What follows belongs to an exercise in optimizing a design on an open flow for small area; a production flow would make more cautious choices.
The RTL was checked by simulation tests, not by an equivalence proof against the original design.

[run.sh]
#!/bin/bash
# synth_recipe.tcl (not shown) runs the flow's synth.tcl, then flattens the netlist and writes it again
# the make line also repeats each setting of config.mk as NAME=value (left out here)
make -C /OpenROAD-flow-scripts/flow DESIGN_CONFIG=/design/flow/config.mk WORK_HOME=/design/flow/orfs CLKGATE_MAP_FILE= SYNTH_SCRIPT=/design/flow/synth_recipe.tcl finish
[config.mk]
export PLATFORM = sky130hd
export DESIGN_NAME = cordic_complex_divide
export DESIGN_NICKNAME = cordic_complex_divide
export VERILOG_FILES = /design/flow/design.v
export SDC_FILE = /design/flow/constraint.sdc
export NUM_CORES = 8
export LEC_CHECK = 0
export CAP_MARGIN = 20
export CORE_MARGIN = 2
export CORE_UTILIZATION = 40
export SLEW_MARGIN = 20
[constraint.sdc]
create_clock -name core_clock -period 16.0 [get_ports {clock}]
set_input_delay 3.2000 -clock core_clock [delete_from_list [all_inputs] [get_ports {clock}]]
set_output_delay 3.2000 -clock core_clock [all_outputs]
set_load 0.01 [all_outputs]
[design.v]
module CORDIC_CV_ORIGIN(
  input         clock,
  input         reset,
  input  [31:0] io_x,
  input  [31:0] io_y,
  output [31:0] io_theta,
  output [31:0] io_r
);
  reg [31:0] current_x_0;  
  reg [31:0] current_x_1;  
  reg [31:0] current_x_2;  
  reg [31:0] current_x_3;  
  reg [31:0] current_x_4;  
  reg [31:0] current_x_5;  
  reg [31:0] current_x_6;  
  reg [31:0] current_x_7;  
  reg [31:0] current_x_8;  
  reg [31:0] current_x_9;  
  reg [31:0] current_x_10;  
  reg [31:0] current_x_11;  
  reg [31:0] current_x_12;  
  reg [31:0] current_x_13;  
  reg [31:0] current_x_14;  
  reg [31:0] current_x_15;  
  reg [31:0] current_x_16;  
  reg [31:0] current_x_17;  
  reg [31:0] current_x_18;  
  reg [31:0] current_x_19;  
  reg [31:0] current_y_0;  
  reg [31:0] current_y_1;  
  reg [31:0] current_y_2;  
  reg [31:0] current_y_3;  
  reg [31:0] current_y_4;  
  reg [31:0] current_y_5;  
  reg [31:0] current_y_6;  
  reg [31:0] current_y_7;  
  reg [31:0] current_y_8;  
  reg [31:0] current_y_9;  
  reg [31:0] current_y_10;  
  reg [31:0] current_y_11;  
  reg [31:0] current_y_12;  
  reg [31:0] current_y_13;  
  reg [31:0] current_y_14;  
  reg [31:0] current_y_15;  
  reg [31:0] current_y_16;  
  reg [31:0] current_y_17;  
  reg [31:0] current_y_18;  
  reg [31:0] current_theta_0;  
  reg [31:0] current_theta_1;  
  reg [31:0] current_theta_2;  
  reg [31:0] current_theta_3;  
  reg [31:0] current_theta_4;  
  reg [31:0] current_theta_5;  
  reg [31:0] current_theta_6;  
  reg [31:0] current_theta_7;  
  reg [31:0] current_theta_8;  
  reg [31:0] current_theta_9;  
  reg [31:0] current_theta_10;  
  reg [31:0] current_theta_11;  
  reg [31:0] current_theta_12;  
  reg [31:0] current_theta_13;  
  reg [31:0] current_theta_14;  
  reg [31:0] current_theta_15;  
  reg [31:0] current_theta_16;  
  reg [31:0] current_theta_17;  
  reg [31:0] current_theta_18;  
  reg [31:0] current_theta_19;  
  wire [31:0] _current_x_0_T_3 = $signed(io_x) - $signed(io_y);  
  wire [31:0] _current_y_0_T_3 = $signed(io_y) + $signed(io_x);  
  wire [31:0] _current_theta_0_T_2 = 32'sh0 - 32'sh2d00000;  
  wire [31:0] _current_x_0_T_7 = $signed(io_x) + $signed(io_y);  
  wire [31:0] _current_y_0_T_7 = $signed(io_y) - $signed(io_x);  
  wire [30:0] _current_x_1_T = current_y_0[31:1];  
  wire [31:0] _GEN_60 = {{1{_current_x_1_T[30]}},_current_x_1_T};  
  wire [31:0] _current_x_1_T_3 = $signed(current_x_0) - $signed(_GEN_60);  
  wire [30:0] _current_y_1_T = current_x_0[31:1];  
  wire [31:0] _GEN_61 = {{1{_current_y_1_T[30]}},_current_y_1_T};  
  wire [31:0] _current_y_1_T_3 = $signed(current_y_0) + $signed(_GEN_61);  
  wire [31:0] _current_theta_1_T_2 = $signed(current_theta_0) - 32'sh1a90a73;  
  wire [31:0] _current_x_1_T_7 = $signed(current_x_0) + $signed(_GEN_60);  
  wire [31:0] _current_y_1_T_7 = $signed(current_y_0) - $signed(_GEN_61);  
  wire [31:0] _current_theta_1_T_5 = $signed(current_theta_0) + 32'sh1a90a73;  
  wire [29:0] _current_x_2_T = current_y_1[31:2];  
  wire [31:0] _GEN_64 = {{2{_current_x_2_T[29]}},_current_x_2_T};  
  wire [31:0] _current_x_2_T_3 = $signed(current_x_1) - $signed(_GEN_64);  
  wire [29:0] _current_y_2_T = current_x_1[31:2];  
  wire [31:0] _GEN_65 = {{2{_current_y_2_T[29]}},_current_y_2_T};  
  wire [31:0] _current_y_2_T_3 = $signed(current_y_1) + $signed(_GEN_65);  
  wire [31:0] _current_theta_2_T_2 = $signed(current_theta_1) - 32'she09474;  
  wire [31:0] _current_x_2_T_7 = $signed(current_x_1) + $signed(_GEN_64);  
  wire [31:0] _current_y_2_T_7 = $signed(current_y_1) - $signed(_GEN_65);  
  wire [31:0] _current_theta_2_T_5 = $signed(current_theta_1) + 32'she09474;  
  wire [28:0] _current_x_3_T = current_y_2[31:3];  
  wire [31:0] _GEN_68 = {{3{_current_x_3_T[28]}},_current_x_3_T};  
  wire [31:0] _current_x_3_T_3 = $signed(current_x_2) - $signed(_GEN_68);  
  wire [28:0] _current_y_3_T = current_x_2[31:3];  
  wire [31:0] _GEN_69 = {{3{_current_y_3_T[28]}},_current_y_3_T};  
  wire [31:0] _current_y_3_T_3 = $signed(current_y_2) + $signed(_GEN_69);  
  wire [31:0] _current_theta_3_T_2 = $signed(current_theta_2) - 32'sh720011;  
  wire [31:0] _current_x_3_T_7 = $signed(current_x_2) + $signed(_GEN_68);  
  wire [31:0] _current_y_3_T_7 = $signed(current_y_2) - $signed(_GEN_69);  
  wire [31:0] _current_theta_3_T_5 = $signed(current_theta_2) + 32'sh720011;  
  wire [27:0] _current_x_4_T = current_y_3[31:4];  
  wire [31:0] _GEN_72 = {{4{_current_x_4_T[27]}},_current_x_4_T};  
  wire [31:0] _current_x_4_T_3 = $signed(current_x_3) - $signed(_GEN_72);  
  wire [27:0] _current_y_4_T = current_x_3[31:4];  
  wire [31:0] _GEN_73 = {{4{_current_y_4_T[27]}},_current_y_4_T};  
  wire [31:0] _current_y_4_T_3 = $signed(current_y_3) + $signed(_GEN_73);  
  wire [31:0] _current_theta_4_T_2 = $signed(current_theta_3) - 32'sh3938aa;  
  wire [31:0] _current_x_4_T_7 = $signed(current_x_3) + $signed(_GEN_72);  
  wire [31:0] _current_y_4_T_7 = $signed(current_y_3) - $signed(_GEN_73);  
  wire [31:0] _current_theta_4_T_5 = $signed(current_theta_3) + 32'sh3938aa;  
  wire [26:0] _current_x_5_T = current_y_4[31:5];  
  wire [31:0] _GEN_76 = {{5{_current_x_5_T[26]}},_current_x_5_T};  
  wire [31:0] _current_x_5_T_3 = $signed(current_x_4) - $signed(_GEN_76);  
  wire [26:0] _current_y_5_T = current_x_4[31:5];  
  wire [31:0] _GEN_77 = {{5{_current_y_5_T[26]}},_current_y_5_T};  
  wire [31:0] _current_y_5_T_3 = $signed(current_y_4) + $signed(_GEN_77);  
  wire [31:0] _current_theta_5_T_2 = $signed(current_theta_4) - 32'sh1ca379;  
  wire [31:0] _current_x_5_T_7 = $signed(current_x_4) + $signed(_GEN_76);  
  wire [31:0] _current_y_5_T_7 = $signed(current_y_4) - $signed(_GEN_77);  
  wire [31:0] _current_theta_5_T_5 = $signed(current_theta_4) + 32'sh1ca379;  
  wire [25:0] _current_x_6_T = current_y_5[31:6];  
  wire [31:0] _GEN_80 = {{6{_current_x_6_T[25]}},_current_x_6_T};  
  wire [31:0] _current_x_6_T_3 = $signed(current_x_5) - $signed(_GEN_80);  
  wire [25:0] _current_y_6_T = current_x_5[31:6];  
  wire [31:0] _GEN_81 = {{6{_current_y_6_T[25]}},_current_y_6_T};  
  wire [31:0] _current_y_6_T_3 = $signed(current_y_5) + $signed(_GEN_81);  
  wire [31:0] _current_theta_6_T_2 = $signed(current_theta_5) - 32'she52a2;  
  wire [31:0] _current_x_6_T_7 = $signed(current_x_5) + $signed(_GEN_80);  
  wire [31:0] _current_y_6_T_7 = $signed(current_y_5) - $signed(_GEN_81);  
  wire [31:0] _current_theta_6_T_5 = $signed(current_theta_5) + 32'she52a2;  
  wire [24:0] _current_x_7_T = current_y_6[31:7];  
  wire [31:0] _GEN_84 = {{7{_current_x_7_T[24]}},_current_x_7_T};  
  wire [31:0] _current_x_7_T_3 = $signed(current_x_6) - $signed(_GEN_84);  
  wire [24:0] _current_y_7_T = current_x_6[31:7];  
  wire [31:0] _GEN_85 = {{7{_current_y_7_T[24]}},_current_y_7_T};  
  wire [31:0] _current_y_7_T_3 = $signed(current_y_6) + $signed(_GEN_85);  
  wire [31:0] _current_theta_7_T_2 = $signed(current_theta_6) - 32'sh7296d;  
  wire [31:0] _current_x_7_T_7 = $signed(current_x_6) + $signed(_GEN_84);  
  wire [31:0] _current_y_7_T_7 = $signed(current_y_6) - $signed(_GEN_85);  
  wire [31:0] _current_theta_7_T_5 = $signed(current_theta_6) + 32'sh7296d;  
  wire [23:0] _current_x_8_T = current_y_7[31:8];  
  wire [31:0] _GEN_88 = {{8{_current_x_8_T[23]}},_current_x_8_T};  
  wire [31:0] _current_x_8_T_3 = $signed(current_x_7) - $signed(_GEN_88);  
  wire [23:0] _current_y_8_T = current_x_7[31:8];  
  wire [31:0] _GEN_89 = {{8{_current_y_8_T[23]}},_current_y_8_T};  
  wire [31:0] _current_y_8_T_3 = $signed(current_y_7) + $signed(_GEN_89);  
  wire [31:0] _current_theta_8_T_2 = $signed(current_theta_7) - 32'sh394ba;  
  wire [31:0] _current_x_8_T_7 = $signed(current_x_7) + $signed(_GEN_88);  
  wire [31:0] _current_y_8_T_7 = $signed(current_y_7) - $signed(_GEN_89);  
  wire [31:0] _current_theta_8_T_5 = $signed(current_theta_7) + 32'sh394ba;  
  wire [22:0] _current_x_9_T = current_y_8[31:9];  
  wire [31:0] _GEN_92 = {{9{_current_x_9_T[22]}},_current_x_9_T};  
  wire [31:0] _current_x_9_T_3 = $signed(current_x_8) - $signed(_GEN_92);  
  wire [22:0] _current_y_9_T = current_x_8[31:9];  
  wire [31:0] _GEN_93 = {{9{_current_y_9_T[22]}},_current_y_9_T};  
  wire [31:0] _current_y_9_T_3 = $signed(current_y_8) + $signed(_GEN_93);  
  wire [31:0] _current_theta_9_T_2 = $signed(current_theta_8) - 32'sh1ca5e;  
  wire [31:0] _current_x_9_T_7 = $signed(current_x_8) + $signed(_GEN_92);  
  wire [31:0] _current_y_9_T_7 = $signed(current_y_8) - $signed(_GEN_93);  
  wire [31:0] _current_theta_9_T_5 = $signed(current_theta_8) + 32'sh1ca5e;  
  wire [21:0] _current_x_10_T = current_y_9[31:10];  
  wire [31:0] _GEN_96 = {{10{_current_x_10_T[21]}},_current_x_10_T};  
  wire [31:0] _current_x_10_T_3 = $signed(current_x_9) - $signed(_GEN_96);  
  wire [21:0] _current_y_10_T = current_x_9[31:10];  
  wire [31:0] _GEN_97 = {{10{_current_y_10_T[21]}},_current_y_10_T};  
  wire [31:0] _current_y_10_T_3 = $signed(current_y_9) + $signed(_GEN_97);  
  wire [31:0] _current_theta_10_T_2 = $signed(current_theta_9) - 32'she52f;  
  wire [31:0] _current_x_10_T_7 = $signed(current_x_9) + $signed(_GEN_96);  
  wire [31:0] _current_y_10_T_7 = $signed(current_y_9) - $signed(_GEN_97);  
  wire [31:0] _current_theta_10_T_5 = $signed(current_theta_9) + 32'she52f;  
  wire [20:0] _current_x_11_T = current_y_10[31:11];  
  wire [31:0] _GEN_100 = {{11{_current_x_11_T[20]}},_current_x_11_T};  
  wire [31:0] _current_x_11_T_3 = $signed(current_x_10) - $signed(_GEN_100);  
  wire [20:0] _current_y_11_T = current_x_10[31:11];  
  wire [31:0] _GEN_101 = {{11{_current_y_11_T[20]}},_current_y_11_T};  
  wire [31:0] _current_y_11_T_3 = $signed(current_y_10) + $signed(_GEN_101);  
  wire [31:0] _current_theta_11_T_2 = $signed(current_theta_10) - 32'sh7297;  
  wire [31:0] _current_x_11_T_7 = $signed(current_x_10) + $signed(_GEN_100);  
  wire [31:0] _current_y_11_T_7 = $signed(current_y_10) - $signed(_GEN_101);  
  wire [31:0] _current_theta_11_T_5 = $signed(current_theta_10) + 32'sh7297;  
  wire [19:0] _current_x_12_T = current_y_11[31:12];  
  wire [31:0] _GEN_104 = {{12{_current_x_12_T[19]}},_current_x_12_T};  
  wire [31:0] _current_x_12_T_3 = $signed(current_x_11) - $signed(_GEN_104);  
  wire [19:0] _current_y_12_T = current_x_11[31:12];  
  wire [31:0] _GEN_105 = {{12{_current_y_12_T[19]}},_current_y_12_T};  
  wire [31:0] _current_y_12_T_3 = $signed(current_y_11) + $signed(_GEN_105);  
  wire [31:0] _current_theta_12_T_2 = $signed(current_theta_11) - 32'sh394c;  
  wire [31:0] _current_x_12_T_7 = $signed(current_x_11) + $signed(_GEN_104);  
  wire [31:0] _current_y_12_T_7 = $signed(current_y_11) - $signed(_GEN_105);  
  wire [31:0] _current_theta_12_T_5 = $signed(current_theta_11) + 32'sh394c;  
  wire [18:0] _current_x_13_T = current_y_12[31:13];  
  wire [31:0] _GEN_108 = {{13{_current_x_13_T[18]}},_current_x_13_T};  
  wire [31:0] _current_x_13_T_3 = $signed(current_x_12) - $signed(_GEN_108);  
  wire [18:0] _current_y_13_T = current_x_12[31:13];  
  wire [31:0] _GEN_109 = {{13{_current_y_13_T[18]}},_current_y_13_T};  
  wire [31:0] _current_y_13_T_3 = $signed(current_y_12) + $signed(_GEN_109);  
  wire [31:0] _current_theta_13_T_2 = $signed(current_theta_12) - 32'sh1ca6;  
  wire [31:0] _current_x_13_T_7 = $signed(current_x_12) + $signed(_GEN_108);  
  wire [31:0] _current_y_13_T_7 = $signed(current_y_12) - $signed(_GEN_109);  
  wire [31:0] _current_theta_13_T_5 = $signed(current_theta_12) + 32'sh1ca6;  
  wire [17:0] _current_x_14_T = current_y_13[31:14];  
  wire [31:0] _GEN_112 = {{14{_current_x_14_T[17]}},_current_x_14_T};  
  wire [31:0] _current_x_14_T_3 = $signed(current_x_13) - $signed(_GEN_112);  
  wire [17:0] _current_y_14_T = current_x_13[31:14];  
  wire [31:0] _GEN_113 = {{14{_current_y_14_T[17]}},_current_y_14_T};  
  wire [31:0] _current_y_14_T_3 = $signed(current_y_13) + $signed(_GEN_113);  
  wire [31:0] _current_theta_14_T_2 = $signed(current_theta_13) - 32'she53;  
  wire [31:0] _current_x_14_T_7 = $signed(current_x_13) + $signed(_GEN_112);  
  wire [31:0] _current_y_14_T_7 = $signed(current_y_13) - $signed(_GEN_113);  
  wire [31:0] _current_theta_14_T_5 = $signed(current_theta_13) + 32'she53;  
  wire [16:0] _current_x_15_T = current_y_14[31:15];  
  wire [31:0] _GEN_116 = {{15{_current_x_15_T[16]}},_current_x_15_T};  
  wire [31:0] _current_x_15_T_3 = $signed(current_x_14) - $signed(_GEN_116);  
  wire [16:0] _current_y_15_T = current_x_14[31:15];  
  wire [31:0] _GEN_117 = {{15{_current_y_15_T[16]}},_current_y_15_T};  
  wire [31:0] _current_y_15_T_3 = $signed(current_y_14) + $signed(_GEN_117);  
  wire [31:0] _current_theta_15_T_2 = $signed(current_theta_14) - 32'sh729;  
  wire [31:0] _current_x_15_T_7 = $signed(current_x_14) + $signed(_GEN_116);  
  wire [31:0] _current_y_15_T_7 = $signed(current_y_14) - $signed(_GEN_117);  
  wire [31:0] _current_theta_15_T_5 = $signed(current_theta_14) + 32'sh729;  
  wire [15:0] _current_x_16_T = current_y_15[31:16];  
  wire [31:0] _GEN_120 = {{16{_current_x_16_T[15]}},_current_x_16_T};  
  wire [31:0] _current_x_16_T_3 = $signed(current_x_15) - $signed(_GEN_120);  
  wire [15:0] _current_y_16_T = current_x_15[31:16];  
  wire [31:0] _GEN_121 = {{16{_current_y_16_T[15]}},_current_y_16_T};  
  wire [31:0] _current_y_16_T_3 = $signed(current_y_15) + $signed(_GEN_121);  
  wire [31:0] _current_theta_16_T_2 = $signed(current_theta_15) - 32'sh395;  
  wire [31:0] _current_x_16_T_7 = $signed(current_x_15) + $signed(_GEN_120);  
  wire [31:0] _current_y_16_T_7 = $signed(current_y_15) - $signed(_GEN_121);  
  wire [31:0] _current_theta_16_T_5 = $signed(current_theta_15) + 32'sh395;  
  wire [14:0] _current_x_17_T = current_y_16[31:17];  
  wire [31:0] _GEN_124 = {{17{_current_x_17_T[14]}},_current_x_17_T};  
  wire [31:0] _current_x_17_T_3 = $signed(current_x_16) - $signed(_GEN_124);  
  wire [14:0] _current_y_17_T = current_x_16[31:17];  
  wire [31:0] _GEN_125 = {{17{_current_y_17_T[14]}},_current_y_17_T};  
  wire [31:0] _current_y_17_T_3 = $signed(current_y_16) + $signed(_GEN_125);  
  wire [31:0] _current_theta_17_T_2 = $signed(current_theta_16) - 32'sh1ca;  
  wire [31:0] _current_x_17_T_7 = $signed(current_x_16) + $signed(_GEN_124);  
  wire [31:0] _current_y_17_T_7 = $signed(current_y_16) - $signed(_GEN_125);  
  wire [31:0] _current_theta_17_T_5 = $signed(current_theta_16) + 32'sh1ca;  
  wire [13:0] _current_x_18_T = current_y_17[31:18];  
  wire [31:0] _GEN_128 = {{18{_current_x_18_T[13]}},_current_x_18_T};  
  wire [31:0] _current_x_18_T_3 = $signed(current_x_17) - $signed(_GEN_128);  
  wire [13:0] _current_y_18_T = current_x_17[31:18];  
  wire [31:0] _GEN_129 = {{18{_current_y_18_T[13]}},_current_y_18_T};  
  wire [31:0] _current_y_18_T_3 = $signed(current_y_17) + $signed(_GEN_129);  
  wire [31:0] _current_theta_18_T_2 = $signed(current_theta_17) - 32'she5;  
  wire [31:0] _current_x_18_T_7 = $signed(current_x_17) + $signed(_GEN_128);  
  wire [31:0] _current_y_18_T_7 = $signed(current_y_17) - $signed(_GEN_129);  
  wire [31:0] _current_theta_18_T_5 = $signed(current_theta_17) + 32'she5;  
  wire [12:0] _current_x_19_T = current_y_18[31:19];  
  wire [31:0] _GEN_132 = {{19{_current_x_19_T[12]}},_current_x_19_T};  
  wire [31:0] _current_x_19_T_3 = $signed(current_x_18) - $signed(_GEN_132);  
  wire [31:0] _current_theta_19_T_2 = $signed(current_theta_18) - 32'sh73;  
  wire [31:0] _current_x_19_T_7 = $signed(current_x_18) + $signed(_GEN_132);  
  wire [31:0] _current_theta_19_T_5 = $signed(current_theta_18) + 32'sh73;  
  wire [63:0] _io_r_T = $signed(current_x_19) * 32'sh9b74f;  
  wire [43:0] _GEN_136 = _io_r_T[63:20];  
  assign io_theta = current_theta_19;  
  assign io_r = _GEN_136[31:0];  
  always @(posedge clock) begin
    if (reset) begin  
      current_x_0 <= 32'sh0;  
    end else if ($signed(io_y) < 32'sh0) begin  
      current_x_0 <= _current_x_0_T_3;  
    end else begin
      current_x_0 <= _current_x_0_T_7;  
    end
    if (reset) begin  
      current_x_1 <= 32'sh0;  
    end else if ($signed(current_y_0) < 32'sh0) begin  
      current_x_1 <= _current_x_1_T_3;  
    end else begin
      current_x_1 <= _current_x_1_T_7;  
    end
    if (reset) begin  
      current_x_2 <= 32'sh0;  
    end else if ($signed(current_y_1) < 32'sh0) begin  
      current_x_2 <= _current_x_2_T_3;  
    end else begin
      current_x_2 <= _current_x_2_T_7;  
    end
    if (reset) begin  
      current_x_3 <= 32'sh0;  
    end else if ($signed(current_y_2) < 32'sh0) begin  
      current_x_3 <= _current_x_3_T_3;  
    end else begin
      current_x_3 <= _current_x_3_T_7;  
    end
    if (reset) begin  
      current_x_4 <= 32'sh0;  
    end else if ($signed(current_y_3) < 32'sh0) begin  
      current_x_4 <= _current_x_4_T_3;  
    end else begin
      current_x_4 <= _current_x_4_T_7;  
    end
    if (reset) begin  
      current_x_5 <= 32'sh0;  
    end else if ($signed(current_y_4) < 32'sh0) begin  
      current_x_5 <= _current_x_5_T_3;  
    end else begin
      current_x_5 <= _current_x_5_T_7;  
    end
    if (reset) begin  
      current_x_6 <= 32'sh0;  
    end else if ($signed(current_y_5) < 32'sh0) begin  
      current_x_6 <= _current_x_6_T_3;  
    end else begin
      current_x_6 <= _current_x_6_T_7;  
    end
    if (reset) begin  
      current_x_7 <= 32'sh0;  
    end else if ($signed(current_y_6) < 32'sh0) begin  
      current_x_7 <= _current_x_7_T_3;  
    end else begin
      current_x_7 <= _current_x_7_T_7;  
    end
    if (reset) begin  
      current_x_8 <= 32'sh0;  
    end else if ($signed(current_y_7) < 32'sh0) begin  
      current_x_8 <= _current_x_8_T_3;  
    end else begin
      current_x_8 <= _current_x_8_T_7;  
    end
    if (reset) begin  
      current_x_9 <= 32'sh0;  
    end else if ($signed(current_y_8) < 32'sh0) begin  
      current_x_9 <= _current_x_9_T_3;  
    end else begin
      current_x_9 <= _current_x_9_T_7;  
    end
    if (reset) begin  
      current_x_10 <= 32'sh0;  
    end else if ($signed(current_y_9) < 32'sh0) begin  
      current_x_10 <= _current_x_10_T_3;  
    end else begin
      current_x_10 <= _current_x_10_T_7;  
    end
    if (reset) begin  
      current_x_11 <= 32'sh0;  
    end else if ($signed(current_y_10) < 32'sh0) begin  
      current_x_11 <= _current_x_11_T_3;  
    end else begin
      current_x_11 <= _current_x_11_T_7;  
    end
    if (reset) begin  
      current_x_12 <= 32'sh0;  
    end else if ($signed(current_y_11) < 32'sh0) begin  
      current_x_12 <= _current_x_12_T_3;  
    end else begin
      current_x_12 <= _current_x_12_T_7;  
    end
    if (reset) begin  
      current_x_13 <= 32'sh0;  
    end else if ($signed(current_y_12) < 32'sh0) begin  
      current_x_13 <= _current_x_13_T_3;  
    end else begin
      current_x_13 <= _current_x_13_T_7;  
    end
    if (reset) begin  
      current_x_14 <= 32'sh0;  
    end else if ($signed(current_y_13) < 32'sh0) begin  
      current_x_14 <= _current_x_14_T_3;  
    end else begin
      current_x_14 <= _current_x_14_T_7;  
    end
    if (reset) begin  
      current_x_15 <= 32'sh0;  
    end else if ($signed(current_y_14) < 32'sh0) begin  
      current_x_15 <= _current_x_15_T_3;  
    end else begin
      current_x_15 <= _current_x_15_T_7;  
    end
    if (reset) begin  
      current_x_16 <= 32'sh0;  
    end else if ($signed(current_y_15) < 32'sh0) begin  
      current_x_16 <= _current_x_16_T_3;  
    end else begin
      current_x_16 <= _current_x_16_T_7;  
    end
    if (reset) begin  
      current_x_17 <= 32'sh0;  
    end else if ($signed(current_y_16) < 32'sh0) begin  
      current_x_17 <= _current_x_17_T_3;  
    end else begin
      current_x_17 <= _current_x_17_T_7;  
    end
    if (reset) begin  
      current_x_18 <= 32'sh0;  
    end else if ($signed(current_y_17) < 32'sh0) begin  
      current_x_18 <= _current_x_18_T_3;  
    end else begin
      current_x_18 <= _current_x_18_T_7;  
    end
    if (reset) begin  
      current_x_19 <= 32'sh0;  
    end else if ($signed(current_y_18) < 32'sh0) begin  
      current_x_19 <= _current_x_19_T_3;  
    end else begin
      current_x_19 <= _current_x_19_T_7;  
    end
    if (reset) begin  
      current_y_0 <= 32'sh0;  
    end else if ($signed(io_y) < 32'sh0) begin  
      current_y_0 <= _current_y_0_T_3;  
    end else begin
      current_y_0 <= _current_y_0_T_7;  
    end
    if (reset) begin  
      current_y_1 <= 32'sh0;  
    end else if ($signed(current_y_0) < 32'sh0) begin  
      current_y_1 <= _current_y_1_T_3;  
    end else begin
      current_y_1 <= _current_y_1_T_7;  
    end
    if (reset) begin  
      current_y_2 <= 32'sh0;  
    end else if ($signed(current_y_1) < 32'sh0) begin  
      current_y_2 <= _current_y_2_T_3;  
    end else begin
      current_y_2 <= _current_y_2_T_7;  
    end
    if (reset) begin  
      current_y_3 <= 32'sh0;  
    end else if ($signed(current_y_2) < 32'sh0) begin  
      current_y_3 <= _current_y_3_T_3;  
    end else begin
      current_y_3 <= _current_y_3_T_7;  
    end
    if (reset) begin  
      current_y_4 <= 32'sh0;  
    end else if ($signed(current_y_3) < 32'sh0) begin  
      current_y_4 <= _current_y_4_T_3;  
    end else begin
      current_y_4 <= _current_y_4_T_7;  
    end
    if (reset) begin  
      current_y_5 <= 32'sh0;  
    end else if ($signed(current_y_4) < 32'sh0) begin  
      current_y_5 <= _current_y_5_T_3;  
    end else begin
      current_y_5 <= _current_y_5_T_7;  
    end
    if (reset) begin  
      current_y_6 <= 32'sh0;  
    end else if ($signed(current_y_5) < 32'sh0) begin  
      current_y_6 <= _current_y_6_T_3;  
    end else begin
      current_y_6 <= _current_y_6_T_7;  
    end
    if (reset) begin  
      current_y_7 <= 32'sh0;  
    end else if ($signed(current_y_6) < 32'sh0) begin  
      current_y_7 <= _current_y_7_T_3;  
    end else begin
      current_y_7 <= _current_y_7_T_7;  
    end
    if (reset) begin  
      current_y_8 <= 32'sh0;  
    end else if ($signed(current_y_7) < 32'sh0) begin  
      current_y_8 <= _current_y_8_T_3;  
    end else begin
      current_y_8 <= _current_y_8_T_7;  
    end
    if (reset) begin  
      current_y_9 <= 32'sh0;  
    end else if ($signed(current_y_8) < 32'sh0) begin  
      current_y_9 <= _current_y_9_T_3;  
    end else begin
      current_y_9 <= _current_y_9_T_7;  
    end
    if (reset) begin  
      current_y_10 <= 32'sh0;  
    end else if ($signed(current_y_9) < 32'sh0) begin  
      current_y_10 <= _current_y_10_T_3;  
    end else begin
      current_y_10 <= _current_y_10_T_7;  
    end
    if (reset) begin  
      current_y_11 <= 32'sh0;  
    end else if ($signed(current_y_10) < 32'sh0) begin  
      current_y_11 <= _current_y_11_T_3;  
    end else begin
      current_y_11 <= _current_y_11_T_7;  
    end
    if (reset) begin  
      current_y_12 <= 32'sh0;  
    end else if ($signed(current_y_11) < 32'sh0) begin  
      current_y_12 <= _current_y_12_T_3;  
    end else begin
      current_y_12 <= _current_y_12_T_7;  
    end
    if (reset) begin  
      current_y_13 <= 32'sh0;  
    end else if ($signed(current_y_12) < 32'sh0) begin  
      current_y_13 <= _current_y_13_T_3;  
    end else begin
      current_y_13 <= _current_y_13_T_7;  
    end
    if (reset) begin  
      current_y_14 <= 32'sh0;  
    end else if ($signed(current_y_13) < 32'sh0) begin  
      current_y_14 <= _current_y_14_T_3;  
    end else begin
      current_y_14 <= _current_y_14_T_7;  
    end
    if (reset) begin  
      current_y_15 <= 32'sh0;  
    end else if ($signed(current_y_14) < 32'sh0) begin  
      current_y_15 <= _current_y_15_T_3;  
    end else begin
      current_y_15 <= _current_y_15_T_7;  
    end
    if (reset) begin  
      current_y_16 <= 32'sh0;  
    end else if ($signed(current_y_15) < 32'sh0) begin  
      current_y_16 <= _current_y_16_T_3;  
    end else begin
      current_y_16 <= _current_y_16_T_7;  
    end
    if (reset) begin  
      current_y_17 <= 32'sh0;  
    end else if ($signed(current_y_16) < 32'sh0) begin  
      current_y_17 <= _current_y_17_T_3;  
    end else begin
      current_y_17 <= _current_y_17_T_7;  
    end
    if (reset) begin  
      current_y_18 <= 32'sh0;  
    end else if ($signed(current_y_17) < 32'sh0) begin  
      current_y_18 <= _current_y_18_T_3;  
    end else begin
      current_y_18 <= _current_y_18_T_7;  
    end
    if (reset) begin  
      current_theta_0 <= 32'sh0;  
    end else if ($signed(io_y) < 32'sh0) begin  
      current_theta_0 <= _current_theta_0_T_2;  
    end else begin
      current_theta_0 <= 32'sh2d00000;  
    end
    if (reset) begin  
      current_theta_1 <= 32'sh0;  
    end else if ($signed(current_y_0) < 32'sh0) begin  
      current_theta_1 <= _current_theta_1_T_2;  
    end else begin
      current_theta_1 <= _current_theta_1_T_5;  
    end
    if (reset) begin  
      current_theta_2 <= 32'sh0;  
    end else if ($signed(current_y_1) < 32'sh0) begin  
      current_theta_2 <= _current_theta_2_T_2;  
    end else begin
      current_theta_2 <= _current_theta_2_T_5;  
    end
    if (reset) begin  
      current_theta_3 <= 32'sh0;  
    end else if ($signed(current_y_2) < 32'sh0) begin  
      current_theta_3 <= _current_theta_3_T_2;  
    end else begin
      current_theta_3 <= _current_theta_3_T_5;  
    end
    if (reset) begin  
      current_theta_4 <= 32'sh0;  
    end else if ($signed(current_y_3) < 32'sh0) begin  
      current_theta_4 <= _current_theta_4_T_2;  
    end else begin
      current_theta_4 <= _current_theta_4_T_5;  
    end
    if (reset) begin  
      current_theta_5 <= 32'sh0;  
    end else if ($signed(current_y_4) < 32'sh0) begin  
      current_theta_5 <= _current_theta_5_T_2;  
    end else begin
      current_theta_5 <= _current_theta_5_T_5;  
    end
    if (reset) begin  
      current_theta_6 <= 32'sh0;  
    end else if ($signed(current_y_5) < 32'sh0) begin  
      current_theta_6 <= _current_theta_6_T_2;  
    end else begin
      current_theta_6 <= _current_theta_6_T_5;  
    end
    if (reset) begin  
      current_theta_7 <= 32'sh0;  
    end else if ($signed(current_y_6) < 32'sh0) begin  
      current_theta_7 <= _current_theta_7_T_2;  
    end else begin
      current_theta_7 <= _current_theta_7_T_5;  
    end
    if (reset) begin  
      current_theta_8 <= 32'sh0;  
    end else if ($signed(current_y_7) < 32'sh0) begin  
      current_theta_8 <= _current_theta_8_T_2;  
    end else begin
      current_theta_8 <= _current_theta_8_T_5;  
    end
    if (reset) begin  
      current_theta_9 <= 32'sh0;  
    end else if ($signed(current_y_8) < 32'sh0) begin  
      current_theta_9 <= _current_theta_9_T_2;  
    end else begin
      current_theta_9 <= _current_theta_9_T_5;  
    end
    if (reset) begin  
      current_theta_10 <= 32'sh0;  
    end else if ($signed(current_y_9) < 32'sh0) begin  
      current_theta_10 <= _current_theta_10_T_2;  
    end else begin
      current_theta_10 <= _current_theta_10_T_5;  
    end
    if (reset) begin  
      current_theta_11 <= 32'sh0;  
    end else if ($signed(current_y_10) < 32'sh0) begin  
      current_theta_11 <= _current_theta_11_T_2;  
    end else begin
      current_theta_11 <= _current_theta_11_T_5;  
    end
    if (reset) begin  
      current_theta_12 <= 32'sh0;  
    end else if ($signed(current_y_11) < 32'sh0) begin  
      current_theta_12 <= _current_theta_12_T_2;  
    end else begin
      current_theta_12 <= _current_theta_12_T_5;  
    end
    if (reset) begin  
      current_theta_13 <= 32'sh0;  
    end else if ($signed(current_y_12) < 32'sh0) begin  
      current_theta_13 <= _current_theta_13_T_2;  
    end else begin
      current_theta_13 <= _current_theta_13_T_5;  
    end
    if (reset) begin  
      current_theta_14 <= 32'sh0;  
    end else if ($signed(current_y_13) < 32'sh0) begin  
      current_theta_14 <= _current_theta_14_T_2;  
    end else begin
      current_theta_14 <= _current_theta_14_T_5;  
    end
    if (reset) begin  
      current_theta_15 <= 32'sh0;  
    end else if ($signed(current_y_14) < 32'sh0) begin  
      current_theta_15 <= _current_theta_15_T_2;  
    end else begin
      current_theta_15 <= _current_theta_15_T_5;  
    end
    if (reset) begin  
      current_theta_16 <= 32'sh0;  
    end else if ($signed(current_y_15) < 32'sh0) begin  
      current_theta_16 <= _current_theta_16_T_2;  
    end else begin
      current_theta_16 <= _current_theta_16_T_5;  
    end
    if (reset) begin  
      current_theta_17 <= 32'sh0;  
    end else if ($signed(current_y_16) < 32'sh0) begin  
      current_theta_17 <= _current_theta_17_T_2;  
    end else begin
      current_theta_17 <= _current_theta_17_T_5;  
    end
    if (reset) begin  
      current_theta_18 <= 32'sh0;  
    end else if ($signed(current_y_17) < 32'sh0) begin  
      current_theta_18 <= _current_theta_18_T_2;  
    end else begin
      current_theta_18 <= _current_theta_18_T_5;  
    end
    if (reset) begin  
      current_theta_19 <= 32'sh0;  
    end else if ($signed(current_y_18) < 32'sh0) begin  
      current_theta_19 <= _current_theta_19_T_2;  
    end else begin
      current_theta_19 <= _current_theta_19_T_5;  
    end
  end
endmodule
module cordic_cv(
  input         clock,
  input         reset,
  input  [31:0] io_x,
  input  [31:0] io_y,
  output [31:0] io_theta,
  output [31:0] io_r
);
  wire  cordic_cv_unit_clock;  
  wire  cordic_cv_unit_reset;  
  wire [31:0] cordic_cv_unit_io_x;  
  wire [31:0] cordic_cv_unit_io_y;  
  wire [31:0] cordic_cv_unit_io_theta;  
  wire [31:0] cordic_cv_unit_io_r;  
  wire [31:0] _cordic_cv_unit_io_x_T_2 = 32'sh0 - $signed(io_x);  
  wire [31:0] _cordic_cv_unit_io_y_T_2 = 32'sh0 - $signed(io_y);  
  wire [31:0] _io_theta_T_2 = $signed(cordic_cv_unit_io_theta) + 32'shb400000;  
  wire [31:0] _io_theta_T_5 = $signed(cordic_cv_unit_io_theta) - 32'shb400000;  
  reg  [39:0] quad_sr;
  wire        x_neg_d = quad_sr[39];
  wire        y_pos_d = quad_sr[38];
  always @(posedge clock) begin
    if (reset) begin
      quad_sr <= 40'h0;
    end else begin
      quad_sr <= {quad_sr[37:0], $signed(io_x) < 32'sh0, $signed(io_y) > 32'sh0};
    end
  end
  wire [31:0] _GEN_0 = y_pos_d ? $signed(_io_theta_T_2) : $signed(_io_theta_T_5);  
  CORDIC_CV_ORIGIN cordic_cv_unit (  
    .clock(cordic_cv_unit_clock),
    .reset(cordic_cv_unit_reset),
    .io_x(cordic_cv_unit_io_x),
    .io_y(cordic_cv_unit_io_y),
    .io_theta(cordic_cv_unit_io_theta),
    .io_r(cordic_cv_unit_io_r)
  );
  assign io_theta = x_neg_d ? $signed(_GEN_0) : $signed(cordic_cv_unit_io_theta);  
  assign io_r = cordic_cv_unit_io_r;  
  assign cordic_cv_unit_clock = clock;
  assign cordic_cv_unit_reset = reset;
  assign cordic_cv_unit_io_x = $signed(io_x) < 32'sh0 ? $signed(_cordic_cv_unit_io_x_T_2) : $signed(io_x);  
  assign cordic_cv_unit_io_y = $signed(io_x) < 32'sh0 ? $signed(_cordic_cv_unit_io_y_T_2) : $signed(io_y);  
endmodule
module shift_2_range(
  input  [31:0] io_x,
  output [31:0] io_out,
  output [4:0]  io_cnt,
  output        io_flag
);
  wire [31:0] _temp_x_T_2 = 32'sh0 - $signed(io_x);  
  wire [31:0] temp_x = $signed(io_x) < 32'sh0 ? $signed(_temp_x_T_2) : $signed(io_x);  
  wire  _T_1 = $signed(temp_x) < 32'sh80000;  
  wire  index__0 = _T_1 ? 1'h0 : 1'h1;  
  wire [32:0] _T_4 = {$signed(temp_x), 1'h0};  
  wire  index__1 = $signed(_T_4) < 33'sh80000 ? 1'h0 : 1'h1;  
  wire [33:0] _T_6 = {$signed(temp_x), 2'h0};  
  wire  index__2 = $signed(_T_6) < 34'sh80000 ? 1'h0 : 1'h1;  
  wire [34:0] _T_8 = {$signed(temp_x), 3'h0};  
  wire  index__3 = $signed(_T_8) < 35'sh80000 ? 1'h0 : 1'h1;  
  wire [35:0] _T_10 = {$signed(temp_x), 4'h0};  
  wire  index__4 = $signed(_T_10) < 36'sh80000 ? 1'h0 : 1'h1;  
  wire [36:0] _T_12 = {$signed(temp_x), 5'h0};  
  wire  index__5 = $signed(_T_12) < 37'sh80000 ? 1'h0 : 1'h1;  
  wire [37:0] _T_14 = {$signed(temp_x), 6'h0};  
  wire  index__6 = $signed(_T_14) < 38'sh80000 ? 1'h0 : 1'h1;  
  wire [38:0] _T_16 = {$signed(temp_x), 7'h0};  
  wire  index__7 = $signed(_T_16) < 39'sh80000 ? 1'h0 : 1'h1;  
  wire [39:0] _T_18 = {$signed(temp_x), 8'h0};  
  wire  index__8 = $signed(_T_18) < 40'sh80000 ? 1'h0 : 1'h1;  
  wire [40:0] _T_20 = {$signed(temp_x), 9'h0};  
  wire  index__9 = $signed(_T_20) < 41'sh80000 ? 1'h0 : 1'h1;  
  wire [41:0] _T_22 = {$signed(temp_x), 10'h0};  
  wire  index__10 = $signed(_T_22) < 42'sh80000 ? 1'h0 : 1'h1;  
  wire [42:0] _T_24 = {$signed(temp_x), 11'h0};  
  wire  index__11 = $signed(_T_24) < 43'sh80000 ? 1'h0 : 1'h1;  
  wire [43:0] _T_26 = {$signed(temp_x), 12'h0};  
  wire  index__12 = $signed(_T_26) < 44'sh80000 ? 1'h0 : 1'h1;  
  wire [44:0] _T_28 = {$signed(temp_x), 13'h0};  
  wire  index__13 = $signed(_T_28) < 45'sh80000 ? 1'h0 : 1'h1;  
  wire [45:0] _T_30 = {$signed(temp_x), 14'h0};  
  wire  index__14 = $signed(_T_30) < 46'sh80000 ? 1'h0 : 1'h1;  
  wire [46:0] _T_32 = {$signed(temp_x), 15'h0};  
  wire  index__15 = $signed(_T_32) < 47'sh80000 ? 1'h0 : 1'h1;  
  wire [47:0] _T_34 = {$signed(temp_x), 16'h0};  
  wire  index__16 = $signed(_T_34) < 48'sh80000 ? 1'h0 : 1'h1;  
  wire [48:0] _T_36 = {$signed(temp_x), 17'h0};  
  wire  index__17 = $signed(_T_36) < 49'sh80000 ? 1'h0 : 1'h1;  
  wire [49:0] _T_38 = {$signed(temp_x), 18'h0};  
  wire  index__18 = $signed(_T_38) < 50'sh80000 ? 1'h0 : 1'h1;  
  wire [50:0] _T_40 = {$signed(temp_x), 19'h0};  
  wire  index__19 = $signed(_T_40) < 51'sh80000 ? 1'h0 : 1'h1;  
  wire [9:0] temp_cnt_lo = {index__9,index__8,index__7,index__6,index__5,index__4,index__3,index__2,index__1,index__0};  
  wire [9:0] temp_cnt_hi = {index__19,index__18,index__17,index__16,index__15,index__14,index__13,index__12,index__11,
    index__10};  
  wire [19:0] _temp_cnt_T = {temp_cnt_hi,temp_cnt_lo};  
  wire [4:0] _temp_cnt_T_21 = _temp_cnt_T[18] ? 5'h12 : 5'h13;  
  wire [4:0] _temp_cnt_T_22 = _temp_cnt_T[17] ? 5'h11 : _temp_cnt_T_21;  
  wire [4:0] _temp_cnt_T_23 = _temp_cnt_T[16] ? 5'h10 : _temp_cnt_T_22;  
  wire [4:0] _temp_cnt_T_24 = _temp_cnt_T[15] ? 5'hf : _temp_cnt_T_23;  
  wire [4:0] _temp_cnt_T_25 = _temp_cnt_T[14] ? 5'he : _temp_cnt_T_24;  
  wire [4:0] _temp_cnt_T_26 = _temp_cnt_T[13] ? 5'hd : _temp_cnt_T_25;  
  wire [4:0] _temp_cnt_T_27 = _temp_cnt_T[12] ? 5'hc : _temp_cnt_T_26;  
  wire [4:0] _temp_cnt_T_28 = _temp_cnt_T[11] ? 5'hb : _temp_cnt_T_27;  
  wire [4:0] _temp_cnt_T_29 = _temp_cnt_T[10] ? 5'ha : _temp_cnt_T_28;  
  wire [4:0] _temp_cnt_T_30 = _temp_cnt_T[9] ? 5'h9 : _temp_cnt_T_29;  
  wire [4:0] _temp_cnt_T_31 = _temp_cnt_T[8] ? 5'h8 : _temp_cnt_T_30;  
  wire [4:0] _temp_cnt_T_32 = _temp_cnt_T[7] ? 5'h7 : _temp_cnt_T_31;  
  wire [4:0] _temp_cnt_T_33 = _temp_cnt_T[6] ? 5'h6 : _temp_cnt_T_32;  
  wire [4:0] _temp_cnt_T_34 = _temp_cnt_T[5] ? 5'h5 : _temp_cnt_T_33;  
  wire [4:0] _temp_cnt_T_35 = _temp_cnt_T[4] ? 5'h4 : _temp_cnt_T_34;  
  wire [4:0] _temp_cnt_T_36 = _temp_cnt_T[3] ? 5'h3 : _temp_cnt_T_35;  
  wire [4:0] _temp_cnt_T_37 = _temp_cnt_T[2] ? 5'h2 : _temp_cnt_T_36;  
  wire [4:0] _temp_cnt_T_38 = _temp_cnt_T[1] ? 5'h1 : _temp_cnt_T_37;  
  wire [4:0] temp_cnt = _temp_cnt_T[0] ? 5'h0 : _temp_cnt_T_38;  
  wire [4:0] _io_cnt_T = _temp_cnt_T[0] ? 5'h0 : _temp_cnt_T_38;  
  wire [62:0] _GEN_0 = {{31{temp_x[31]}},temp_x};  
  wire [62:0] _io_out_T = $signed(_GEN_0) << temp_cnt;  
  wire  index_1_0 = $signed(temp_x) > 32'sh100000 ? 1'h0 : 1'h1;  
  wire [30:0] _T_45 = temp_x[31:1];  
  wire [31:0] _GEN_58 = {{1{_T_45[30]}},_T_45};  
  wire  index_1_1 = $signed(_GEN_58) > 32'sh100000 ? 1'h0 : 1'h1;  
  wire [29:0] _T_47 = temp_x[31:2];  
  wire [31:0] _GEN_59 = {{2{_T_47[29]}},_T_47};  
  wire  index_1_2 = $signed(_GEN_59) > 32'sh100000 ? 1'h0 : 1'h1;  
  wire [28:0] _T_49 = temp_x[31:3];  
  wire [31:0] _GEN_60 = {{3{_T_49[28]}},_T_49};  
  wire  index_1_3 = $signed(_GEN_60) > 32'sh100000 ? 1'h0 : 1'h1;  
  wire [27:0] _T_51 = temp_x[31:4];  
  wire [31:0] _GEN_61 = {{4{_T_51[27]}},_T_51};  
  wire  index_1_4 = $signed(_GEN_61) > 32'sh100000 ? 1'h0 : 1'h1;  
  wire [26:0] _T_53 = temp_x[31:5];  
  wire [31:0] _GEN_62 = {{5{_T_53[26]}},_T_53};  
  wire  index_1_5 = $signed(_GEN_62) > 32'sh100000 ? 1'h0 : 1'h1;  
  wire [25:0] _T_55 = temp_x[31:6];  
  wire [31:0] _GEN_63 = {{6{_T_55[25]}},_T_55};  
  wire  index_1_6 = $signed(_GEN_63) > 32'sh100000 ? 1'h0 : 1'h1;  
  wire [24:0] _T_57 = temp_x[31:7];  
  wire [31:0] _GEN_64 = {{7{_T_57[24]}},_T_57};  
  wire  index_1_7 = $signed(_GEN_64) > 32'sh100000 ? 1'h0 : 1'h1;  
  wire [23:0] _T_59 = temp_x[31:8];  
  wire [31:0] _GEN_65 = {{8{_T_59[23]}},_T_59};  
  wire  index_1_8 = $signed(_GEN_65) > 32'sh100000 ? 1'h0 : 1'h1;  
  wire [22:0] _T_61 = temp_x[31:9];  
  wire [31:0] _GEN_66 = {{9{_T_61[22]}},_T_61};  
  wire  index_1_9 = $signed(_GEN_66) > 32'sh100000 ? 1'h0 : 1'h1;  
  wire [21:0] _T_63 = temp_x[31:10];  
  wire [31:0] _GEN_67 = {{10{_T_63[21]}},_T_63};  
  wire  index_1_10 = $signed(_GEN_67) > 32'sh100000 ? 1'h0 : 1'h1;  
  wire [7:0] temp_cnt_lo_lo_1 = {index_1_7,index_1_6,index_1_5,index_1_4,index_1_3,index_1_2,index_1_1,index_1_0};  
  wire [31:0] _temp_cnt_T_39 = {16'hffff,4'hf,1'h1,index_1_10,index_1_9,index_1_8,temp_cnt_lo_lo_1};  
  wire [4:0] _temp_cnt_T_72 = _temp_cnt_T_39[30] ? 5'h1e : 5'h1f;  
  wire [4:0] _temp_cnt_T_73 = _temp_cnt_T_39[29] ? 5'h1d : _temp_cnt_T_72;  
  wire [4:0] _temp_cnt_T_74 = _temp_cnt_T_39[28] ? 5'h1c : _temp_cnt_T_73;  
  wire [4:0] _temp_cnt_T_75 = _temp_cnt_T_39[27] ? 5'h1b : _temp_cnt_T_74;  
  wire [4:0] _temp_cnt_T_76 = _temp_cnt_T_39[26] ? 5'h1a : _temp_cnt_T_75;  
  wire [4:0] _temp_cnt_T_77 = _temp_cnt_T_39[25] ? 5'h19 : _temp_cnt_T_76;  
  wire [4:0] _temp_cnt_T_78 = _temp_cnt_T_39[24] ? 5'h18 : _temp_cnt_T_77;  
  wire [4:0] _temp_cnt_T_79 = _temp_cnt_T_39[23] ? 5'h17 : _temp_cnt_T_78;  
  wire [4:0] _temp_cnt_T_80 = _temp_cnt_T_39[22] ? 5'h16 : _temp_cnt_T_79;  
  wire [4:0] _temp_cnt_T_81 = _temp_cnt_T_39[21] ? 5'h15 : _temp_cnt_T_80;  
  wire [4:0] _temp_cnt_T_82 = _temp_cnt_T_39[20] ? 5'h14 : _temp_cnt_T_81;  
  wire [4:0] _temp_cnt_T_83 = _temp_cnt_T_39[19] ? 5'h13 : _temp_cnt_T_82;  
  wire [4:0] _temp_cnt_T_84 = _temp_cnt_T_39[18] ? 5'h12 : _temp_cnt_T_83;  
  wire [4:0] _temp_cnt_T_85 = _temp_cnt_T_39[17] ? 5'h11 : _temp_cnt_T_84;  
  wire [4:0] _temp_cnt_T_86 = _temp_cnt_T_39[16] ? 5'h10 : _temp_cnt_T_85;  
  wire [4:0] _temp_cnt_T_87 = _temp_cnt_T_39[15] ? 5'hf : _temp_cnt_T_86;  
  wire [4:0] _temp_cnt_T_88 = _temp_cnt_T_39[14] ? 5'he : _temp_cnt_T_87;  
  wire [4:0] _temp_cnt_T_89 = _temp_cnt_T_39[13] ? 5'hd : _temp_cnt_T_88;  
  wire [4:0] _temp_cnt_T_90 = _temp_cnt_T_39[12] ? 5'hc : _temp_cnt_T_89;  
  wire [4:0] _temp_cnt_T_91 = _temp_cnt_T_39[11] ? 5'hb : _temp_cnt_T_90;  
  wire [4:0] _temp_cnt_T_92 = _temp_cnt_T_39[10] ? 5'ha : _temp_cnt_T_91;  
  wire [4:0] _temp_cnt_T_93 = _temp_cnt_T_39[9] ? 5'h9 : _temp_cnt_T_92;  
  wire [4:0] _temp_cnt_T_94 = _temp_cnt_T_39[8] ? 5'h8 : _temp_cnt_T_93;  
  wire [4:0] _temp_cnt_T_95 = _temp_cnt_T_39[7] ? 5'h7 : _temp_cnt_T_94;  
  wire [4:0] _temp_cnt_T_96 = _temp_cnt_T_39[6] ? 5'h6 : _temp_cnt_T_95;  
  wire [4:0] _temp_cnt_T_97 = _temp_cnt_T_39[5] ? 5'h5 : _temp_cnt_T_96;  
  wire [4:0] _temp_cnt_T_98 = _temp_cnt_T_39[4] ? 5'h4 : _temp_cnt_T_97;  
  wire [4:0] _temp_cnt_T_99 = _temp_cnt_T_39[3] ? 5'h3 : _temp_cnt_T_98;  
  wire [4:0] _temp_cnt_T_100 = _temp_cnt_T_39[2] ? 5'h2 : _temp_cnt_T_99;  
  wire [4:0] _temp_cnt_T_101 = _temp_cnt_T_39[1] ? 5'h1 : _temp_cnt_T_100;  
  wire [4:0] temp_cnt_1 = _temp_cnt_T_39[0] ? 5'h0 : _temp_cnt_T_101;  
  wire [4:0] _io_cnt_T_1 = _temp_cnt_T_39[0] ? 5'h0 : _temp_cnt_T_101;  
  wire [4:0] _io_cnt_T_4 = 5'sh0 - $signed(_io_cnt_T_1);  
  wire [31:0] _io_out_T_1 = $signed(temp_x) >>> temp_cnt_1;  
  wire [4:0] _GEN_54 = $signed(temp_x) > 32'sh80000 ? $signed(_io_cnt_T_4) : $signed(5'sh0);  
  wire [31:0] _GEN_55 = $signed(temp_x) > 32'sh80000 ? $signed(_io_out_T_1) : $signed(temp_x);  
  wire [62:0] _GEN_57 = $signed(temp_x) < 32'sh80000 ? $signed(_io_out_T) : $signed({{31{_GEN_55[31]}},_GEN_55});  
  assign io_out = _GEN_57[31:0];
  assign io_cnt = $signed(temp_x) < 32'sh80000 ? $signed(_io_cnt_T) : $signed(_GEN_54);  
  assign io_flag = $signed(io_x) < 32'sh0 ? 1'h0 : 1'h1;  
endmodule
module CORDIC_LV_ORIGIN(
  input         clock,
  input         reset,
  input  [31:0] io_x,
  input  [31:0] io_y,
  output [31:0] io_z
);
  reg [31:0] current_x_0;  
  reg [31:0] current_x_1;  
  reg [31:0] current_x_2;  
  reg [31:0] current_x_3;  
  reg [31:0] current_x_4;  
  reg [31:0] current_x_5;  
  reg [31:0] current_x_6;  
  reg [31:0] current_x_7;  
  reg [31:0] current_x_8;  
  reg [31:0] current_x_9;  
  reg [31:0] current_x_10;  
  reg [31:0] current_x_11;  
  reg [31:0] current_x_12;  
  reg [31:0] current_x_13;  
  reg [31:0] current_x_14;  
  reg [31:0] current_x_15;  
  reg [31:0] current_x_16;  
  reg [31:0] current_x_17;  
  reg [31:0] current_y_0;  
  reg [31:0] current_y_1;  
  reg [31:0] current_y_2;  
  reg [31:0] current_y_3;  
  reg [31:0] current_y_4;  
  reg [31:0] current_y_5;  
  reg [31:0] current_y_6;  
  reg [31:0] current_y_7;  
  reg [31:0] current_y_8;  
  reg [31:0] current_y_9;  
  reg [31:0] current_y_10;  
  reg [31:0] current_y_11;  
  reg [31:0] current_y_12;  
  reg [31:0] current_y_13;  
  reg [31:0] current_y_14;  
  reg [31:0] current_y_15;  
  reg [31:0] current_y_16;  
  reg [31:0] current_y_17;  
  reg [31:0] current_y_18;  
  reg [31:0] current_z_0;  
  reg [31:0] current_z_1;  
  reg [31:0] current_z_2;  
  reg [31:0] current_z_3;  
  reg [31:0] current_z_4;  
  reg [31:0] current_z_5;  
  reg [31:0] current_z_6;  
  reg [31:0] current_z_7;  
  reg [31:0] current_z_8;  
  reg [31:0] current_z_9;  
  reg [31:0] current_z_10;  
  reg [31:0] current_z_11;  
  reg [31:0] current_z_12;  
  reg [31:0] current_z_13;  
  reg [31:0] current_z_14;  
  reg [31:0] current_z_15;  
  reg [31:0] current_z_16;  
  reg [31:0] current_z_17;  
  reg [31:0] current_z_18;  
  reg [31:0] current_z_19;  
  wire [31:0] _current_y_0_T_3 = $signed(io_y) - $signed(io_x);  
  wire [30:0] _current_y_1_T = current_x_0[31:1];  
  wire [31:0] _GEN_38 = {{1{_current_y_1_T[30]}},_current_y_1_T};  
  wire [31:0] _current_y_1_T_3 = $signed(current_y_0) + $signed(_GEN_38);  
  wire [31:0] _current_z_1_T_3 = $signed(current_z_0) - 32'sh80000;  
  wire [31:0] _current_y_1_T_7 = $signed(current_y_0) - $signed(_GEN_38);  
  wire [31:0] _current_z_1_T_7 = $signed(current_z_0) + 32'sh80000;  
  wire [29:0] _current_y_2_T = current_x_1[31:2];  
  wire [31:0] _GEN_40 = {{2{_current_y_2_T[29]}},_current_y_2_T};  
  wire [31:0] _current_y_2_T_3 = $signed(current_y_1) + $signed(_GEN_40);  
  wire [31:0] _current_z_2_T_3 = $signed(current_z_1) - 32'sh40000;  
  wire [31:0] _current_y_2_T_7 = $signed(current_y_1) - $signed(_GEN_40);  
  wire [31:0] _current_z_2_T_7 = $signed(current_z_1) + 32'sh40000;  
  wire [28:0] _current_y_3_T = current_x_2[31:3];  
  wire [31:0] _GEN_42 = {{3{_current_y_3_T[28]}},_current_y_3_T};  
  wire [31:0] _current_y_3_T_3 = $signed(current_y_2) + $signed(_GEN_42);  
  wire [31:0] _current_z_3_T_3 = $signed(current_z_2) - 32'sh20000;  
  wire [31:0] _current_y_3_T_7 = $signed(current_y_2) - $signed(_GEN_42);  
  wire [31:0] _current_z_3_T_7 = $signed(current_z_2) + 32'sh20000;  
  wire [27:0] _current_y_4_T = current_x_3[31:4];  
  wire [31:0] _GEN_44 = {{4{_current_y_4_T[27]}},_current_y_4_T};  
  wire [31:0] _current_y_4_T_3 = $signed(current_y_3) + $signed(_GEN_44);  
  wire [31:0] _current_z_4_T_3 = $signed(current_z_3) - 32'sh10000;  
  wire [31:0] _current_y_4_T_7 = $signed(current_y_3) - $signed(_GEN_44);  
  wire [31:0] _current_z_4_T_7 = $signed(current_z_3) + 32'sh10000;  
  wire [26:0] _current_y_5_T = current_x_4[31:5];  
  wire [31:0] _GEN_46 = {{5{_current_y_5_T[26]}},_current_y_5_T};  
  wire [31:0] _current_y_5_T_3 = $signed(current_y_4) + $signed(_GEN_46);  
  wire [31:0] _current_z_5_T_3 = $signed(current_z_4) - 32'sh8000;  
  wire [31:0] _current_y_5_T_7 = $signed(current_y_4) - $signed(_GEN_46);  
  wire [31:0] _current_z_5_T_7 = $signed(current_z_4) + 32'sh8000;  
  wire [25:0] _current_y_6_T = current_x_5[31:6];  
  wire [31:0] _GEN_48 = {{6{_current_y_6_T[25]}},_current_y_6_T};  
  wire [31:0] _current_y_6_T_3 = $signed(current_y_5) + $signed(_GEN_48);  
  wire [31:0] _current_z_6_T_3 = $signed(current_z_5) - 32'sh4000;  
  wire [31:0] _current_y_6_T_7 = $signed(current_y_5) - $signed(_GEN_48);  
  wire [31:0] _current_z_6_T_7 = $signed(current_z_5) + 32'sh4000;  
  wire [24:0] _current_y_7_T = current_x_6[31:7];  
  wire [31:0] _GEN_50 = {{7{_current_y_7_T[24]}},_current_y_7_T};  
  wire [31:0] _current_y_7_T_3 = $signed(current_y_6) + $signed(_GEN_50);  
  wire [31:0] _current_z_7_T_3 = $signed(current_z_6) - 32'sh2000;  
  wire [31:0] _current_y_7_T_7 = $signed(current_y_6) - $signed(_GEN_50);  
  wire [31:0] _current_z_7_T_7 = $signed(current_z_6) + 32'sh2000;  
  wire [23:0] _current_y_8_T = current_x_7[31:8];  
  wire [31:0] _GEN_52 = {{8{_current_y_8_T[23]}},_current_y_8_T};  
  wire [31:0] _current_y_8_T_3 = $signed(current_y_7) + $signed(_GEN_52);  
  wire [31:0] _current_z_8_T_3 = $signed(current_z_7) - 32'sh1000;  
  wire [31:0] _current_y_8_T_7 = $signed(current_y_7) - $signed(_GEN_52);  
  wire [31:0] _current_z_8_T_7 = $signed(current_z_7) + 32'sh1000;  
  wire [22:0] _current_y_9_T = current_x_8[31:9];  
  wire [31:0] _GEN_54 = {{9{_current_y_9_T[22]}},_current_y_9_T};  
  wire [31:0] _current_y_9_T_3 = $signed(current_y_8) + $signed(_GEN_54);  
  wire [31:0] _current_z_9_T_3 = $signed(current_z_8) - 32'sh800;  
  wire [31:0] _current_y_9_T_7 = $signed(current_y_8) - $signed(_GEN_54);  
  wire [31:0] _current_z_9_T_7 = $signed(current_z_8) + 32'sh800;  
  wire [21:0] _current_y_10_T = current_x_9[31:10];  
  wire [31:0] _GEN_56 = {{10{_current_y_10_T[21]}},_current_y_10_T};  
  wire [31:0] _current_y_10_T_3 = $signed(current_y_9) + $signed(_GEN_56);  
  wire [31:0] _current_z_10_T_3 = $signed(current_z_9) - 32'sh400;  
  wire [31:0] _current_y_10_T_7 = $signed(current_y_9) - $signed(_GEN_56);  
  wire [31:0] _current_z_10_T_7 = $signed(current_z_9) + 32'sh400;  
  wire [20:0] _current_y_11_T = current_x_10[31:11];  
  wire [31:0] _GEN_58 = {{11{_current_y_11_T[20]}},_current_y_11_T};  
  wire [31:0] _current_y_11_T_3 = $signed(current_y_10) + $signed(_GEN_58);  
  wire [31:0] _current_z_11_T_3 = $signed(current_z_10) - 32'sh200;  
  wire [31:0] _current_y_11_T_7 = $signed(current_y_10) - $signed(_GEN_58);  
  wire [31:0] _current_z_11_T_7 = $signed(current_z_10) + 32'sh200;  
  wire [19:0] _current_y_12_T = current_x_11[31:12];  
  wire [31:0] _GEN_60 = {{12{_current_y_12_T[19]}},_current_y_12_T};  
  wire [31:0] _current_y_12_T_3 = $signed(current_y_11) + $signed(_GEN_60);  
  wire [31:0] _current_z_12_T_3 = $signed(current_z_11) - 32'sh100;  
  wire [31:0] _current_y_12_T_7 = $signed(current_y_11) - $signed(_GEN_60);  
  wire [31:0] _current_z_12_T_7 = $signed(current_z_11) + 32'sh100;  
  wire [18:0] _current_y_13_T = current_x_12[31:13];  
  wire [31:0] _GEN_62 = {{13{_current_y_13_T[18]}},_current_y_13_T};  
  wire [31:0] _current_y_13_T_3 = $signed(current_y_12) + $signed(_GEN_62);  
  wire [31:0] _current_z_13_T_3 = $signed(current_z_12) - 32'sh80;  
  wire [31:0] _current_y_13_T_7 = $signed(current_y_12) - $signed(_GEN_62);  
  wire [31:0] _current_z_13_T_7 = $signed(current_z_12) + 32'sh80;  
  wire [17:0] _current_y_14_T = current_x_13[31:14];  
  wire [31:0] _GEN_64 = {{14{_current_y_14_T[17]}},_current_y_14_T};  
  wire [31:0] _current_y_14_T_3 = $signed(current_y_13) + $signed(_GEN_64);  
  wire [31:0] _current_z_14_T_3 = $signed(current_z_13) - 32'sh40;  
  wire [31:0] _current_y_14_T_7 = $signed(current_y_13) - $signed(_GEN_64);  
  wire [31:0] _current_z_14_T_7 = $signed(current_z_13) + 32'sh40;  
  wire [16:0] _current_y_15_T = current_x_14[31:15];  
  wire [31:0] _GEN_66 = {{15{_current_y_15_T[16]}},_current_y_15_T};  
  wire [31:0] _current_y_15_T_3 = $signed(current_y_14) + $signed(_GEN_66);  
  wire [31:0] _current_z_15_T_3 = $signed(current_z_14) - 32'sh20;  
  wire [31:0] _current_y_15_T_7 = $signed(current_y_14) - $signed(_GEN_66);  
  wire [31:0] _current_z_15_T_7 = $signed(current_z_14) + 32'sh20;  
  wire [15:0] _current_y_16_T = current_x_15[31:16];  
  wire [31:0] _GEN_68 = {{16{_current_y_16_T[15]}},_current_y_16_T};  
  wire [31:0] _current_y_16_T_3 = $signed(current_y_15) + $signed(_GEN_68);  
  wire [31:0] _current_z_16_T_3 = $signed(current_z_15) - 32'sh10;  
  wire [31:0] _current_y_16_T_7 = $signed(current_y_15) - $signed(_GEN_68);  
  wire [31:0] _current_z_16_T_7 = $signed(current_z_15) + 32'sh10;  
  wire [14:0] _current_y_17_T = current_x_16[31:17];  
  wire [31:0] _GEN_70 = {{17{_current_y_17_T[14]}},_current_y_17_T};  
  wire [31:0] _current_y_17_T_3 = $signed(current_y_16) + $signed(_GEN_70);  
  wire [31:0] _current_z_17_T_3 = $signed(current_z_16) - 32'sh8;  
  wire [31:0] _current_y_17_T_7 = $signed(current_y_16) - $signed(_GEN_70);  
  wire [31:0] _current_z_17_T_7 = $signed(current_z_16) + 32'sh8;  
  wire [13:0] _current_y_18_T = current_x_17[31:18];  
  wire [31:0] _GEN_72 = {{18{_current_y_18_T[13]}},_current_y_18_T};  
  wire [31:0] _current_y_18_T_3 = $signed(current_y_17) + $signed(_GEN_72);  
  wire [31:0] _current_z_18_T_3 = $signed(current_z_17) - 32'sh4;  
  wire [31:0] _current_y_18_T_7 = $signed(current_y_17) - $signed(_GEN_72);  
  wire [31:0] _current_z_18_T_7 = $signed(current_z_17) + 32'sh4;  
  wire [31:0] _current_z_19_T_3 = $signed(current_z_18) - 32'sh2;  
  wire [31:0] _current_z_19_T_7 = $signed(current_z_18) + 32'sh2;  
  assign io_z = current_z_19;  
  always @(posedge clock) begin
    if (reset) begin  
      current_x_0 <= 32'sh0;  
    end else begin
      current_x_0 <= io_x;  
    end
    if (reset) begin  
      current_x_1 <= 32'sh0;  
    end else begin
      current_x_1 <= current_x_0;  
    end
    if (reset) begin  
      current_x_2 <= 32'sh0;  
    end else begin
      current_x_2 <= current_x_1;  
    end
    if (reset) begin  
      current_x_3 <= 32'sh0;  
    end else begin
      current_x_3 <= current_x_2;  
    end
    if (reset) begin  
      current_x_4 <= 32'sh0;  
    end else begin
      current_x_4 <= current_x_3;  
    end
    if (reset) begin  
      current_x_5 <= 32'sh0;  
    end else begin
      current_x_5 <= current_x_4;  
    end
    if (reset) begin  
      current_x_6 <= 32'sh0;  
    end else begin
      current_x_6 <= current_x_5;  
    end
    if (reset) begin  
      current_x_7 <= 32'sh0;  
    end else begin
      current_x_7 <= current_x_6;  
    end
    if (reset) begin  
      current_x_8 <= 32'sh0;  
    end else begin
      current_x_8 <= current_x_7;  
    end
    if (reset) begin  
      current_x_9 <= 32'sh0;  
    end else begin
      current_x_9 <= current_x_8;  
    end
    if (reset) begin  
      current_x_10 <= 32'sh0;  
    end else begin
      current_x_10 <= current_x_9;  
    end
    if (reset) begin  
      current_x_11 <= 32'sh0;  
    end else begin
      current_x_11 <= current_x_10;  
    end
    if (reset) begin  
      current_x_12 <= 32'sh0;  
    end else begin
      current_x_12 <= current_x_11;  
    end
    if (reset) begin  
      current_x_13 <= 32'sh0;  
    end else begin
      current_x_13 <= current_x_12;  
    end
    if (reset) begin  
      current_x_14 <= 32'sh0;  
    end else begin
      current_x_14 <= current_x_13;  
    end
    if (reset) begin  
      current_x_15 <= 32'sh0;  
    end else begin
      current_x_15 <= current_x_14;  
    end
    if (reset) begin  
      current_x_16 <= 32'sh0;  
    end else begin
      current_x_16 <= current_x_15;  
    end
    if (reset) begin  
      current_x_17 <= 32'sh0;  
    end else begin
      current_x_17 <= current_x_16;  
    end
    if (reset) begin  
      current_y_0 <= 32'sh0;  
    end else begin
      current_y_0 <= _current_y_0_T_3;  
    end
    if (reset) begin  
      current_y_1 <= 32'sh0;  
    end else if ($signed(current_y_0) < 32'sh0) begin  
      current_y_1 <= _current_y_1_T_3;  
    end else begin
      current_y_1 <= _current_y_1_T_7;  
    end
    if (reset) begin  
      current_y_2 <= 32'sh0;  
    end else if ($signed(current_y_1) < 32'sh0) begin  
      current_y_2 <= _current_y_2_T_3;  
    end else begin
      current_y_2 <= _current_y_2_T_7;  
    end
    if (reset) begin  
      current_y_3 <= 32'sh0;  
    end else if ($signed(current_y_2) < 32'sh0) begin  
      current_y_3 <= _current_y_3_T_3;  
    end else begin
      current_y_3 <= _current_y_3_T_7;  
    end
    if (reset) begin  
      current_y_4 <= 32'sh0;  
    end else if ($signed(current_y_3) < 32'sh0) begin  
      current_y_4 <= _current_y_4_T_3;  
    end else begin
      current_y_4 <= _current_y_4_T_7;  
    end
    if (reset) begin  
      current_y_5 <= 32'sh0;  
    end else if ($signed(current_y_4) < 32'sh0) begin  
      current_y_5 <= _current_y_5_T_3;  
    end else begin
      current_y_5 <= _current_y_5_T_7;  
    end
    if (reset) begin  
      current_y_6 <= 32'sh0;  
    end else if ($signed(current_y_5) < 32'sh0) begin  
      current_y_6 <= _current_y_6_T_3;  
    end else begin
      current_y_6 <= _current_y_6_T_7;  
    end
    if (reset) begin  
      current_y_7 <= 32'sh0;  
    end else if ($signed(current_y_6) < 32'sh0) begin  
      current_y_7 <= _current_y_7_T_3;  
    end else begin
      current_y_7 <= _current_y_7_T_7;  
    end
    if (reset) begin  
      current_y_8 <= 32'sh0;  
    end else if ($signed(current_y_7) < 32'sh0) begin  
      current_y_8 <= _current_y_8_T_3;  
    end else begin
      current_y_8 <= _current_y_8_T_7;  
    end
    if (reset) begin  
      current_y_9 <= 32'sh0;  
    end else if ($signed(current_y_8) < 32'sh0) begin  
      current_y_9 <= _current_y_9_T_3;  
    end else begin
      current_y_9 <= _current_y_9_T_7;  
    end
    if (reset) begin  
      current_y_10 <= 32'sh0;  
    end else if ($signed(current_y_9) < 32'sh0) begin  
      current_y_10 <= _current_y_10_T_3;  
    end else begin
      current_y_10 <= _current_y_10_T_7;  
    end
    if (reset) begin  
      current_y_11 <= 32'sh0;  
    end else if ($signed(current_y_10) < 32'sh0) begin  
      current_y_11 <= _current_y_11_T_3;  
    end else begin
      current_y_11 <= _current_y_11_T_7;  
    end
    if (reset) begin  
      current_y_12 <= 32'sh0;  
    end else if ($signed(current_y_11) < 32'sh0) begin  
      current_y_12 <= _current_y_12_T_3;  
    end else begin
      current_y_12 <= _current_y_12_T_7;  
    end
    if (reset) begin  
      current_y_13 <= 32'sh0;  
    end else if ($signed(current_y_12) < 32'sh0) begin  
      current_y_13 <= _current_y_13_T_3;  
    end else begin
      current_y_13 <= _current_y_13_T_7;  
    end
    if (reset) begin  
      current_y_14 <= 32'sh0;  
    end else if ($signed(current_y_13) < 32'sh0) begin  
      current_y_14 <= _current_y_14_T_3;  
    end else begin
      current_y_14 <= _current_y_14_T_7;  
    end
    if (reset) begin  
      current_y_15 <= 32'sh0;  
    end else if ($signed(current_y_14) < 32'sh0) begin  
      current_y_15 <= _current_y_15_T_3;  
    end else begin
      current_y_15 <= _current_y_15_T_7;  
    end
    if (reset) begin  
      current_y_16 <= 32'sh0;  
    end else if ($signed(current_y_15) < 32'sh0) begin  
      current_y_16 <= _current_y_16_T_3;  
    end else begin
      current_y_16 <= _current_y_16_T_7;  
    end
    if (reset) begin  
      current_y_17 <= 32'sh0;  
    end else if ($signed(current_y_16) < 32'sh0) begin  
      current_y_17 <= _current_y_17_T_3;  
    end else begin
      current_y_17 <= _current_y_17_T_7;  
    end
    if (reset) begin  
      current_y_18 <= 32'sh0;  
    end else if ($signed(current_y_17) < 32'sh0) begin  
      current_y_18 <= _current_y_18_T_3;  
    end else begin
      current_y_18 <= _current_y_18_T_7;  
    end
    if (reset) begin  
      current_z_0 <= 32'sh0;  
    end else begin
      current_z_0 <= 32'sh100000;  
    end
    if (reset) begin  
      current_z_1 <= 32'sh0;  
    end else if ($signed(current_y_0) < 32'sh0) begin  
      current_z_1 <= _current_z_1_T_3;  
    end else begin
      current_z_1 <= _current_z_1_T_7;  
    end
    if (reset) begin  
      current_z_2 <= 32'sh0;  
    end else if ($signed(current_y_1) < 32'sh0) begin  
      current_z_2 <= _current_z_2_T_3;  
    end else begin
      current_z_2 <= _current_z_2_T_7;  
    end
    if (reset) begin  
      current_z_3 <= 32'sh0;  
    end else if ($signed(current_y_2) < 32'sh0) begin  
      current_z_3 <= _current_z_3_T_3;  
    end else begin
      current_z_3 <= _current_z_3_T_7;  
    end
    if (reset) begin  
      current_z_4 <= 32'sh0;  
    end else if ($signed(current_y_3) < 32'sh0) begin  
      current_z_4 <= _current_z_4_T_3;  
    end else begin
      current_z_4 <= _current_z_4_T_7;  
    end
    if (reset) begin  
      current_z_5 <= 32'sh0;  
    end else if ($signed(current_y_4) < 32'sh0) begin  
      current_z_5 <= _current_z_5_T_3;  
    end else begin
      current_z_5 <= _current_z_5_T_7;  
    end
    if (reset) begin  
      current_z_6 <= 32'sh0;  
    end else if ($signed(current_y_5) < 32'sh0) begin  
      current_z_6 <= _current_z_6_T_3;  
    end else begin
      current_z_6 <= _current_z_6_T_7;  
    end
    if (reset) begin  
      current_z_7 <= 32'sh0;  
    end else if ($signed(current_y_6) < 32'sh0) begin  
      current_z_7 <= _current_z_7_T_3;  
    end else begin
      current_z_7 <= _current_z_7_T_7;  
    end
    if (reset) begin  
      current_z_8 <= 32'sh0;  
    end else if ($signed(current_y_7) < 32'sh0) begin  
      current_z_8 <= _current_z_8_T_3;  
    end else begin
      current_z_8 <= _current_z_8_T_7;  
    end
    if (reset) begin  
      current_z_9 <= 32'sh0;  
    end else if ($signed(current_y_8) < 32'sh0) begin  
      current_z_9 <= _current_z_9_T_3;  
    end else begin
      current_z_9 <= _current_z_9_T_7;  
    end
    if (reset) begin  
      current_z_10 <= 32'sh0;  
    end else if ($signed(current_y_9) < 32'sh0) begin  
      current_z_10 <= _current_z_10_T_3;  
    end else begin
      current_z_10 <= _current_z_10_T_7;  
    end
    if (reset) begin  
      current_z_11 <= 32'sh0;  
    end else if ($signed(current_y_10) < 32'sh0) begin  
      current_z_11 <= _current_z_11_T_3;  
    end else begin
      current_z_11 <= _current_z_11_T_7;  
    end
    if (reset) begin  
      current_z_12 <= 32'sh0;  
    end else if ($signed(current_y_11) < 32'sh0) begin  
      current_z_12 <= _current_z_12_T_3;  
    end else begin
      current_z_12 <= _current_z_12_T_7;  
    end
    if (reset) begin  
      current_z_13 <= 32'sh0;  
    end else if ($signed(current_y_12) < 32'sh0) begin  
      current_z_13 <= _current_z_13_T_3;  
    end else begin
      current_z_13 <= _current_z_13_T_7;  
    end
    if (reset) begin  
      current_z_14 <= 32'sh0;  
    end else if ($signed(current_y_13) < 32'sh0) begin  
      current_z_14 <= _current_z_14_T_3;  
    end else begin
      current_z_14 <= _current_z_14_T_7;  
    end
    if (reset) begin  
      current_z_15 <= 32'sh0;  
    end else if ($signed(current_y_14) < 32'sh0) begin  
      current_z_15 <= _current_z_15_T_3;  
    end else begin
      current_z_15 <= _current_z_15_T_7;  
    end
    if (reset) begin  
      current_z_16 <= 32'sh0;  
    end else if ($signed(current_y_15) < 32'sh0) begin  
      current_z_16 <= _current_z_16_T_3;  
    end else begin
      current_z_16 <= _current_z_16_T_7;  
    end
    if (reset) begin  
      current_z_17 <= 32'sh0;  
    end else if ($signed(current_y_16) < 32'sh0) begin  
      current_z_17 <= _current_z_17_T_3;  
    end else begin
      current_z_17 <= _current_z_17_T_7;  
    end
    if (reset) begin  
      current_z_18 <= 32'sh0;  
    end else if ($signed(current_y_17) < 32'sh0) begin  
      current_z_18 <= _current_z_18_T_3;  
    end else begin
      current_z_18 <= _current_z_18_T_7;  
    end
    if (reset) begin  
      current_z_19 <= 32'sh0;  
    end else if ($signed(current_y_18) < 32'sh0) begin  
      current_z_19 <= _current_z_19_T_3;  
    end else begin
      current_z_19 <= _current_z_19_T_7;  
    end
  end
endmodule
module cordic_divide(
  input         clock,
  input         reset,
  input  [31:0] io_x,
  input  [31:0] io_y,
  output [31:0] io_z
);
  wire [31:0] unit_io_x;  
  wire [31:0] unit_io_out;  
  wire [4:0] unit_io_cnt;  
  wire  unit_io_flag;  
  wire [31:0] unit_1_io_x;  
  wire [31:0] unit_1_io_out;  
  wire [4:0] unit_1_io_cnt;  
  wire  unit_1_io_flag;  
  wire  cordic_lv_clock;  
  wire  cordic_lv_reset;  
  wire [31:0] cordic_lv_io_x;  
  wire [31:0] cordic_lv_io_y;  
  wire [31:0] cordic_lv_io_z;  
  wire [31:0] _unnormed_z_T_2 = 32'sh0 - $signed(cordic_lv_io_z);  
  reg  [239:0] norm_sr;
  wire [4:0]   x_cnt_d = norm_sr[239:235];
  wire         x_flag_d = norm_sr[234];
  wire [4:0]   y_cnt_d = norm_sr[233:229];
  wire         y_flag_d = norm_sr[228];
  always @(posedge clock) begin
    if (reset) begin
      norm_sr <= 240'h0;
    end else begin
      norm_sr <= {norm_sr[227:0], unit_io_cnt, unit_io_flag, unit_1_io_cnt, unit_1_io_flag};
    end
  end
  wire [31:0] unnormed_z = x_flag_d & ~y_flag_d | ~x_flag_d & y_flag_d ? $signed(_unnormed_z_T_2) :
    $signed(cordic_lv_io_z);  
  wire [4:0] shift_cnt = $signed(y_cnt_d) - $signed(x_cnt_d);  
  wire [4:0] _io_z_T_3 = 5'sh0 - $signed(shift_cnt);  
  wire [62:0] _GEN_0 = {{31{unnormed_z[31]}},unnormed_z};  
  wire [62:0] _io_z_T_4 = $signed(_GEN_0) << _io_z_T_3;  
  wire [4:0] _io_z_T_5 = $signed(y_cnt_d) - $signed(x_cnt_d);  
  wire [31:0] _io_z_T_6 = $signed(unnormed_z) >>> _io_z_T_5;  
  wire [62:0] _GEN_1 = $signed(shift_cnt) < 5'sh0 ? $signed(_io_z_T_4) : $signed({{31{_io_z_T_6[31]}},_io_z_T_6});  
  shift_2_range unit (  
    .io_x(unit_io_x),
    .io_out(unit_io_out),
    .io_cnt(unit_io_cnt),
    .io_flag(unit_io_flag)
  );
  shift_2_range unit_1 (  
    .io_x(unit_1_io_x),
    .io_out(unit_1_io_out),
    .io_cnt(unit_1_io_cnt),
    .io_flag(unit_1_io_flag)
  );
  CORDIC_LV_ORIGIN cordic_lv (  
    .clock(cordic_lv_clock),
    .reset(cordic_lv_reset),
    .io_x(cordic_lv_io_x),
    .io_y(cordic_lv_io_y),
    .io_z(cordic_lv_io_z)
  );
  assign io_z = _GEN_1[31:0];
  assign unit_io_x = io_x;  
  assign unit_1_io_x = io_y;  
  assign cordic_lv_clock = clock;
  assign cordic_lv_reset = reset;
  assign cordic_lv_io_x = unit_io_out;  
  assign cordic_lv_io_y = unit_1_io_out;  
endmodule
module CORDIC_CR_ORIGIN(
  input         clock,
  input         reset,
  input  [31:0] io_x,
  input  [31:0] io_y,
  input  [31:0] io_theta,
  output [31:0] io_x_n,
  output [31:0] io_y_n
);
  reg [31:0] current_x_0;  
  reg [31:0] current_x_1;  
  reg [31:0] current_x_2;  
  reg [31:0] current_x_3;  
  reg [31:0] current_x_4;  
  reg [31:0] current_x_5;  
  reg [31:0] current_x_6;  
  reg [31:0] current_x_7;  
  reg [31:0] current_x_8;  
  reg [31:0] current_x_9;  
  reg [31:0] current_x_10;  
  reg [31:0] current_x_11;  
  reg [31:0] current_x_12;  
  reg [31:0] current_x_13;  
  reg [31:0] current_x_14;  
  reg [31:0] current_x_15;  
  reg [31:0] current_x_16;  
  reg [31:0] current_x_17;  
  reg [31:0] current_x_18;  
  reg [31:0] current_x_19;  
  reg [31:0] current_y_0;  
  reg [31:0] current_y_1;  
  reg [31:0] current_y_2;  
  reg [31:0] current_y_3;  
  reg [31:0] current_y_4;  
  reg [31:0] current_y_5;  
  reg [31:0] current_y_6;  
  reg [31:0] current_y_7;  
  reg [31:0] current_y_8;  
  reg [31:0] current_y_9;  
  reg [31:0] current_y_10;  
  reg [31:0] current_y_11;  
  reg [31:0] current_y_12;  
  reg [31:0] current_y_13;  
  reg [31:0] current_y_14;  
  reg [31:0] current_y_15;  
  reg [31:0] current_y_16;  
  reg [31:0] current_y_17;  
  reg [31:0] current_y_18;  
  reg [31:0] current_y_19;  
  reg [31:0] current_theta_0;  
  reg [31:0] current_theta_1;  
  reg [31:0] current_theta_2;  
  reg [31:0] current_theta_3;  
  reg [31:0] current_theta_4;  
  reg [31:0] current_theta_5;  
  reg [31:0] current_theta_6;  
  reg [31:0] current_theta_7;  
  reg [31:0] current_theta_8;  
  reg [31:0] current_theta_9;  
  reg [31:0] current_theta_10;  
  reg [31:0] current_theta_11;  
  reg [31:0] current_theta_12;  
  reg [31:0] current_theta_13;  
  reg [31:0] current_theta_14;  
  reg [31:0] current_theta_15;  
  reg [31:0] current_theta_16;  
  reg [31:0] current_theta_17;  
  reg [31:0] current_theta_18;  
  wire [31:0] _current_x_0_T_2 = $signed(io_x) + $signed(io_y);  
  wire [31:0] _current_y_0_T_2 = 32'sh0 - $signed(io_x);  
  wire [31:0] _current_y_0_T_5 = $signed(_current_y_0_T_2) + $signed(io_y);  
  wire [31:0] _current_theta_0_T_2 = $signed(io_theta) + 32'sh2d00000;  
  wire [31:0] _current_x_0_T_5 = $signed(io_x) - $signed(io_y);  
  wire [31:0] _current_theta_0_T_5 = $signed(io_theta) - 32'sh2d00000;  
  wire [30:0] _current_x_1_T = current_y_0[31:1];  
  wire [31:0] _GEN_60 = {{1{_current_x_1_T[30]}},_current_x_1_T};  
  wire [31:0] _current_x_1_T_3 = $signed(current_x_0) + $signed(_GEN_60);  
  wire [30:0] _current_y_1_T = current_x_0[31:1];  
  wire [31:0] _GEN_61 = {{1{_current_y_1_T[30]}},_current_y_1_T};  
  wire [31:0] _current_y_1_T_3 = $signed(current_y_0) - $signed(_GEN_61);  
  wire [31:0] _current_theta_1_T_2 = $signed(current_theta_0) + 32'sh1a90a73;  
  wire [31:0] _current_x_1_T_7 = $signed(current_x_0) - $signed(_GEN_60);  
  wire [31:0] _current_y_1_T_7 = $signed(current_y_0) + $signed(_GEN_61);  
  wire [31:0] _current_theta_1_T_5 = $signed(current_theta_0) - 32'sh1a90a73;  
  wire [29:0] _current_x_2_T = current_y_1[31:2];  
  wire [31:0] _GEN_64 = {{2{_current_x_2_T[29]}},_current_x_2_T};  
  wire [31:0] _current_x_2_T_3 = $signed(current_x_1) + $signed(_GEN_64);  
  wire [29:0] _current_y_2_T = current_x_1[31:2];  
  wire [31:0] _GEN_65 = {{2{_current_y_2_T[29]}},_current_y_2_T};  
  wire [31:0] _current_y_2_T_3 = $signed(current_y_1) - $signed(_GEN_65);  
  wire [31:0] _current_theta_2_T_2 = $signed(current_theta_1) + 32'she09474;  
  wire [31:0] _current_x_2_T_7 = $signed(current_x_1) - $signed(_GEN_64);  
  wire [31:0] _current_y_2_T_7 = $signed(current_y_1) + $signed(_GEN_65);  
  wire [31:0] _current_theta_2_T_5 = $signed(current_theta_1) - 32'she09474;  
  wire [28:0] _current_x_3_T = current_y_2[31:3];  
  wire [31:0] _GEN_68 = {{3{_current_x_3_T[28]}},_current_x_3_T};  
  wire [31:0] _current_x_3_T_3 = $signed(current_x_2) + $signed(_GEN_68);  
  wire [28:0] _current_y_3_T = current_x_2[31:3];  
  wire [31:0] _GEN_69 = {{3{_current_y_3_T[28]}},_current_y_3_T};  
  wire [31:0] _current_y_3_T_3 = $signed(current_y_2) - $signed(_GEN_69);  
  wire [31:0] _current_theta_3_T_2 = $signed(current_theta_2) + 32'sh720011;  
  wire [31:0] _current_x_3_T_7 = $signed(current_x_2) - $signed(_GEN_68);  
  wire [31:0] _current_y_3_T_7 = $signed(current_y_2) + $signed(_GEN_69);  
  wire [31:0] _current_theta_3_T_5 = $signed(current_theta_2) - 32'sh720011;  
  wire [27:0] _current_x_4_T = current_y_3[31:4];  
  wire [31:0] _GEN_72 = {{4{_current_x_4_T[27]}},_current_x_4_T};  
  wire [31:0] _current_x_4_T_3 = $signed(current_x_3) + $signed(_GEN_72);  
  wire [27:0] _current_y_4_T = current_x_3[31:4];  
  wire [31:0] _GEN_73 = {{4{_current_y_4_T[27]}},_current_y_4_T};  
  wire [31:0] _current_y_4_T_3 = $signed(current_y_3) - $signed(_GEN_73);  
  wire [31:0] _current_theta_4_T_2 = $signed(current_theta_3) + 32'sh3938aa;  
  wire [31:0] _current_x_4_T_7 = $signed(current_x_3) - $signed(_GEN_72);  
  wire [31:0] _current_y_4_T_7 = $signed(current_y_3) + $signed(_GEN_73);  
  wire [31:0] _current_theta_4_T_5 = $signed(current_theta_3) - 32'sh3938aa;  
  wire [26:0] _current_x_5_T = current_y_4[31:5];  
  wire [31:0] _GEN_76 = {{5{_current_x_5_T[26]}},_current_x_5_T};  
  wire [31:0] _current_x_5_T_3 = $signed(current_x_4) + $signed(_GEN_76);  
  wire [26:0] _current_y_5_T = current_x_4[31:5];  
  wire [31:0] _GEN_77 = {{5{_current_y_5_T[26]}},_current_y_5_T};  
  wire [31:0] _current_y_5_T_3 = $signed(current_y_4) - $signed(_GEN_77);  
  wire [31:0] _current_theta_5_T_2 = $signed(current_theta_4) + 32'sh1ca379;  
  wire [31:0] _current_x_5_T_7 = $signed(current_x_4) - $signed(_GEN_76);  
  wire [31:0] _current_y_5_T_7 = $signed(current_y_4) + $signed(_GEN_77);  
  wire [31:0] _current_theta_5_T_5 = $signed(current_theta_4) - 32'sh1ca379;  
  wire [25:0] _current_x_6_T = current_y_5[31:6];  
  wire [31:0] _GEN_80 = {{6{_current_x_6_T[25]}},_current_x_6_T};  
  wire [31:0] _current_x_6_T_3 = $signed(current_x_5) + $signed(_GEN_80);  
  wire [25:0] _current_y_6_T = current_x_5[31:6];  
  wire [31:0] _GEN_81 = {{6{_current_y_6_T[25]}},_current_y_6_T};  
  wire [31:0] _current_y_6_T_3 = $signed(current_y_5) - $signed(_GEN_81);  
  wire [31:0] _current_theta_6_T_2 = $signed(current_theta_5) + 32'she52a2;  
  wire [31:0] _current_x_6_T_7 = $signed(current_x_5) - $signed(_GEN_80);  
  wire [31:0] _current_y_6_T_7 = $signed(current_y_5) + $signed(_GEN_81);  
  wire [31:0] _current_theta_6_T_5 = $signed(current_theta_5) - 32'she52a2;  
  wire [24:0] _current_x_7_T = current_y_6[31:7];  
  wire [31:0] _GEN_84 = {{7{_current_x_7_T[24]}},_current_x_7_T};  
  wire [31:0] _current_x_7_T_3 = $signed(current_x_6) + $signed(_GEN_84);  
  wire [24:0] _current_y_7_T = current_x_6[31:7];  
  wire [31:0] _GEN_85 = {{7{_current_y_7_T[24]}},_current_y_7_T};  
  wire [31:0] _current_y_7_T_3 = $signed(current_y_6) - $signed(_GEN_85);  
  wire [31:0] _current_theta_7_T_2 = $signed(current_theta_6) + 32'sh7296d;  
  wire [31:0] _current_x_7_T_7 = $signed(current_x_6) - $signed(_GEN_84);  
  wire [31:0] _current_y_7_T_7 = $signed(current_y_6) + $signed(_GEN_85);  
  wire [31:0] _current_theta_7_T_5 = $signed(current_theta_6) - 32'sh7296d;  
  wire [23:0] _current_x_8_T = current_y_7[31:8];  
  wire [31:0] _GEN_88 = {{8{_current_x_8_T[23]}},_current_x_8_T};  
  wire [31:0] _current_x_8_T_3 = $signed(current_x_7) + $signed(_GEN_88);  
  wire [23:0] _current_y_8_T = current_x_7[31:8];  
  wire [31:0] _GEN_89 = {{8{_current_y_8_T[23]}},_current_y_8_T};  
  wire [31:0] _current_y_8_T_3 = $signed(current_y_7) - $signed(_GEN_89);  
  wire [31:0] _current_theta_8_T_2 = $signed(current_theta_7) + 32'sh394ba;  
  wire [31:0] _current_x_8_T_7 = $signed(current_x_7) - $signed(_GEN_88);  
  wire [31:0] _current_y_8_T_7 = $signed(current_y_7) + $signed(_GEN_89);  
  wire [31:0] _current_theta_8_T_5 = $signed(current_theta_7) - 32'sh394ba;  
  wire [22:0] _current_x_9_T = current_y_8[31:9];  
  wire [31:0] _GEN_92 = {{9{_current_x_9_T[22]}},_current_x_9_T};  
  wire [31:0] _current_x_9_T_3 = $signed(current_x_8) + $signed(_GEN_92);  
  wire [22:0] _current_y_9_T = current_x_8[31:9];  
  wire [31:0] _GEN_93 = {{9{_current_y_9_T[22]}},_current_y_9_T};  
  wire [31:0] _current_y_9_T_3 = $signed(current_y_8) - $signed(_GEN_93);  
  wire [31:0] _current_theta_9_T_2 = $signed(current_theta_8) + 32'sh1ca5e;  
  wire [31:0] _current_x_9_T_7 = $signed(current_x_8) - $signed(_GEN_92);  
  wire [31:0] _current_y_9_T_7 = $signed(current_y_8) + $signed(_GEN_93);  
  wire [31:0] _current_theta_9_T_5 = $signed(current_theta_8) - 32'sh1ca5e;  
  wire [21:0] _current_x_10_T = current_y_9[31:10];  
  wire [31:0] _GEN_96 = {{10{_current_x_10_T[21]}},_current_x_10_T};  
  wire [31:0] _current_x_10_T_3 = $signed(current_x_9) + $signed(_GEN_96);  
  wire [21:0] _current_y_10_T = current_x_9[31:10];  
  wire [31:0] _GEN_97 = {{10{_current_y_10_T[21]}},_current_y_10_T};  
  wire [31:0] _current_y_10_T_3 = $signed(current_y_9) - $signed(_GEN_97);  
  wire [31:0] _current_theta_10_T_2 = $signed(current_theta_9) + 32'she52f;  
  wire [31:0] _current_x_10_T_7 = $signed(current_x_9) - $signed(_GEN_96);  
  wire [31:0] _current_y_10_T_7 = $signed(current_y_9) + $signed(_GEN_97);  
  wire [31:0] _current_theta_10_T_5 = $signed(current_theta_9) - 32'she52f;  
  wire [20:0] _current_x_11_T = current_y_10[31:11];  
  wire [31:0] _GEN_100 = {{11{_current_x_11_T[20]}},_current_x_11_T};  
  wire [31:0] _current_x_11_T_3 = $signed(current_x_10) + $signed(_GEN_100);  
  wire [20:0] _current_y_11_T = current_x_10[31:11];  
  wire [31:0] _GEN_101 = {{11{_current_y_11_T[20]}},_current_y_11_T};  
  wire [31:0] _current_y_11_T_3 = $signed(current_y_10) - $signed(_GEN_101);  
  wire [31:0] _current_theta_11_T_2 = $signed(current_theta_10) + 32'sh7297;  
  wire [31:0] _current_x_11_T_7 = $signed(current_x_10) - $signed(_GEN_100);  
  wire [31:0] _current_y_11_T_7 = $signed(current_y_10) + $signed(_GEN_101);  
  wire [31:0] _current_theta_11_T_5 = $signed(current_theta_10) - 32'sh7297;  
  wire [19:0] _current_x_12_T = current_y_11[31:12];  
  wire [31:0] _GEN_104 = {{12{_current_x_12_T[19]}},_current_x_12_T};  
  wire [31:0] _current_x_12_T_3 = $signed(current_x_11) + $signed(_GEN_104);  
  wire [19:0] _current_y_12_T = current_x_11[31:12];  
  wire [31:0] _GEN_105 = {{12{_current_y_12_T[19]}},_current_y_12_T};  
  wire [31:0] _current_y_12_T_3 = $signed(current_y_11) - $signed(_GEN_105);  
  wire [31:0] _current_theta_12_T_2 = $signed(current_theta_11) + 32'sh394c;  
  wire [31:0] _current_x_12_T_7 = $signed(current_x_11) - $signed(_GEN_104);  
  wire [31:0] _current_y_12_T_7 = $signed(current_y_11) + $signed(_GEN_105);  
  wire [31:0] _current_theta_12_T_5 = $signed(current_theta_11) - 32'sh394c;  
  wire [18:0] _current_x_13_T = current_y_12[31:13];  
  wire [31:0] _GEN_108 = {{13{_current_x_13_T[18]}},_current_x_13_T};  
  wire [31:0] _current_x_13_T_3 = $signed(current_x_12) + $signed(_GEN_108);  
  wire [18:0] _current_y_13_T = current_x_12[31:13];  
  wire [31:0] _GEN_109 = {{13{_current_y_13_T[18]}},_current_y_13_T};  
  wire [31:0] _current_y_13_T_3 = $signed(current_y_12) - $signed(_GEN_109);  
  wire [31:0] _current_theta_13_T_2 = $signed(current_theta_12) + 32'sh1ca6;  
  wire [31:0] _current_x_13_T_7 = $signed(current_x_12) - $signed(_GEN_108);  
  wire [31:0] _current_y_13_T_7 = $signed(current_y_12) + $signed(_GEN_109);  
  wire [31:0] _current_theta_13_T_5 = $signed(current_theta_12) - 32'sh1ca6;  
  wire [17:0] _current_x_14_T = current_y_13[31:14];  
  wire [31:0] _GEN_112 = {{14{_current_x_14_T[17]}},_current_x_14_T};  
  wire [31:0] _current_x_14_T_3 = $signed(current_x_13) + $signed(_GEN_112);  
  wire [17:0] _current_y_14_T = current_x_13[31:14];  
  wire [31:0] _GEN_113 = {{14{_current_y_14_T[17]}},_current_y_14_T};  
  wire [31:0] _current_y_14_T_3 = $signed(current_y_13) - $signed(_GEN_113);  
  wire [31:0] _current_theta_14_T_2 = $signed(current_theta_13) + 32'she53;  
  wire [31:0] _current_x_14_T_7 = $signed(current_x_13) - $signed(_GEN_112);  
  wire [31:0] _current_y_14_T_7 = $signed(current_y_13) + $signed(_GEN_113);  
  wire [31:0] _current_theta_14_T_5 = $signed(current_theta_13) - 32'she53;  
  wire [16:0] _current_x_15_T = current_y_14[31:15];  
  wire [31:0] _GEN_116 = {{15{_current_x_15_T[16]}},_current_x_15_T};  
  wire [31:0] _current_x_15_T_3 = $signed(current_x_14) + $signed(_GEN_116);  
  wire [16:0] _current_y_15_T = current_x_14[31:15];  
  wire [31:0] _GEN_117 = {{15{_current_y_15_T[16]}},_current_y_15_T};  
  wire [31:0] _current_y_15_T_3 = $signed(current_y_14) - $signed(_GEN_117);  
  wire [31:0] _current_theta_15_T_2 = $signed(current_theta_14) + 32'sh729;  
  wire [31:0] _current_x_15_T_7 = $signed(current_x_14) - $signed(_GEN_116);  
  wire [31:0] _current_y_15_T_7 = $signed(current_y_14) + $signed(_GEN_117);  
  wire [31:0] _current_theta_15_T_5 = $signed(current_theta_14) - 32'sh729;  
  wire [15:0] _current_x_16_T = current_y_15[31:16];  
  wire [31:0] _GEN_120 = {{16{_current_x_16_T[15]}},_current_x_16_T};  
  wire [31:0] _current_x_16_T_3 = $signed(current_x_15) + $signed(_GEN_120);  
  wire [15:0] _current_y_16_T = current_x_15[31:16];  
  wire [31:0] _GEN_121 = {{16{_current_y_16_T[15]}},_current_y_16_T};  
  wire [31:0] _current_y_16_T_3 = $signed(current_y_15) - $signed(_GEN_121);  
  wire [31:0] _current_theta_16_T_2 = $signed(current_theta_15) + 32'sh395;  
  wire [31:0] _current_x_16_T_7 = $signed(current_x_15) - $signed(_GEN_120);  
  wire [31:0] _current_y_16_T_7 = $signed(current_y_15) + $signed(_GEN_121);  
  wire [31:0] _current_theta_16_T_5 = $signed(current_theta_15) - 32'sh395;  
  wire [14:0] _current_x_17_T = current_y_16[31:17];  
  wire [31:0] _GEN_124 = {{17{_current_x_17_T[14]}},_current_x_17_T};  
  wire [31:0] _current_x_17_T_3 = $signed(current_x_16) + $signed(_GEN_124);  
  wire [14:0] _current_y_17_T = current_x_16[31:17];  
  wire [31:0] _GEN_125 = {{17{_current_y_17_T[14]}},_current_y_17_T};  
  wire [31:0] _current_y_17_T_3 = $signed(current_y_16) - $signed(_GEN_125);  
  wire [31:0] _current_theta_17_T_2 = $signed(current_theta_16) + 32'sh1ca;  
  wire [31:0] _current_x_17_T_7 = $signed(current_x_16) - $signed(_GEN_124);  
  wire [31:0] _current_y_17_T_7 = $signed(current_y_16) + $signed(_GEN_125);  
  wire [31:0] _current_theta_17_T_5 = $signed(current_theta_16) - 32'sh1ca;  
  wire [13:0] _current_x_18_T = current_y_17[31:18];  
  wire [31:0] _GEN_128 = {{18{_current_x_18_T[13]}},_current_x_18_T};  
  wire [31:0] _current_x_18_T_3 = $signed(current_x_17) + $signed(_GEN_128);  
  wire [13:0] _current_y_18_T = current_x_17[31:18];  
  wire [31:0] _GEN_129 = {{18{_current_y_18_T[13]}},_current_y_18_T};  
  wire [31:0] _current_y_18_T_3 = $signed(current_y_17) - $signed(_GEN_129);  
  wire [31:0] _current_theta_18_T_2 = $signed(current_theta_17) + 32'she5;  
  wire [31:0] _current_x_18_T_7 = $signed(current_x_17) - $signed(_GEN_128);  
  wire [31:0] _current_y_18_T_7 = $signed(current_y_17) + $signed(_GEN_129);  
  wire [31:0] _current_theta_18_T_5 = $signed(current_theta_17) - 32'she5;  
  wire [12:0] _current_x_19_T = current_y_18[31:19];  
  wire [31:0] _GEN_132 = {{19{_current_x_19_T[12]}},_current_x_19_T};  
  wire [31:0] _current_x_19_T_3 = $signed(current_x_18) + $signed(_GEN_132);  
  wire [12:0] _current_y_19_T = current_x_18[31:19];  
  wire [31:0] _GEN_133 = {{19{_current_y_19_T[12]}},_current_y_19_T};  
  wire [31:0] _current_y_19_T_3 = $signed(current_y_18) - $signed(_GEN_133);  
  wire [31:0] _current_x_19_T_7 = $signed(current_x_18) - $signed(_GEN_132);  
  wire [31:0] _current_y_19_T_7 = $signed(current_y_18) + $signed(_GEN_133);  
  wire [63:0] _io_x_n_T = $signed(current_x_19) * 32'sh9b74f;  
  wire [63:0] _io_y_n_T = $signed(current_y_19) * 32'sh9b74f;  
  wire [43:0] _GEN_136 = _io_x_n_T[63:20];  
  wire [43:0] _GEN_138 = _io_y_n_T[63:20];  
  assign io_x_n = _GEN_136[31:0];  
  assign io_y_n = _GEN_138[31:0];  
  always @(posedge clock) begin
    if (reset) begin  
      current_x_0 <= 32'sh0;  
    end else if ($signed(io_theta) < 32'sh0) begin  
      current_x_0 <= _current_x_0_T_2;  
    end else begin
      current_x_0 <= _current_x_0_T_5;  
    end
    if (reset) begin  
      current_x_1 <= 32'sh0;  
    end else if ($signed(current_theta_0) < 32'sh0) begin  
      current_x_1 <= _current_x_1_T_3;  
    end else begin
      current_x_1 <= _current_x_1_T_7;  
    end
    if (reset) begin  
      current_x_2 <= 32'sh0;  
    end else if ($signed(current_theta_1) < 32'sh0) begin  
      current_x_2 <= _current_x_2_T_3;  
    end else begin
      current_x_2 <= _current_x_2_T_7;  
    end
    if (reset) begin  
      current_x_3 <= 32'sh0;  
    end else if ($signed(current_theta_2) < 32'sh0) begin  
      current_x_3 <= _current_x_3_T_3;  
    end else begin
      current_x_3 <= _current_x_3_T_7;  
    end
    if (reset) begin  
      current_x_4 <= 32'sh0;  
    end else if ($signed(current_theta_3) < 32'sh0) begin  
      current_x_4 <= _current_x_4_T_3;  
    end else begin
      current_x_4 <= _current_x_4_T_7;  
    end
    if (reset) begin  
      current_x_5 <= 32'sh0;  
    end else if ($signed(current_theta_4) < 32'sh0) begin  
      current_x_5 <= _current_x_5_T_3;  
    end else begin
      current_x_5 <= _current_x_5_T_7;  
    end
    if (reset) begin  
      current_x_6 <= 32'sh0;  
    end else if ($signed(current_theta_5) < 32'sh0) begin  
      current_x_6 <= _current_x_6_T_3;  
    end else begin
      current_x_6 <= _current_x_6_T_7;  
    end
    if (reset) begin  
      current_x_7 <= 32'sh0;  
    end else if ($signed(current_theta_6) < 32'sh0) begin  
      current_x_7 <= _current_x_7_T_3;  
    end else begin
      current_x_7 <= _current_x_7_T_7;  
    end
    if (reset) begin  
      current_x_8 <= 32'sh0;  
    end else if ($signed(current_theta_7) < 32'sh0) begin  
      current_x_8 <= _current_x_8_T_3;  
    end else begin
      current_x_8 <= _current_x_8_T_7;  
    end
    if (reset) begin  
      current_x_9 <= 32'sh0;  
    end else if ($signed(current_theta_8) < 32'sh0) begin  
      current_x_9 <= _current_x_9_T_3;  
    end else begin
      current_x_9 <= _current_x_9_T_7;  
    end
    if (reset) begin  
      current_x_10 <= 32'sh0;  
    end else if ($signed(current_theta_9) < 32'sh0) begin  
      current_x_10 <= _current_x_10_T_3;  
    end else begin
      current_x_10 <= _current_x_10_T_7;  
    end
    if (reset) begin  
      current_x_11 <= 32'sh0;  
    end else if ($signed(current_theta_10) < 32'sh0) begin  
      current_x_11 <= _current_x_11_T_3;  
    end else begin
      current_x_11 <= _current_x_11_T_7;  
    end
    if (reset) begin  
      current_x_12 <= 32'sh0;  
    end else if ($signed(current_theta_11) < 32'sh0) begin  
      current_x_12 <= _current_x_12_T_3;  
    end else begin
      current_x_12 <= _current_x_12_T_7;  
    end
    if (reset) begin  
      current_x_13 <= 32'sh0;  
    end else if ($signed(current_theta_12) < 32'sh0) begin  
      current_x_13 <= _current_x_13_T_3;  
    end else begin
      current_x_13 <= _current_x_13_T_7;  
    end
    if (reset) begin  
      current_x_14 <= 32'sh0;  
    end else if ($signed(current_theta_13) < 32'sh0) begin  
      current_x_14 <= _current_x_14_T_3;  
    end else begin
      current_x_14 <= _current_x_14_T_7;  
    end
    if (reset) begin  
      current_x_15 <= 32'sh0;  
    end else if ($signed(current_theta_14) < 32'sh0) begin  
      current_x_15 <= _current_x_15_T_3;  
    end else begin
      current_x_15 <= _current_x_15_T_7;  
    end
    if (reset) begin  
      current_x_16 <= 32'sh0;  
    end else if ($signed(current_theta_15) < 32'sh0) begin  
      current_x_16 <= _current_x_16_T_3;  
    end else begin
      current_x_16 <= _current_x_16_T_7;  
    end
    if (reset) begin  
      current_x_17 <= 32'sh0;  
    end else if ($signed(current_theta_16) < 32'sh0) begin  
      current_x_17 <= _current_x_17_T_3;  
    end else begin
      current_x_17 <= _current_x_17_T_7;  
    end
    if (reset) begin  
      current_x_18 <= 32'sh0;  
    end else if ($signed(current_theta_17) < 32'sh0) begin  
      current_x_18 <= _current_x_18_T_3;  
    end else begin
      current_x_18 <= _current_x_18_T_7;  
    end
    if (reset) begin  
      current_x_19 <= 32'sh0;  
    end else if ($signed(current_theta_18) < 32'sh0) begin  
      current_x_19 <= _current_x_19_T_3;  
    end else begin
      current_x_19 <= _current_x_19_T_7;  
    end
    if (reset) begin  
      current_y_0 <= 32'sh0;  
    end else if ($signed(io_theta) < 32'sh0) begin  
      current_y_0 <= _current_y_0_T_5;  
    end else begin
      current_y_0 <= _current_x_0_T_2;  
    end
    if (reset) begin  
      current_y_1 <= 32'sh0;  
    end else if ($signed(current_theta_0) < 32'sh0) begin  
      current_y_1 <= _current_y_1_T_3;  
    end else begin
      current_y_1 <= _current_y_1_T_7;  
    end
    if (reset) begin  
      current_y_2 <= 32'sh0;  
    end else if ($signed(current_theta_1) < 32'sh0) begin  
      current_y_2 <= _current_y_2_T_3;  
    end else begin
      current_y_2 <= _current_y_2_T_7;  
    end
    if (reset) begin  
      current_y_3 <= 32'sh0;  
    end else if ($signed(current_theta_2) < 32'sh0) begin  
      current_y_3 <= _current_y_3_T_3;  
    end else begin
      current_y_3 <= _current_y_3_T_7;  
    end
    if (reset) begin  
      current_y_4 <= 32'sh0;  
    end else if ($signed(current_theta_3) < 32'sh0) begin  
      current_y_4 <= _current_y_4_T_3;  
    end else begin
      current_y_4 <= _current_y_4_T_7;  
    end
    if (reset) begin  
      current_y_5 <= 32'sh0;  
    end else if ($signed(current_theta_4) < 32'sh0) begin  
      current_y_5 <= _current_y_5_T_3;  
    end else begin
      current_y_5 <= _current_y_5_T_7;  
    end
    if (reset) begin  
      current_y_6 <= 32'sh0;  
    end else if ($signed(current_theta_5) < 32'sh0) begin  
      current_y_6 <= _current_y_6_T_3;  
    end else begin
      current_y_6 <= _current_y_6_T_7;  
    end
    if (reset) begin  
      current_y_7 <= 32'sh0;  
    end else if ($signed(current_theta_6) < 32'sh0) begin  
      current_y_7 <= _current_y_7_T_3;  
    end else begin
      current_y_7 <= _current_y_7_T_7;  
    end
    if (reset) begin  
      current_y_8 <= 32'sh0;  
    end else if ($signed(current_theta_7) < 32'sh0) begin  
      current_y_8 <= _current_y_8_T_3;  
    end else begin
      current_y_8 <= _current_y_8_T_7;  
    end
    if (reset) begin  
      current_y_9 <= 32'sh0;  
    end else if ($signed(current_theta_8) < 32'sh0) begin  
      current_y_9 <= _current_y_9_T_3;  
    end else begin
      current_y_9 <= _current_y_9_T_7;  
    end
    if (reset) begin  
      current_y_10 <= 32'sh0;  
    end else if ($signed(current_theta_9) < 32'sh0) begin  
      current_y_10 <= _current_y_10_T_3;  
    end else begin
      current_y_10 <= _current_y_10_T_7;  
    end
    if (reset) begin  
      current_y_11 <= 32'sh0;  
    end else if ($signed(current_theta_10) < 32'sh0) begin  
      current_y_11 <= _current_y_11_T_3;  
    end else begin
      current_y_11 <= _current_y_11_T_7;  
    end
    if (reset) begin  
      current_y_12 <= 32'sh0;  
    end else if ($signed(current_theta_11) < 32'sh0) begin  
      current_y_12 <= _current_y_12_T_3;  
    end else begin
      current_y_12 <= _current_y_12_T_7;  
    end
    if (reset) begin  
      current_y_13 <= 32'sh0;  
    end else if ($signed(current_theta_12) < 32'sh0) begin  
      current_y_13 <= _current_y_13_T_3;  
    end else begin
      current_y_13 <= _current_y_13_T_7;  
    end
    if (reset) begin  
      current_y_14 <= 32'sh0;  
    end else if ($signed(current_theta_13) < 32'sh0) begin  
      current_y_14 <= _current_y_14_T_3;  
    end else begin
      current_y_14 <= _current_y_14_T_7;  
    end
    if (reset) begin  
      current_y_15 <= 32'sh0;  
    end else if ($signed(current_theta_14) < 32'sh0) begin  
      current_y_15 <= _current_y_15_T_3;  
    end else begin
      current_y_15 <= _current_y_15_T_7;  
    end
    if (reset) begin  
      current_y_16 <= 32'sh0;  
    end else if ($signed(current_theta_15) < 32'sh0) begin  
      current_y_16 <= _current_y_16_T_3;  
    end else begin
      current_y_16 <= _current_y_16_T_7;  
    end
    if (reset) begin  
      current_y_17 <= 32'sh0;  
    end else if ($signed(current_theta_16) < 32'sh0) begin  
      current_y_17 <= _current_y_17_T_3;  
    end else begin
      current_y_17 <= _current_y_17_T_7;  
    end
    if (reset) begin  
      current_y_18 <= 32'sh0;  
    end else if ($signed(current_theta_17) < 32'sh0) begin  
      current_y_18 <= _current_y_18_T_3;  
    end else begin
      current_y_18 <= _current_y_18_T_7;  
    end
    if (reset) begin  
      current_y_19 <= 32'sh0;  
    end else if ($signed(current_theta_18) < 32'sh0) begin  
      current_y_19 <= _current_y_19_T_3;  
    end else begin
      current_y_19 <= _current_y_19_T_7;  
    end
    if (reset) begin  
      current_theta_0 <= 32'sh0;  
    end else if ($signed(io_theta) < 32'sh0) begin  
      current_theta_0 <= _current_theta_0_T_2;  
    end else begin
      current_theta_0 <= _current_theta_0_T_5;  
    end
    if (reset) begin  
      current_theta_1 <= 32'sh0;  
    end else if ($signed(current_theta_0) < 32'sh0) begin  
      current_theta_1 <= _current_theta_1_T_2;  
    end else begin
      current_theta_1 <= _current_theta_1_T_5;  
    end
    if (reset) begin  
      current_theta_2 <= 32'sh0;  
    end else if ($signed(current_theta_1) < 32'sh0) begin  
      current_theta_2 <= _current_theta_2_T_2;  
    end else begin
      current_theta_2 <= _current_theta_2_T_5;  
    end
    if (reset) begin  
      current_theta_3 <= 32'sh0;  
    end else if ($signed(current_theta_2) < 32'sh0) begin  
      current_theta_3 <= _current_theta_3_T_2;  
    end else begin
      current_theta_3 <= _current_theta_3_T_5;  
    end
    if (reset) begin  
      current_theta_4 <= 32'sh0;  
    end else if ($signed(current_theta_3) < 32'sh0) begin  
      current_theta_4 <= _current_theta_4_T_2;  
    end else begin
      current_theta_4 <= _current_theta_4_T_5;  
    end
    if (reset) begin  
      current_theta_5 <= 32'sh0;  
    end else if ($signed(current_theta_4) < 32'sh0) begin  
      current_theta_5 <= _current_theta_5_T_2;  
    end else begin
      current_theta_5 <= _current_theta_5_T_5;  
    end
    if (reset) begin  
      current_theta_6 <= 32'sh0;  
    end else if ($signed(current_theta_5) < 32'sh0) begin  
      current_theta_6 <= _current_theta_6_T_2;  
    end else begin
      current_theta_6 <= _current_theta_6_T_5;  
    end
    if (reset) begin  
      current_theta_7 <= 32'sh0;  
    end else if ($signed(current_theta_6) < 32'sh0) begin  
      current_theta_7 <= _current_theta_7_T_2;  
    end else begin
      current_theta_7 <= _current_theta_7_T_5;  
    end
    if (reset) begin  
      current_theta_8 <= 32'sh0;  
    end else if ($signed(current_theta_7) < 32'sh0) begin  
      current_theta_8 <= _current_theta_8_T_2;  
    end else begin
      current_theta_8 <= _current_theta_8_T_5;  
    end
    if (reset) begin  
      current_theta_9 <= 32'sh0;  
    end else if ($signed(current_theta_8) < 32'sh0) begin  
      current_theta_9 <= _current_theta_9_T_2;  
    end else begin
      current_theta_9 <= _current_theta_9_T_5;  
    end
    if (reset) begin  
      current_theta_10 <= 32'sh0;  
    end else if ($signed(current_theta_9) < 32'sh0) begin  
      current_theta_10 <= _current_theta_10_T_2;  
    end else begin
      current_theta_10 <= _current_theta_10_T_5;  
    end
    if (reset) begin  
      current_theta_11 <= 32'sh0;  
    end else if ($signed(current_theta_10) < 32'sh0) begin  
      current_theta_11 <= _current_theta_11_T_2;  
    end else begin
      current_theta_11 <= _current_theta_11_T_5;  
    end
    if (reset) begin  
      current_theta_12 <= 32'sh0;  
    end else if ($signed(current_theta_11) < 32'sh0) begin  
      current_theta_12 <= _current_theta_12_T_2;  
    end else begin
      current_theta_12 <= _current_theta_12_T_5;  
    end
    if (reset) begin  
      current_theta_13 <= 32'sh0;  
    end else if ($signed(current_theta_12) < 32'sh0) begin  
      current_theta_13 <= _current_theta_13_T_2;  
    end else begin
      current_theta_13 <= _current_theta_13_T_5;  
    end
    if (reset) begin  
      current_theta_14 <= 32'sh0;  
    end else if ($signed(current_theta_13) < 32'sh0) begin  
      current_theta_14 <= _current_theta_14_T_2;  
    end else begin
      current_theta_14 <= _current_theta_14_T_5;  
    end
    if (reset) begin  
      current_theta_15 <= 32'sh0;  
    end else if ($signed(current_theta_14) < 32'sh0) begin  
      current_theta_15 <= _current_theta_15_T_2;  
    end else begin
      current_theta_15 <= _current_theta_15_T_5;  
    end
    if (reset) begin  
      current_theta_16 <= 32'sh0;  
    end else if ($signed(current_theta_15) < 32'sh0) begin  
      current_theta_16 <= _current_theta_16_T_2;  
    end else begin
      current_theta_16 <= _current_theta_16_T_5;  
    end
    if (reset) begin  
      current_theta_17 <= 32'sh0;  
    end else if ($signed(current_theta_16) < 32'sh0) begin  
      current_theta_17 <= _current_theta_17_T_2;  
    end else begin
      current_theta_17 <= _current_theta_17_T_5;  
    end
    if (reset) begin  
      current_theta_18 <= 32'sh0;  
    end else if ($signed(current_theta_17) < 32'sh0) begin  
      current_theta_18 <= _current_theta_18_T_2;  
    end else begin
      current_theta_18 <= _current_theta_18_T_5;  
    end
  end
endmodule
module cordic_complex_divide(
  input         clock,
  input         reset,
  input  [31:0] io_op1_re,
  input  [31:0] io_op1_im,
  input  [31:0] io_op2_re,
  input  [31:0] io_op2_im,
  output [31:0] io_res_re,
  output [31:0] io_res_im
);
  wire  cordic_cv_clock;  
  wire  cordic_cv_reset;  
  wire [31:0] cordic_cv_io_x;  
  wire [31:0] cordic_cv_io_y;  
  wire [31:0] cordic_cv_io_theta;  
  wire [31:0] cordic_cv_io_r;  
  wire  z_a_divide_clock;  
  wire  z_a_divide_reset;  
  wire [31:0] z_a_divide_io_x;  
  wire [31:0] z_a_divide_io_y;  
  wire [31:0] z_a_divide_io_z;  
  wire  z_b_divide_clock;  
  wire  z_b_divide_reset;  
  wire [31:0] z_b_divide_io_x;  
  wire [31:0] z_b_divide_io_y;  
  wire [31:0] z_b_divide_io_z;  
  wire  cordic_unit_clock;  
  wire  cordic_unit_reset;  
  wire [31:0] cordic_unit_io_x;  
  wire [31:0] cordic_unit_io_y;  
  wire [31:0] cordic_unit_io_theta;  
  wire [31:0] cordic_unit_io_x_n;  
  wire [31:0] cordic_unit_io_y_n;  
  reg  flag_reg_0;  
  reg  flag_reg_1;  
  reg  flag_reg_2;  
  reg  flag_reg_3;  
  reg  flag_reg_4;  
  reg  flag_reg_5;  
  reg  flag_reg_6;  
  reg  flag_reg_7;  
  reg  flag_reg_8;  
  reg  flag_reg_9;  
  reg  flag_reg_10;  
  reg  flag_reg_11;  
  reg  flag_reg_12;  
  reg  flag_reg_13;  
  reg  flag_reg_14;  
  reg  flag_reg_15;  
  reg  flag_reg_16;  
  reg  flag_reg_17;  
  reg  flag_reg_18;  
  reg  flag_reg_19;  
  reg  flag_reg_20;  
  reg  flag_reg_21;  
  reg  flag_reg_22;  
  reg  flag_reg_23;  
  reg  flag_reg_24;  
  reg  flag_reg_25;  
  reg  flag_reg_26;  
  reg  flag_reg_27;  
  reg  flag_reg_28;  
  reg  flag_reg_29;  
  reg  flag_reg_30;  
  reg  flag_reg_31;  
  reg  flag_reg_32;  
  reg  flag_reg_33;  
  reg  flag_reg_34;  
  reg  flag_reg_35;  
  reg  flag_reg_36;  
  reg  flag_reg_37;  
  reg  flag_reg_38;  
  reg  flag_reg_39;  
  reg  flag_reg_40;  
  reg  flag_reg_41;  
  reg  flag_reg_42;  
  reg  flag_reg_43;  
  reg  flag_reg_44;  
  reg  flag_reg_45;  
  reg  flag_reg_46;  
  reg  flag_reg_47;  
  reg  flag_reg_48;  
  reg  flag_reg_49;  
  reg  flag_reg_50;  
  reg  flag_reg_51;  
  reg  flag_reg_52;  
  reg  flag_reg_53;  
  reg  flag_reg_54;  
  reg  flag_reg_55;  
  reg  flag_reg_56;  
  reg  flag_reg_57;  
  reg  flag_reg_58;  
  reg  flag_reg_59;  
  wire [31:0] _p_T_2 = 32'sh0 - $signed(io_op2_re);  
  wire [31:0] _q_T_2 = 32'sh0 - $signed(io_op2_im);  
  wire  _GEN_2 = $signed(io_op2_re) < 32'sh0 ? 1'h0 : 1'h1;  
  reg [31:0] a_reg_0;  
  reg [31:0] a_reg_1;  
  reg [31:0] a_reg_2;  
  reg [31:0] a_reg_3;  
  reg [31:0] a_reg_4;  
  reg [31:0] a_reg_5;  
  reg [31:0] a_reg_6;  
  reg [31:0] a_reg_7;  
  reg [31:0] a_reg_8;  
  reg [31:0] a_reg_9;  
  reg [31:0] a_reg_10;  
  reg [31:0] a_reg_11;  
  reg [31:0] a_reg_12;  
  reg [31:0] a_reg_13;  
  reg [31:0] a_reg_14;  
  reg [31:0] a_reg_15;  
  reg [31:0] a_reg_16;  
  reg [31:0] a_reg_17;  
  reg [31:0] a_reg_18;  
  reg [31:0] a_reg_19;  
  reg [31:0] b_reg_0;  
  reg [31:0] b_reg_1;  
  reg [31:0] b_reg_2;  
  reg [31:0] b_reg_3;  
  reg [31:0] b_reg_4;  
  reg [31:0] b_reg_5;  
  reg [31:0] b_reg_6;  
  reg [31:0] b_reg_7;  
  reg [31:0] b_reg_8;  
  reg [31:0] b_reg_9;  
  reg [31:0] b_reg_10;  
  reg [31:0] b_reg_11;  
  reg [31:0] b_reg_12;  
  reg [31:0] b_reg_13;  
  reg [31:0] b_reg_14;  
  reg [31:0] b_reg_15;  
  reg [31:0] b_reg_16;  
  reg [31:0] b_reg_17;  
  reg [31:0] b_reg_18;  
  reg [31:0] b_reg_19;  
  reg [31:0] theta_reg_0;  
  reg [31:0] theta_reg_1;  
  reg [31:0] theta_reg_2;  
  reg [31:0] theta_reg_3;  
  reg [31:0] theta_reg_4;  
  reg [31:0] theta_reg_5;  
  reg [31:0] theta_reg_6;  
  reg [31:0] theta_reg_7;  
  reg [31:0] theta_reg_8;  
  reg [31:0] theta_reg_9;  
  reg [31:0] theta_reg_10;  
  reg [31:0] theta_reg_11;  
  reg [31:0] theta_reg_12;  
  reg [31:0] theta_reg_13;  
  reg [31:0] theta_reg_14;  
  reg [31:0] theta_reg_15;  
  reg [31:0] theta_reg_16;  
  reg [31:0] theta_reg_17;  
  reg [31:0] theta_reg_18;  
  reg [31:0] theta_reg_19;  
  wire [31:0] _io_res_re_T_2 = 32'sh0 - $signed(cordic_unit_io_x_n);  
  wire [31:0] _io_res_im_T_2 = 32'sh0 - $signed(cordic_unit_io_y_n);  
  cordic_cv cordic_cv (  
    .clock(cordic_cv_clock),
    .reset(cordic_cv_reset),
    .io_x(cordic_cv_io_x),
    .io_y(cordic_cv_io_y),
    .io_theta(cordic_cv_io_theta),
    .io_r(cordic_cv_io_r)
  );
  cordic_divide z_a_divide (  
    .clock(z_a_divide_clock),
    .reset(z_a_divide_reset),
    .io_x(z_a_divide_io_x),
    .io_y(z_a_divide_io_y),
    .io_z(z_a_divide_io_z)
  );
  cordic_divide z_b_divide (  
    .clock(z_b_divide_clock),
    .reset(z_b_divide_reset),
    .io_x(z_b_divide_io_x),
    .io_y(z_b_divide_io_y),
    .io_z(z_b_divide_io_z)
  );
  CORDIC_CR_ORIGIN cordic_unit (  
    .clock(cordic_unit_clock),
    .reset(cordic_unit_reset),
    .io_x(cordic_unit_io_x),
    .io_y(cordic_unit_io_y),
    .io_theta(cordic_unit_io_theta),
    .io_x_n(cordic_unit_io_x_n),
    .io_y_n(cordic_unit_io_y_n)
  );
  assign io_res_re = flag_reg_59 ? $signed(cordic_unit_io_x_n) : $signed(_io_res_re_T_2);  
  assign io_res_im = flag_reg_59 ? $signed(cordic_unit_io_y_n) : $signed(_io_res_im_T_2);  
  assign cordic_cv_clock = clock;
  assign cordic_cv_reset = reset;
  assign cordic_cv_io_x = $signed(io_op2_re) < 32'sh0 ? $signed(_p_T_2) : $signed(io_op2_re);  
  assign cordic_cv_io_y = $signed(io_op2_re) < 32'sh0 ? $signed(_q_T_2) : $signed(io_op2_im);  
  assign z_a_divide_clock = clock;
  assign z_a_divide_reset = reset;
  assign z_a_divide_io_x = cordic_cv_io_r;  
  assign z_a_divide_io_y = a_reg_19;  
  assign z_b_divide_clock = clock;
  assign z_b_divide_reset = reset;
  assign z_b_divide_io_x = cordic_cv_io_r;  
  assign z_b_divide_io_y = b_reg_19;  
  assign cordic_unit_clock = clock;
  assign cordic_unit_reset = reset;
  assign cordic_unit_io_x = z_a_divide_io_z;  
  assign cordic_unit_io_y = z_b_divide_io_z;  
  assign cordic_unit_io_theta = 32'sh0 - $signed(theta_reg_19);  
  always @(posedge clock) begin
    flag_reg_0 <= reset | _GEN_2;  
    flag_reg_1 <= reset | flag_reg_0;  
    flag_reg_2 <= reset | flag_reg_1;  
    flag_reg_3 <= reset | flag_reg_2;  
    flag_reg_4 <= reset | flag_reg_3;  
    flag_reg_5 <= reset | flag_reg_4;  
    flag_reg_6 <= reset | flag_reg_5;  
    flag_reg_7 <= reset | flag_reg_6;  
    flag_reg_8 <= reset | flag_reg_7;  
    flag_reg_9 <= reset | flag_reg_8;  
    flag_reg_10 <= reset | flag_reg_9;  
    flag_reg_11 <= reset | flag_reg_10;  
    flag_reg_12 <= reset | flag_reg_11;  
    flag_reg_13 <= reset | flag_reg_12;  
    flag_reg_14 <= reset | flag_reg_13;  
    flag_reg_15 <= reset | flag_reg_14;  
    flag_reg_16 <= reset | flag_reg_15;  
    flag_reg_17 <= reset | flag_reg_16;  
    flag_reg_18 <= reset | flag_reg_17;  
    flag_reg_19 <= reset | flag_reg_18;  
    flag_reg_20 <= reset | flag_reg_19;  
    flag_reg_21 <= reset | flag_reg_20;  
    flag_reg_22 <= reset | flag_reg_21;  
    flag_reg_23 <= reset | flag_reg_22;  
    flag_reg_24 <= reset | flag_reg_23;  
    flag_reg_25 <= reset | flag_reg_24;  
    flag_reg_26 <= reset | flag_reg_25;  
    flag_reg_27 <= reset | flag_reg_26;  
    flag_reg_28 <= reset | flag_reg_27;  
    flag_reg_29 <= reset | flag_reg_28;  
    flag_reg_30 <= reset | flag_reg_29;  
    flag_reg_31 <= reset | flag_reg_30;  
    flag_reg_32 <= reset | flag_reg_31;  
    flag_reg_33 <= reset | flag_reg_32;  
    flag_reg_34 <= reset | flag_reg_33;  
    flag_reg_35 <= reset | flag_reg_34;  
    flag_reg_36 <= reset | flag_reg_35;  
    flag_reg_37 <= reset | flag_reg_36;  
    flag_reg_38 <= reset | flag_reg_37;  
    flag_reg_39 <= reset | flag_reg_38;  
    flag_reg_40 <= reset | flag_reg_39;  
    flag_reg_41 <= reset | flag_reg_40;  
    flag_reg_42 <= reset | flag_reg_41;  
    flag_reg_43 <= reset | flag_reg_42;  
    flag_reg_44 <= reset | flag_reg_43;  
    flag_reg_45 <= reset | flag_reg_44;  
    flag_reg_46 <= reset | flag_reg_45;  
    flag_reg_47 <= reset | flag_reg_46;  
    flag_reg_48 <= reset | flag_reg_47;  
    flag_reg_49 <= reset | flag_reg_48;  
    flag_reg_50 <= reset | flag_reg_49;  
    flag_reg_51 <= reset | flag_reg_50;  
    flag_reg_52 <= reset | flag_reg_51;  
    flag_reg_53 <= reset | flag_reg_52;  
    flag_reg_54 <= reset | flag_reg_53;  
    flag_reg_55 <= reset | flag_reg_54;  
    flag_reg_56 <= reset | flag_reg_55;  
    flag_reg_57 <= reset | flag_reg_56;  
    flag_reg_58 <= reset | flag_reg_57;  
    flag_reg_59 <= reset | flag_reg_58;  
    if (reset) begin  
      a_reg_0 <= 32'sh0;  
    end else begin
      a_reg_0 <= io_op1_re;  
    end
    if (reset) begin  
      a_reg_1 <= 32'sh0;  
    end else begin
      a_reg_1 <= a_reg_0;  
    end
    if (reset) begin  
      a_reg_2 <= 32'sh0;  
    end else begin
      a_reg_2 <= a_reg_1;  
    end
    if (reset) begin  
      a_reg_3 <= 32'sh0;  
    end else begin
      a_reg_3 <= a_reg_2;  
    end
    if (reset) begin  
      a_reg_4 <= 32'sh0;  
    end else begin
      a_reg_4 <= a_reg_3;  
    end
    if (reset) begin  
      a_reg_5 <= 32'sh0;  
    end else begin
      a_reg_5 <= a_reg_4;  
    end
    if (reset) begin  
      a_reg_6 <= 32'sh0;  
    end else begin
      a_reg_6 <= a_reg_5;  
    end
    if (reset) begin  
      a_reg_7 <= 32'sh0;  
    end else begin
      a_reg_7 <= a_reg_6;  
    end
    if (reset) begin  
      a_reg_8 <= 32'sh0;  
    end else begin
      a_reg_8 <= a_reg_7;  
    end
    if (reset) begin  
      a_reg_9 <= 32'sh0;  
    end else begin
      a_reg_9 <= a_reg_8;  
    end
    if (reset) begin  
      a_reg_10 <= 32'sh0;  
    end else begin
      a_reg_10 <= a_reg_9;  
    end
    if (reset) begin  
      a_reg_11 <= 32'sh0;  
    end else begin
      a_reg_11 <= a_reg_10;  
    end
    if (reset) begin  
      a_reg_12 <= 32'sh0;  
    end else begin
      a_reg_12 <= a_reg_11;  
    end
    if (reset) begin  
      a_reg_13 <= 32'sh0;  
    end else begin
      a_reg_13 <= a_reg_12;  
    end
    if (reset) begin  
      a_reg_14 <= 32'sh0;  
    end else begin
      a_reg_14 <= a_reg_13;  
    end
    if (reset) begin  
      a_reg_15 <= 32'sh0;  
    end else begin
      a_reg_15 <= a_reg_14;  
    end
    if (reset) begin  
      a_reg_16 <= 32'sh0;  
    end else begin
      a_reg_16 <= a_reg_15;  
    end
    if (reset) begin  
      a_reg_17 <= 32'sh0;  
    end else begin
      a_reg_17 <= a_reg_16;  
    end
    if (reset) begin  
      a_reg_18 <= 32'sh0;  
    end else begin
      a_reg_18 <= a_reg_17;  
    end
    if (reset) begin  
      a_reg_19 <= 32'sh0;  
    end else begin
      a_reg_19 <= a_reg_18;  
    end
    if (reset) begin  
      b_reg_0 <= 32'sh0;  
    end else begin
      b_reg_0 <= io_op1_im;  
    end
    if (reset) begin  
      b_reg_1 <= 32'sh0;  
    end else begin
      b_reg_1 <= b_reg_0;  
    end
    if (reset) begin  
      b_reg_2 <= 32'sh0;  
    end else begin
      b_reg_2 <= b_reg_1;  
    end
    if (reset) begin  
      b_reg_3 <= 32'sh0;  
    end else begin
      b_reg_3 <= b_reg_2;  
    end
    if (reset) begin  
      b_reg_4 <= 32'sh0;  
    end else begin
      b_reg_4 <= b_reg_3;  
    end
    if (reset) begin  
      b_reg_5 <= 32'sh0;  
    end else begin
      b_reg_5 <= b_reg_4;  
    end
    if (reset) begin  
      b_reg_6 <= 32'sh0;  
    end else begin
      b_reg_6 <= b_reg_5;  
    end
    if (reset) begin  
      b_reg_7 <= 32'sh0;  
    end else begin
      b_reg_7 <= b_reg_6;  
    end
    if (reset) begin  
      b_reg_8 <= 32'sh0;  
    end else begin
      b_reg_8 <= b_reg_7;  
    end
    if (reset) begin  
      b_reg_9 <= 32'sh0;  
    end else begin
      b_reg_9 <= b_reg_8;  
    end
    if (reset) begin  
      b_reg_10 <= 32'sh0;  
    end else begin
      b_reg_10 <= b_reg_9;  
    end
    if (reset) begin  
      b_reg_11 <= 32'sh0;  
    end else begin
      b_reg_11 <= b_reg_10;  
    end
    if (reset) begin  
      b_reg_12 <= 32'sh0;  
    end else begin
      b_reg_12 <= b_reg_11;  
    end
    if (reset) begin  
      b_reg_13 <= 32'sh0;  
    end else begin
      b_reg_13 <= b_reg_12;  
    end
    if (reset) begin  
      b_reg_14 <= 32'sh0;  
    end else begin
      b_reg_14 <= b_reg_13;  
    end
    if (reset) begin  
      b_reg_15 <= 32'sh0;  
    end else begin
      b_reg_15 <= b_reg_14;  
    end
    if (reset) begin  
      b_reg_16 <= 32'sh0;  
    end else begin
      b_reg_16 <= b_reg_15;  
    end
    if (reset) begin  
      b_reg_17 <= 32'sh0;  
    end else begin
      b_reg_17 <= b_reg_16;  
    end
    if (reset) begin  
      b_reg_18 <= 32'sh0;  
    end else begin
      b_reg_18 <= b_reg_17;  
    end
    if (reset) begin  
      b_reg_19 <= 32'sh0;  
    end else begin
      b_reg_19 <= b_reg_18;  
    end
    if (reset) begin  
      theta_reg_0 <= 32'sh0;  
    end else begin
      theta_reg_0 <= cordic_cv_io_theta;  
    end
    if (reset) begin  
      theta_reg_1 <= 32'sh0;  
    end else begin
      theta_reg_1 <= theta_reg_0;  
    end
    if (reset) begin  
      theta_reg_2 <= 32'sh0;  
    end else begin
      theta_reg_2 <= theta_reg_1;  
    end
    if (reset) begin  
      theta_reg_3 <= 32'sh0;  
    end else begin
      theta_reg_3 <= theta_reg_2;  
    end
    if (reset) begin  
      theta_reg_4 <= 32'sh0;  
    end else begin
      theta_reg_4 <= theta_reg_3;  
    end
    if (reset) begin  
      theta_reg_5 <= 32'sh0;  
    end else begin
      theta_reg_5 <= theta_reg_4;  
    end
    if (reset) begin  
      theta_reg_6 <= 32'sh0;  
    end else begin
      theta_reg_6 <= theta_reg_5;  
    end
    if (reset) begin  
      theta_reg_7 <= 32'sh0;  
    end else begin
      theta_reg_7 <= theta_reg_6;  
    end
    if (reset) begin  
      theta_reg_8 <= 32'sh0;  
    end else begin
      theta_reg_8 <= theta_reg_7;  
    end
    if (reset) begin  
      theta_reg_9 <= 32'sh0;  
    end else begin
      theta_reg_9 <= theta_reg_8;  
    end
    if (reset) begin  
      theta_reg_10 <= 32'sh0;  
    end else begin
      theta_reg_10 <= theta_reg_9;  
    end
    if (reset) begin  
      theta_reg_11 <= 32'sh0;  
    end else begin
      theta_reg_11 <= theta_reg_10;  
    end
    if (reset) begin  
      theta_reg_12 <= 32'sh0;  
    end else begin
      theta_reg_12 <= theta_reg_11;  
    end
    if (reset) begin  
      theta_reg_13 <= 32'sh0;  
    end else begin
      theta_reg_13 <= theta_reg_12;  
    end
    if (reset) begin  
      theta_reg_14 <= 32'sh0;  
    end else begin
      theta_reg_14 <= theta_reg_13;  
    end
    if (reset) begin  
      theta_reg_15 <= 32'sh0;  
    end else begin
      theta_reg_15 <= theta_reg_14;  
    end
    if (reset) begin  
      theta_reg_16 <= 32'sh0;  
    end else begin
      theta_reg_16 <= theta_reg_15;  
    end
    if (reset) begin  
      theta_reg_17 <= 32'sh0;  
    end else begin
      theta_reg_17 <= theta_reg_16;  
    end
    if (reset) begin  
      theta_reg_18 <= 32'sh0;  
    end else begin
      theta_reg_18 <= theta_reg_17;  
    end
    if (reset) begin  
      theta_reg_19 <= 32'sh0;  
    end else begin
      theta_reg_19 <= theta_reg_18;  
    end
  end
endmodule
==> run summary <==
* Hold worst-path end: flag_reg_42$_DFF_P_
* Main combinational cell family by area after synthesis: simple AND/OR/NAND/NOR gates
* Clock input transition at the sequential cells of the worst setup and hold paths: 0.06 ns
- Reg2reg end: z_b_divide.cordic_lv.current_y_0[30]$_SDFF_PP0_
- The first global-routing pass estimated 2340 mm of wire.
* Synthesized-area fraction occupied by ao, oa, aoi and oai cells: 0.148
- Registers with the highest flip-flop counts: z_b_divide.norm_sr: 240 flops, z_a_divide.norm_sr: 120 flops, cordic_cv.quad_sr: 40 flops
* Share of synthesized area occupied by flip-flops and latches: 0.303
- The wire-length estimate of the detail-placed layout is about 1200 mm.
- Of the total synthesized cell area, the portion taken by XOR and XNOR cells is 0.108.
- After the first detailed-routing iteration, the DRC count stood at 25700.
- Drt drc: 0
- Maximum number of pins on one net before global-route repair: 233
- After synthesis, the share of cell area in mux cells is 0.0132.
* Cells after synthesis: 65700
- Area contributors post-synth: dfxtp_1 30%, ha_1 14%, nor2_1 6.4%
- Counting instances, the worst hold path has a depth of 1.
- In the final routed layout, each cell accounts on average for 17.5 um.
- Timing analysis after detailed placement gives a worst setup slack of 0.604 ns.
- Weighted congestion reported at the end of routability-driven placement: 0.902
* Remaining antenna violation count: 0
- Setup ws final: 0.889 ns
- Number of library cell types mapped by synthesis: 122
- Total number of yosys warnings: 6
- CTS Hold Bufs: 0
- Ports: slightly below 200
* Final wirelength: 1490 mm
- In the routed layout, each cell is associated on average with a via count of 5.13.
- The worst setup path is launched from a flop.
- Area fraction in and, or, nand and nor cells after synthesis: 0.199
- The cell area that synthesis handed to floorplanning was 555000 um2.
- Crit path to: z_b_divide.cordic_lv.current_y_0[30]$_SDFF_PP0_
- For this run the aggregate overflow at the end of global routing stands at 0.
- In the post-synthesis netlist, the cell with the most instances is nor2_1.
* Sink Count: between 8000 and 9000
* Run status: timing/DRC/antenna clean
* Unrepaired setup endpoints after global routing: no
- Count of flip-flops with a built-in enable after synthesis: 0
* Root Buffer: clkbuf_16
- Worst slew margin relative to its limit: 0.0937
- Most common library cell in the layout ignoring fill and taps: nor2_1
- Seq cells post-synth: 8388
- Post-CTS repair changed the size of 0 cells.
* Number of vias in the routed layout: 437000
- The worst setup path is of the flop to flop kind.
- Worst-Margin Slew: 1.35 ns
- Worst Min Path Start: flag_reg_41$_DFF_P_
- In this design, the stage delay of the slowest critical-path cell is 0.56 ns.
- Vert. Die Dim: 1.18 mm
- Clock skew on the completed layout was measured at slightly above 0.1 ns.
- Tracing the worst setup path back leads to its startpoint at cordic_cv.cordic_cv_unit.current_x_19[7]$_SDFF_PP0_.
- Total global routing track utilization: 0.206
* Number of nets in the final layout: 73500
* Average size of a mapped cell: 8.45 um2
- Layout area overhead: 10.6%
- In this run the worst hold path is classified as flop to flop.
- No sink is reached through more buffers than the 5 on the longest clock path.
- Max Cap Violations: 0
through the flow:
stage / cell area (um2) / util / cells / hold WS [ns]
after floorplan: 555000 / - / 65700 / 0.389
after global placement: 580000 / 0.419 / 83300 / 0.392
after detailed placement: 580000 / 0.419 / 83300 / 0.393
after CTS: 613000 / 0.443 / 85100 / 0.386
after global routing: 614000 / 0.443 / 85200 / 0.399
final: 614000 / 0.444 / 85200 / 0.392
metal layers:
metal	up-vias	track usage	share of wire
met5	-	0	0.000090
met3	2144	0.0201	0.035
met4	20	0.0778	0.042
met2	6903	0.357	0.47
li1	225000	-	-
met1	203000	0.263	0.45
worst max-delay path, delay by kind of cell (launching register included):
family,cells,cell delay [ns]
and+or+nand+nor,11,3.26
AOI/OAI and AO/OA,26,5.77
xor gates and xnor gates,1,0.18
muxes,1,0.23
DFF,1,0.54
buffers and inverters,8,0.88
adders and majority gates,10,4.18
final cells by class:
class                           instances  area (um2)
Antenna cell                          108         270
Clock buffer                         1251       26600
Clock inverter                        505        6980
Fill cell                          137000      770000
Inverter                             4309       16200
Multi-Input combinational cell      51200      365000
Sequential cell                      8388      168000
Tap cell                            18400       23100
Timing Repair Buffer                  951        7970
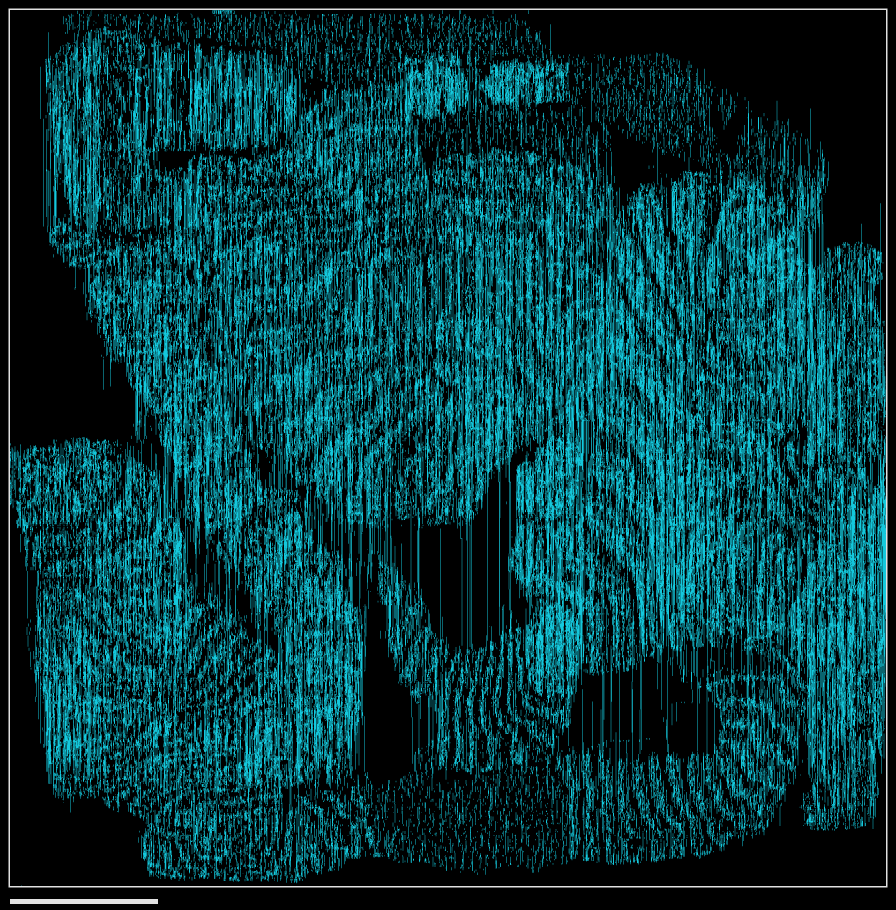
*Signal wires on met2*
Bar = 200 um.
main direction = vertical
wire length on this layer = 702 mm

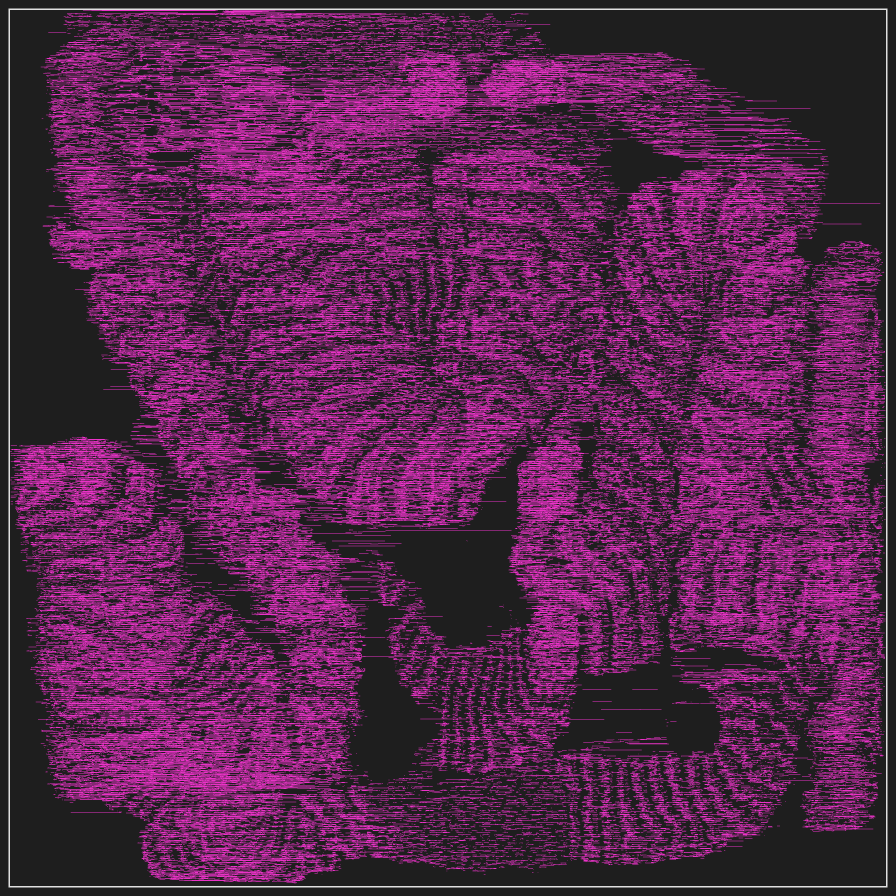
*Signal wires on met1*
share of all routed wire = 45%
main direction = horizontal
nets with wire on the layer = 70601

==> separate check: timing with driven ports <==
The results above use ideal ports. As a check the final layout listed here was re-extracted and re-timed, cells and wires unchanged.
Step 1 (the two cells are an assumption about what drives the block):
set clk [get_ports {clock}]
set_driving_cell -lib_cell sky130_fd_sc_hd__clkbuf_16 $clk
set_driving_cell -lib_cell sky130_fd_sc_hd__buf_2 [delete_from_list [all_inputs] $clk]
Step 2 also shifts input and output timing later by t, the mid clock arrival at the registers, as if the neighbouring blocks saw the same clock.
Three values: ideal, step 1, step 2; two values: the first two.
shift t [ns]: 1.341
setup slack, ns: 0.889 / 0.889 / 0.889
latest minus earliest clock arrival (ns): 0.163 / 0.163
worst register clock-pin slew, ns: 0.07 / 0.07
worst slew at a driven data input, ns: 0.22
After both steps setup and hold are still met in this run. The setup slack of this run moves by 0.000 ns with the drivers and by 0.000 ns with both steps.
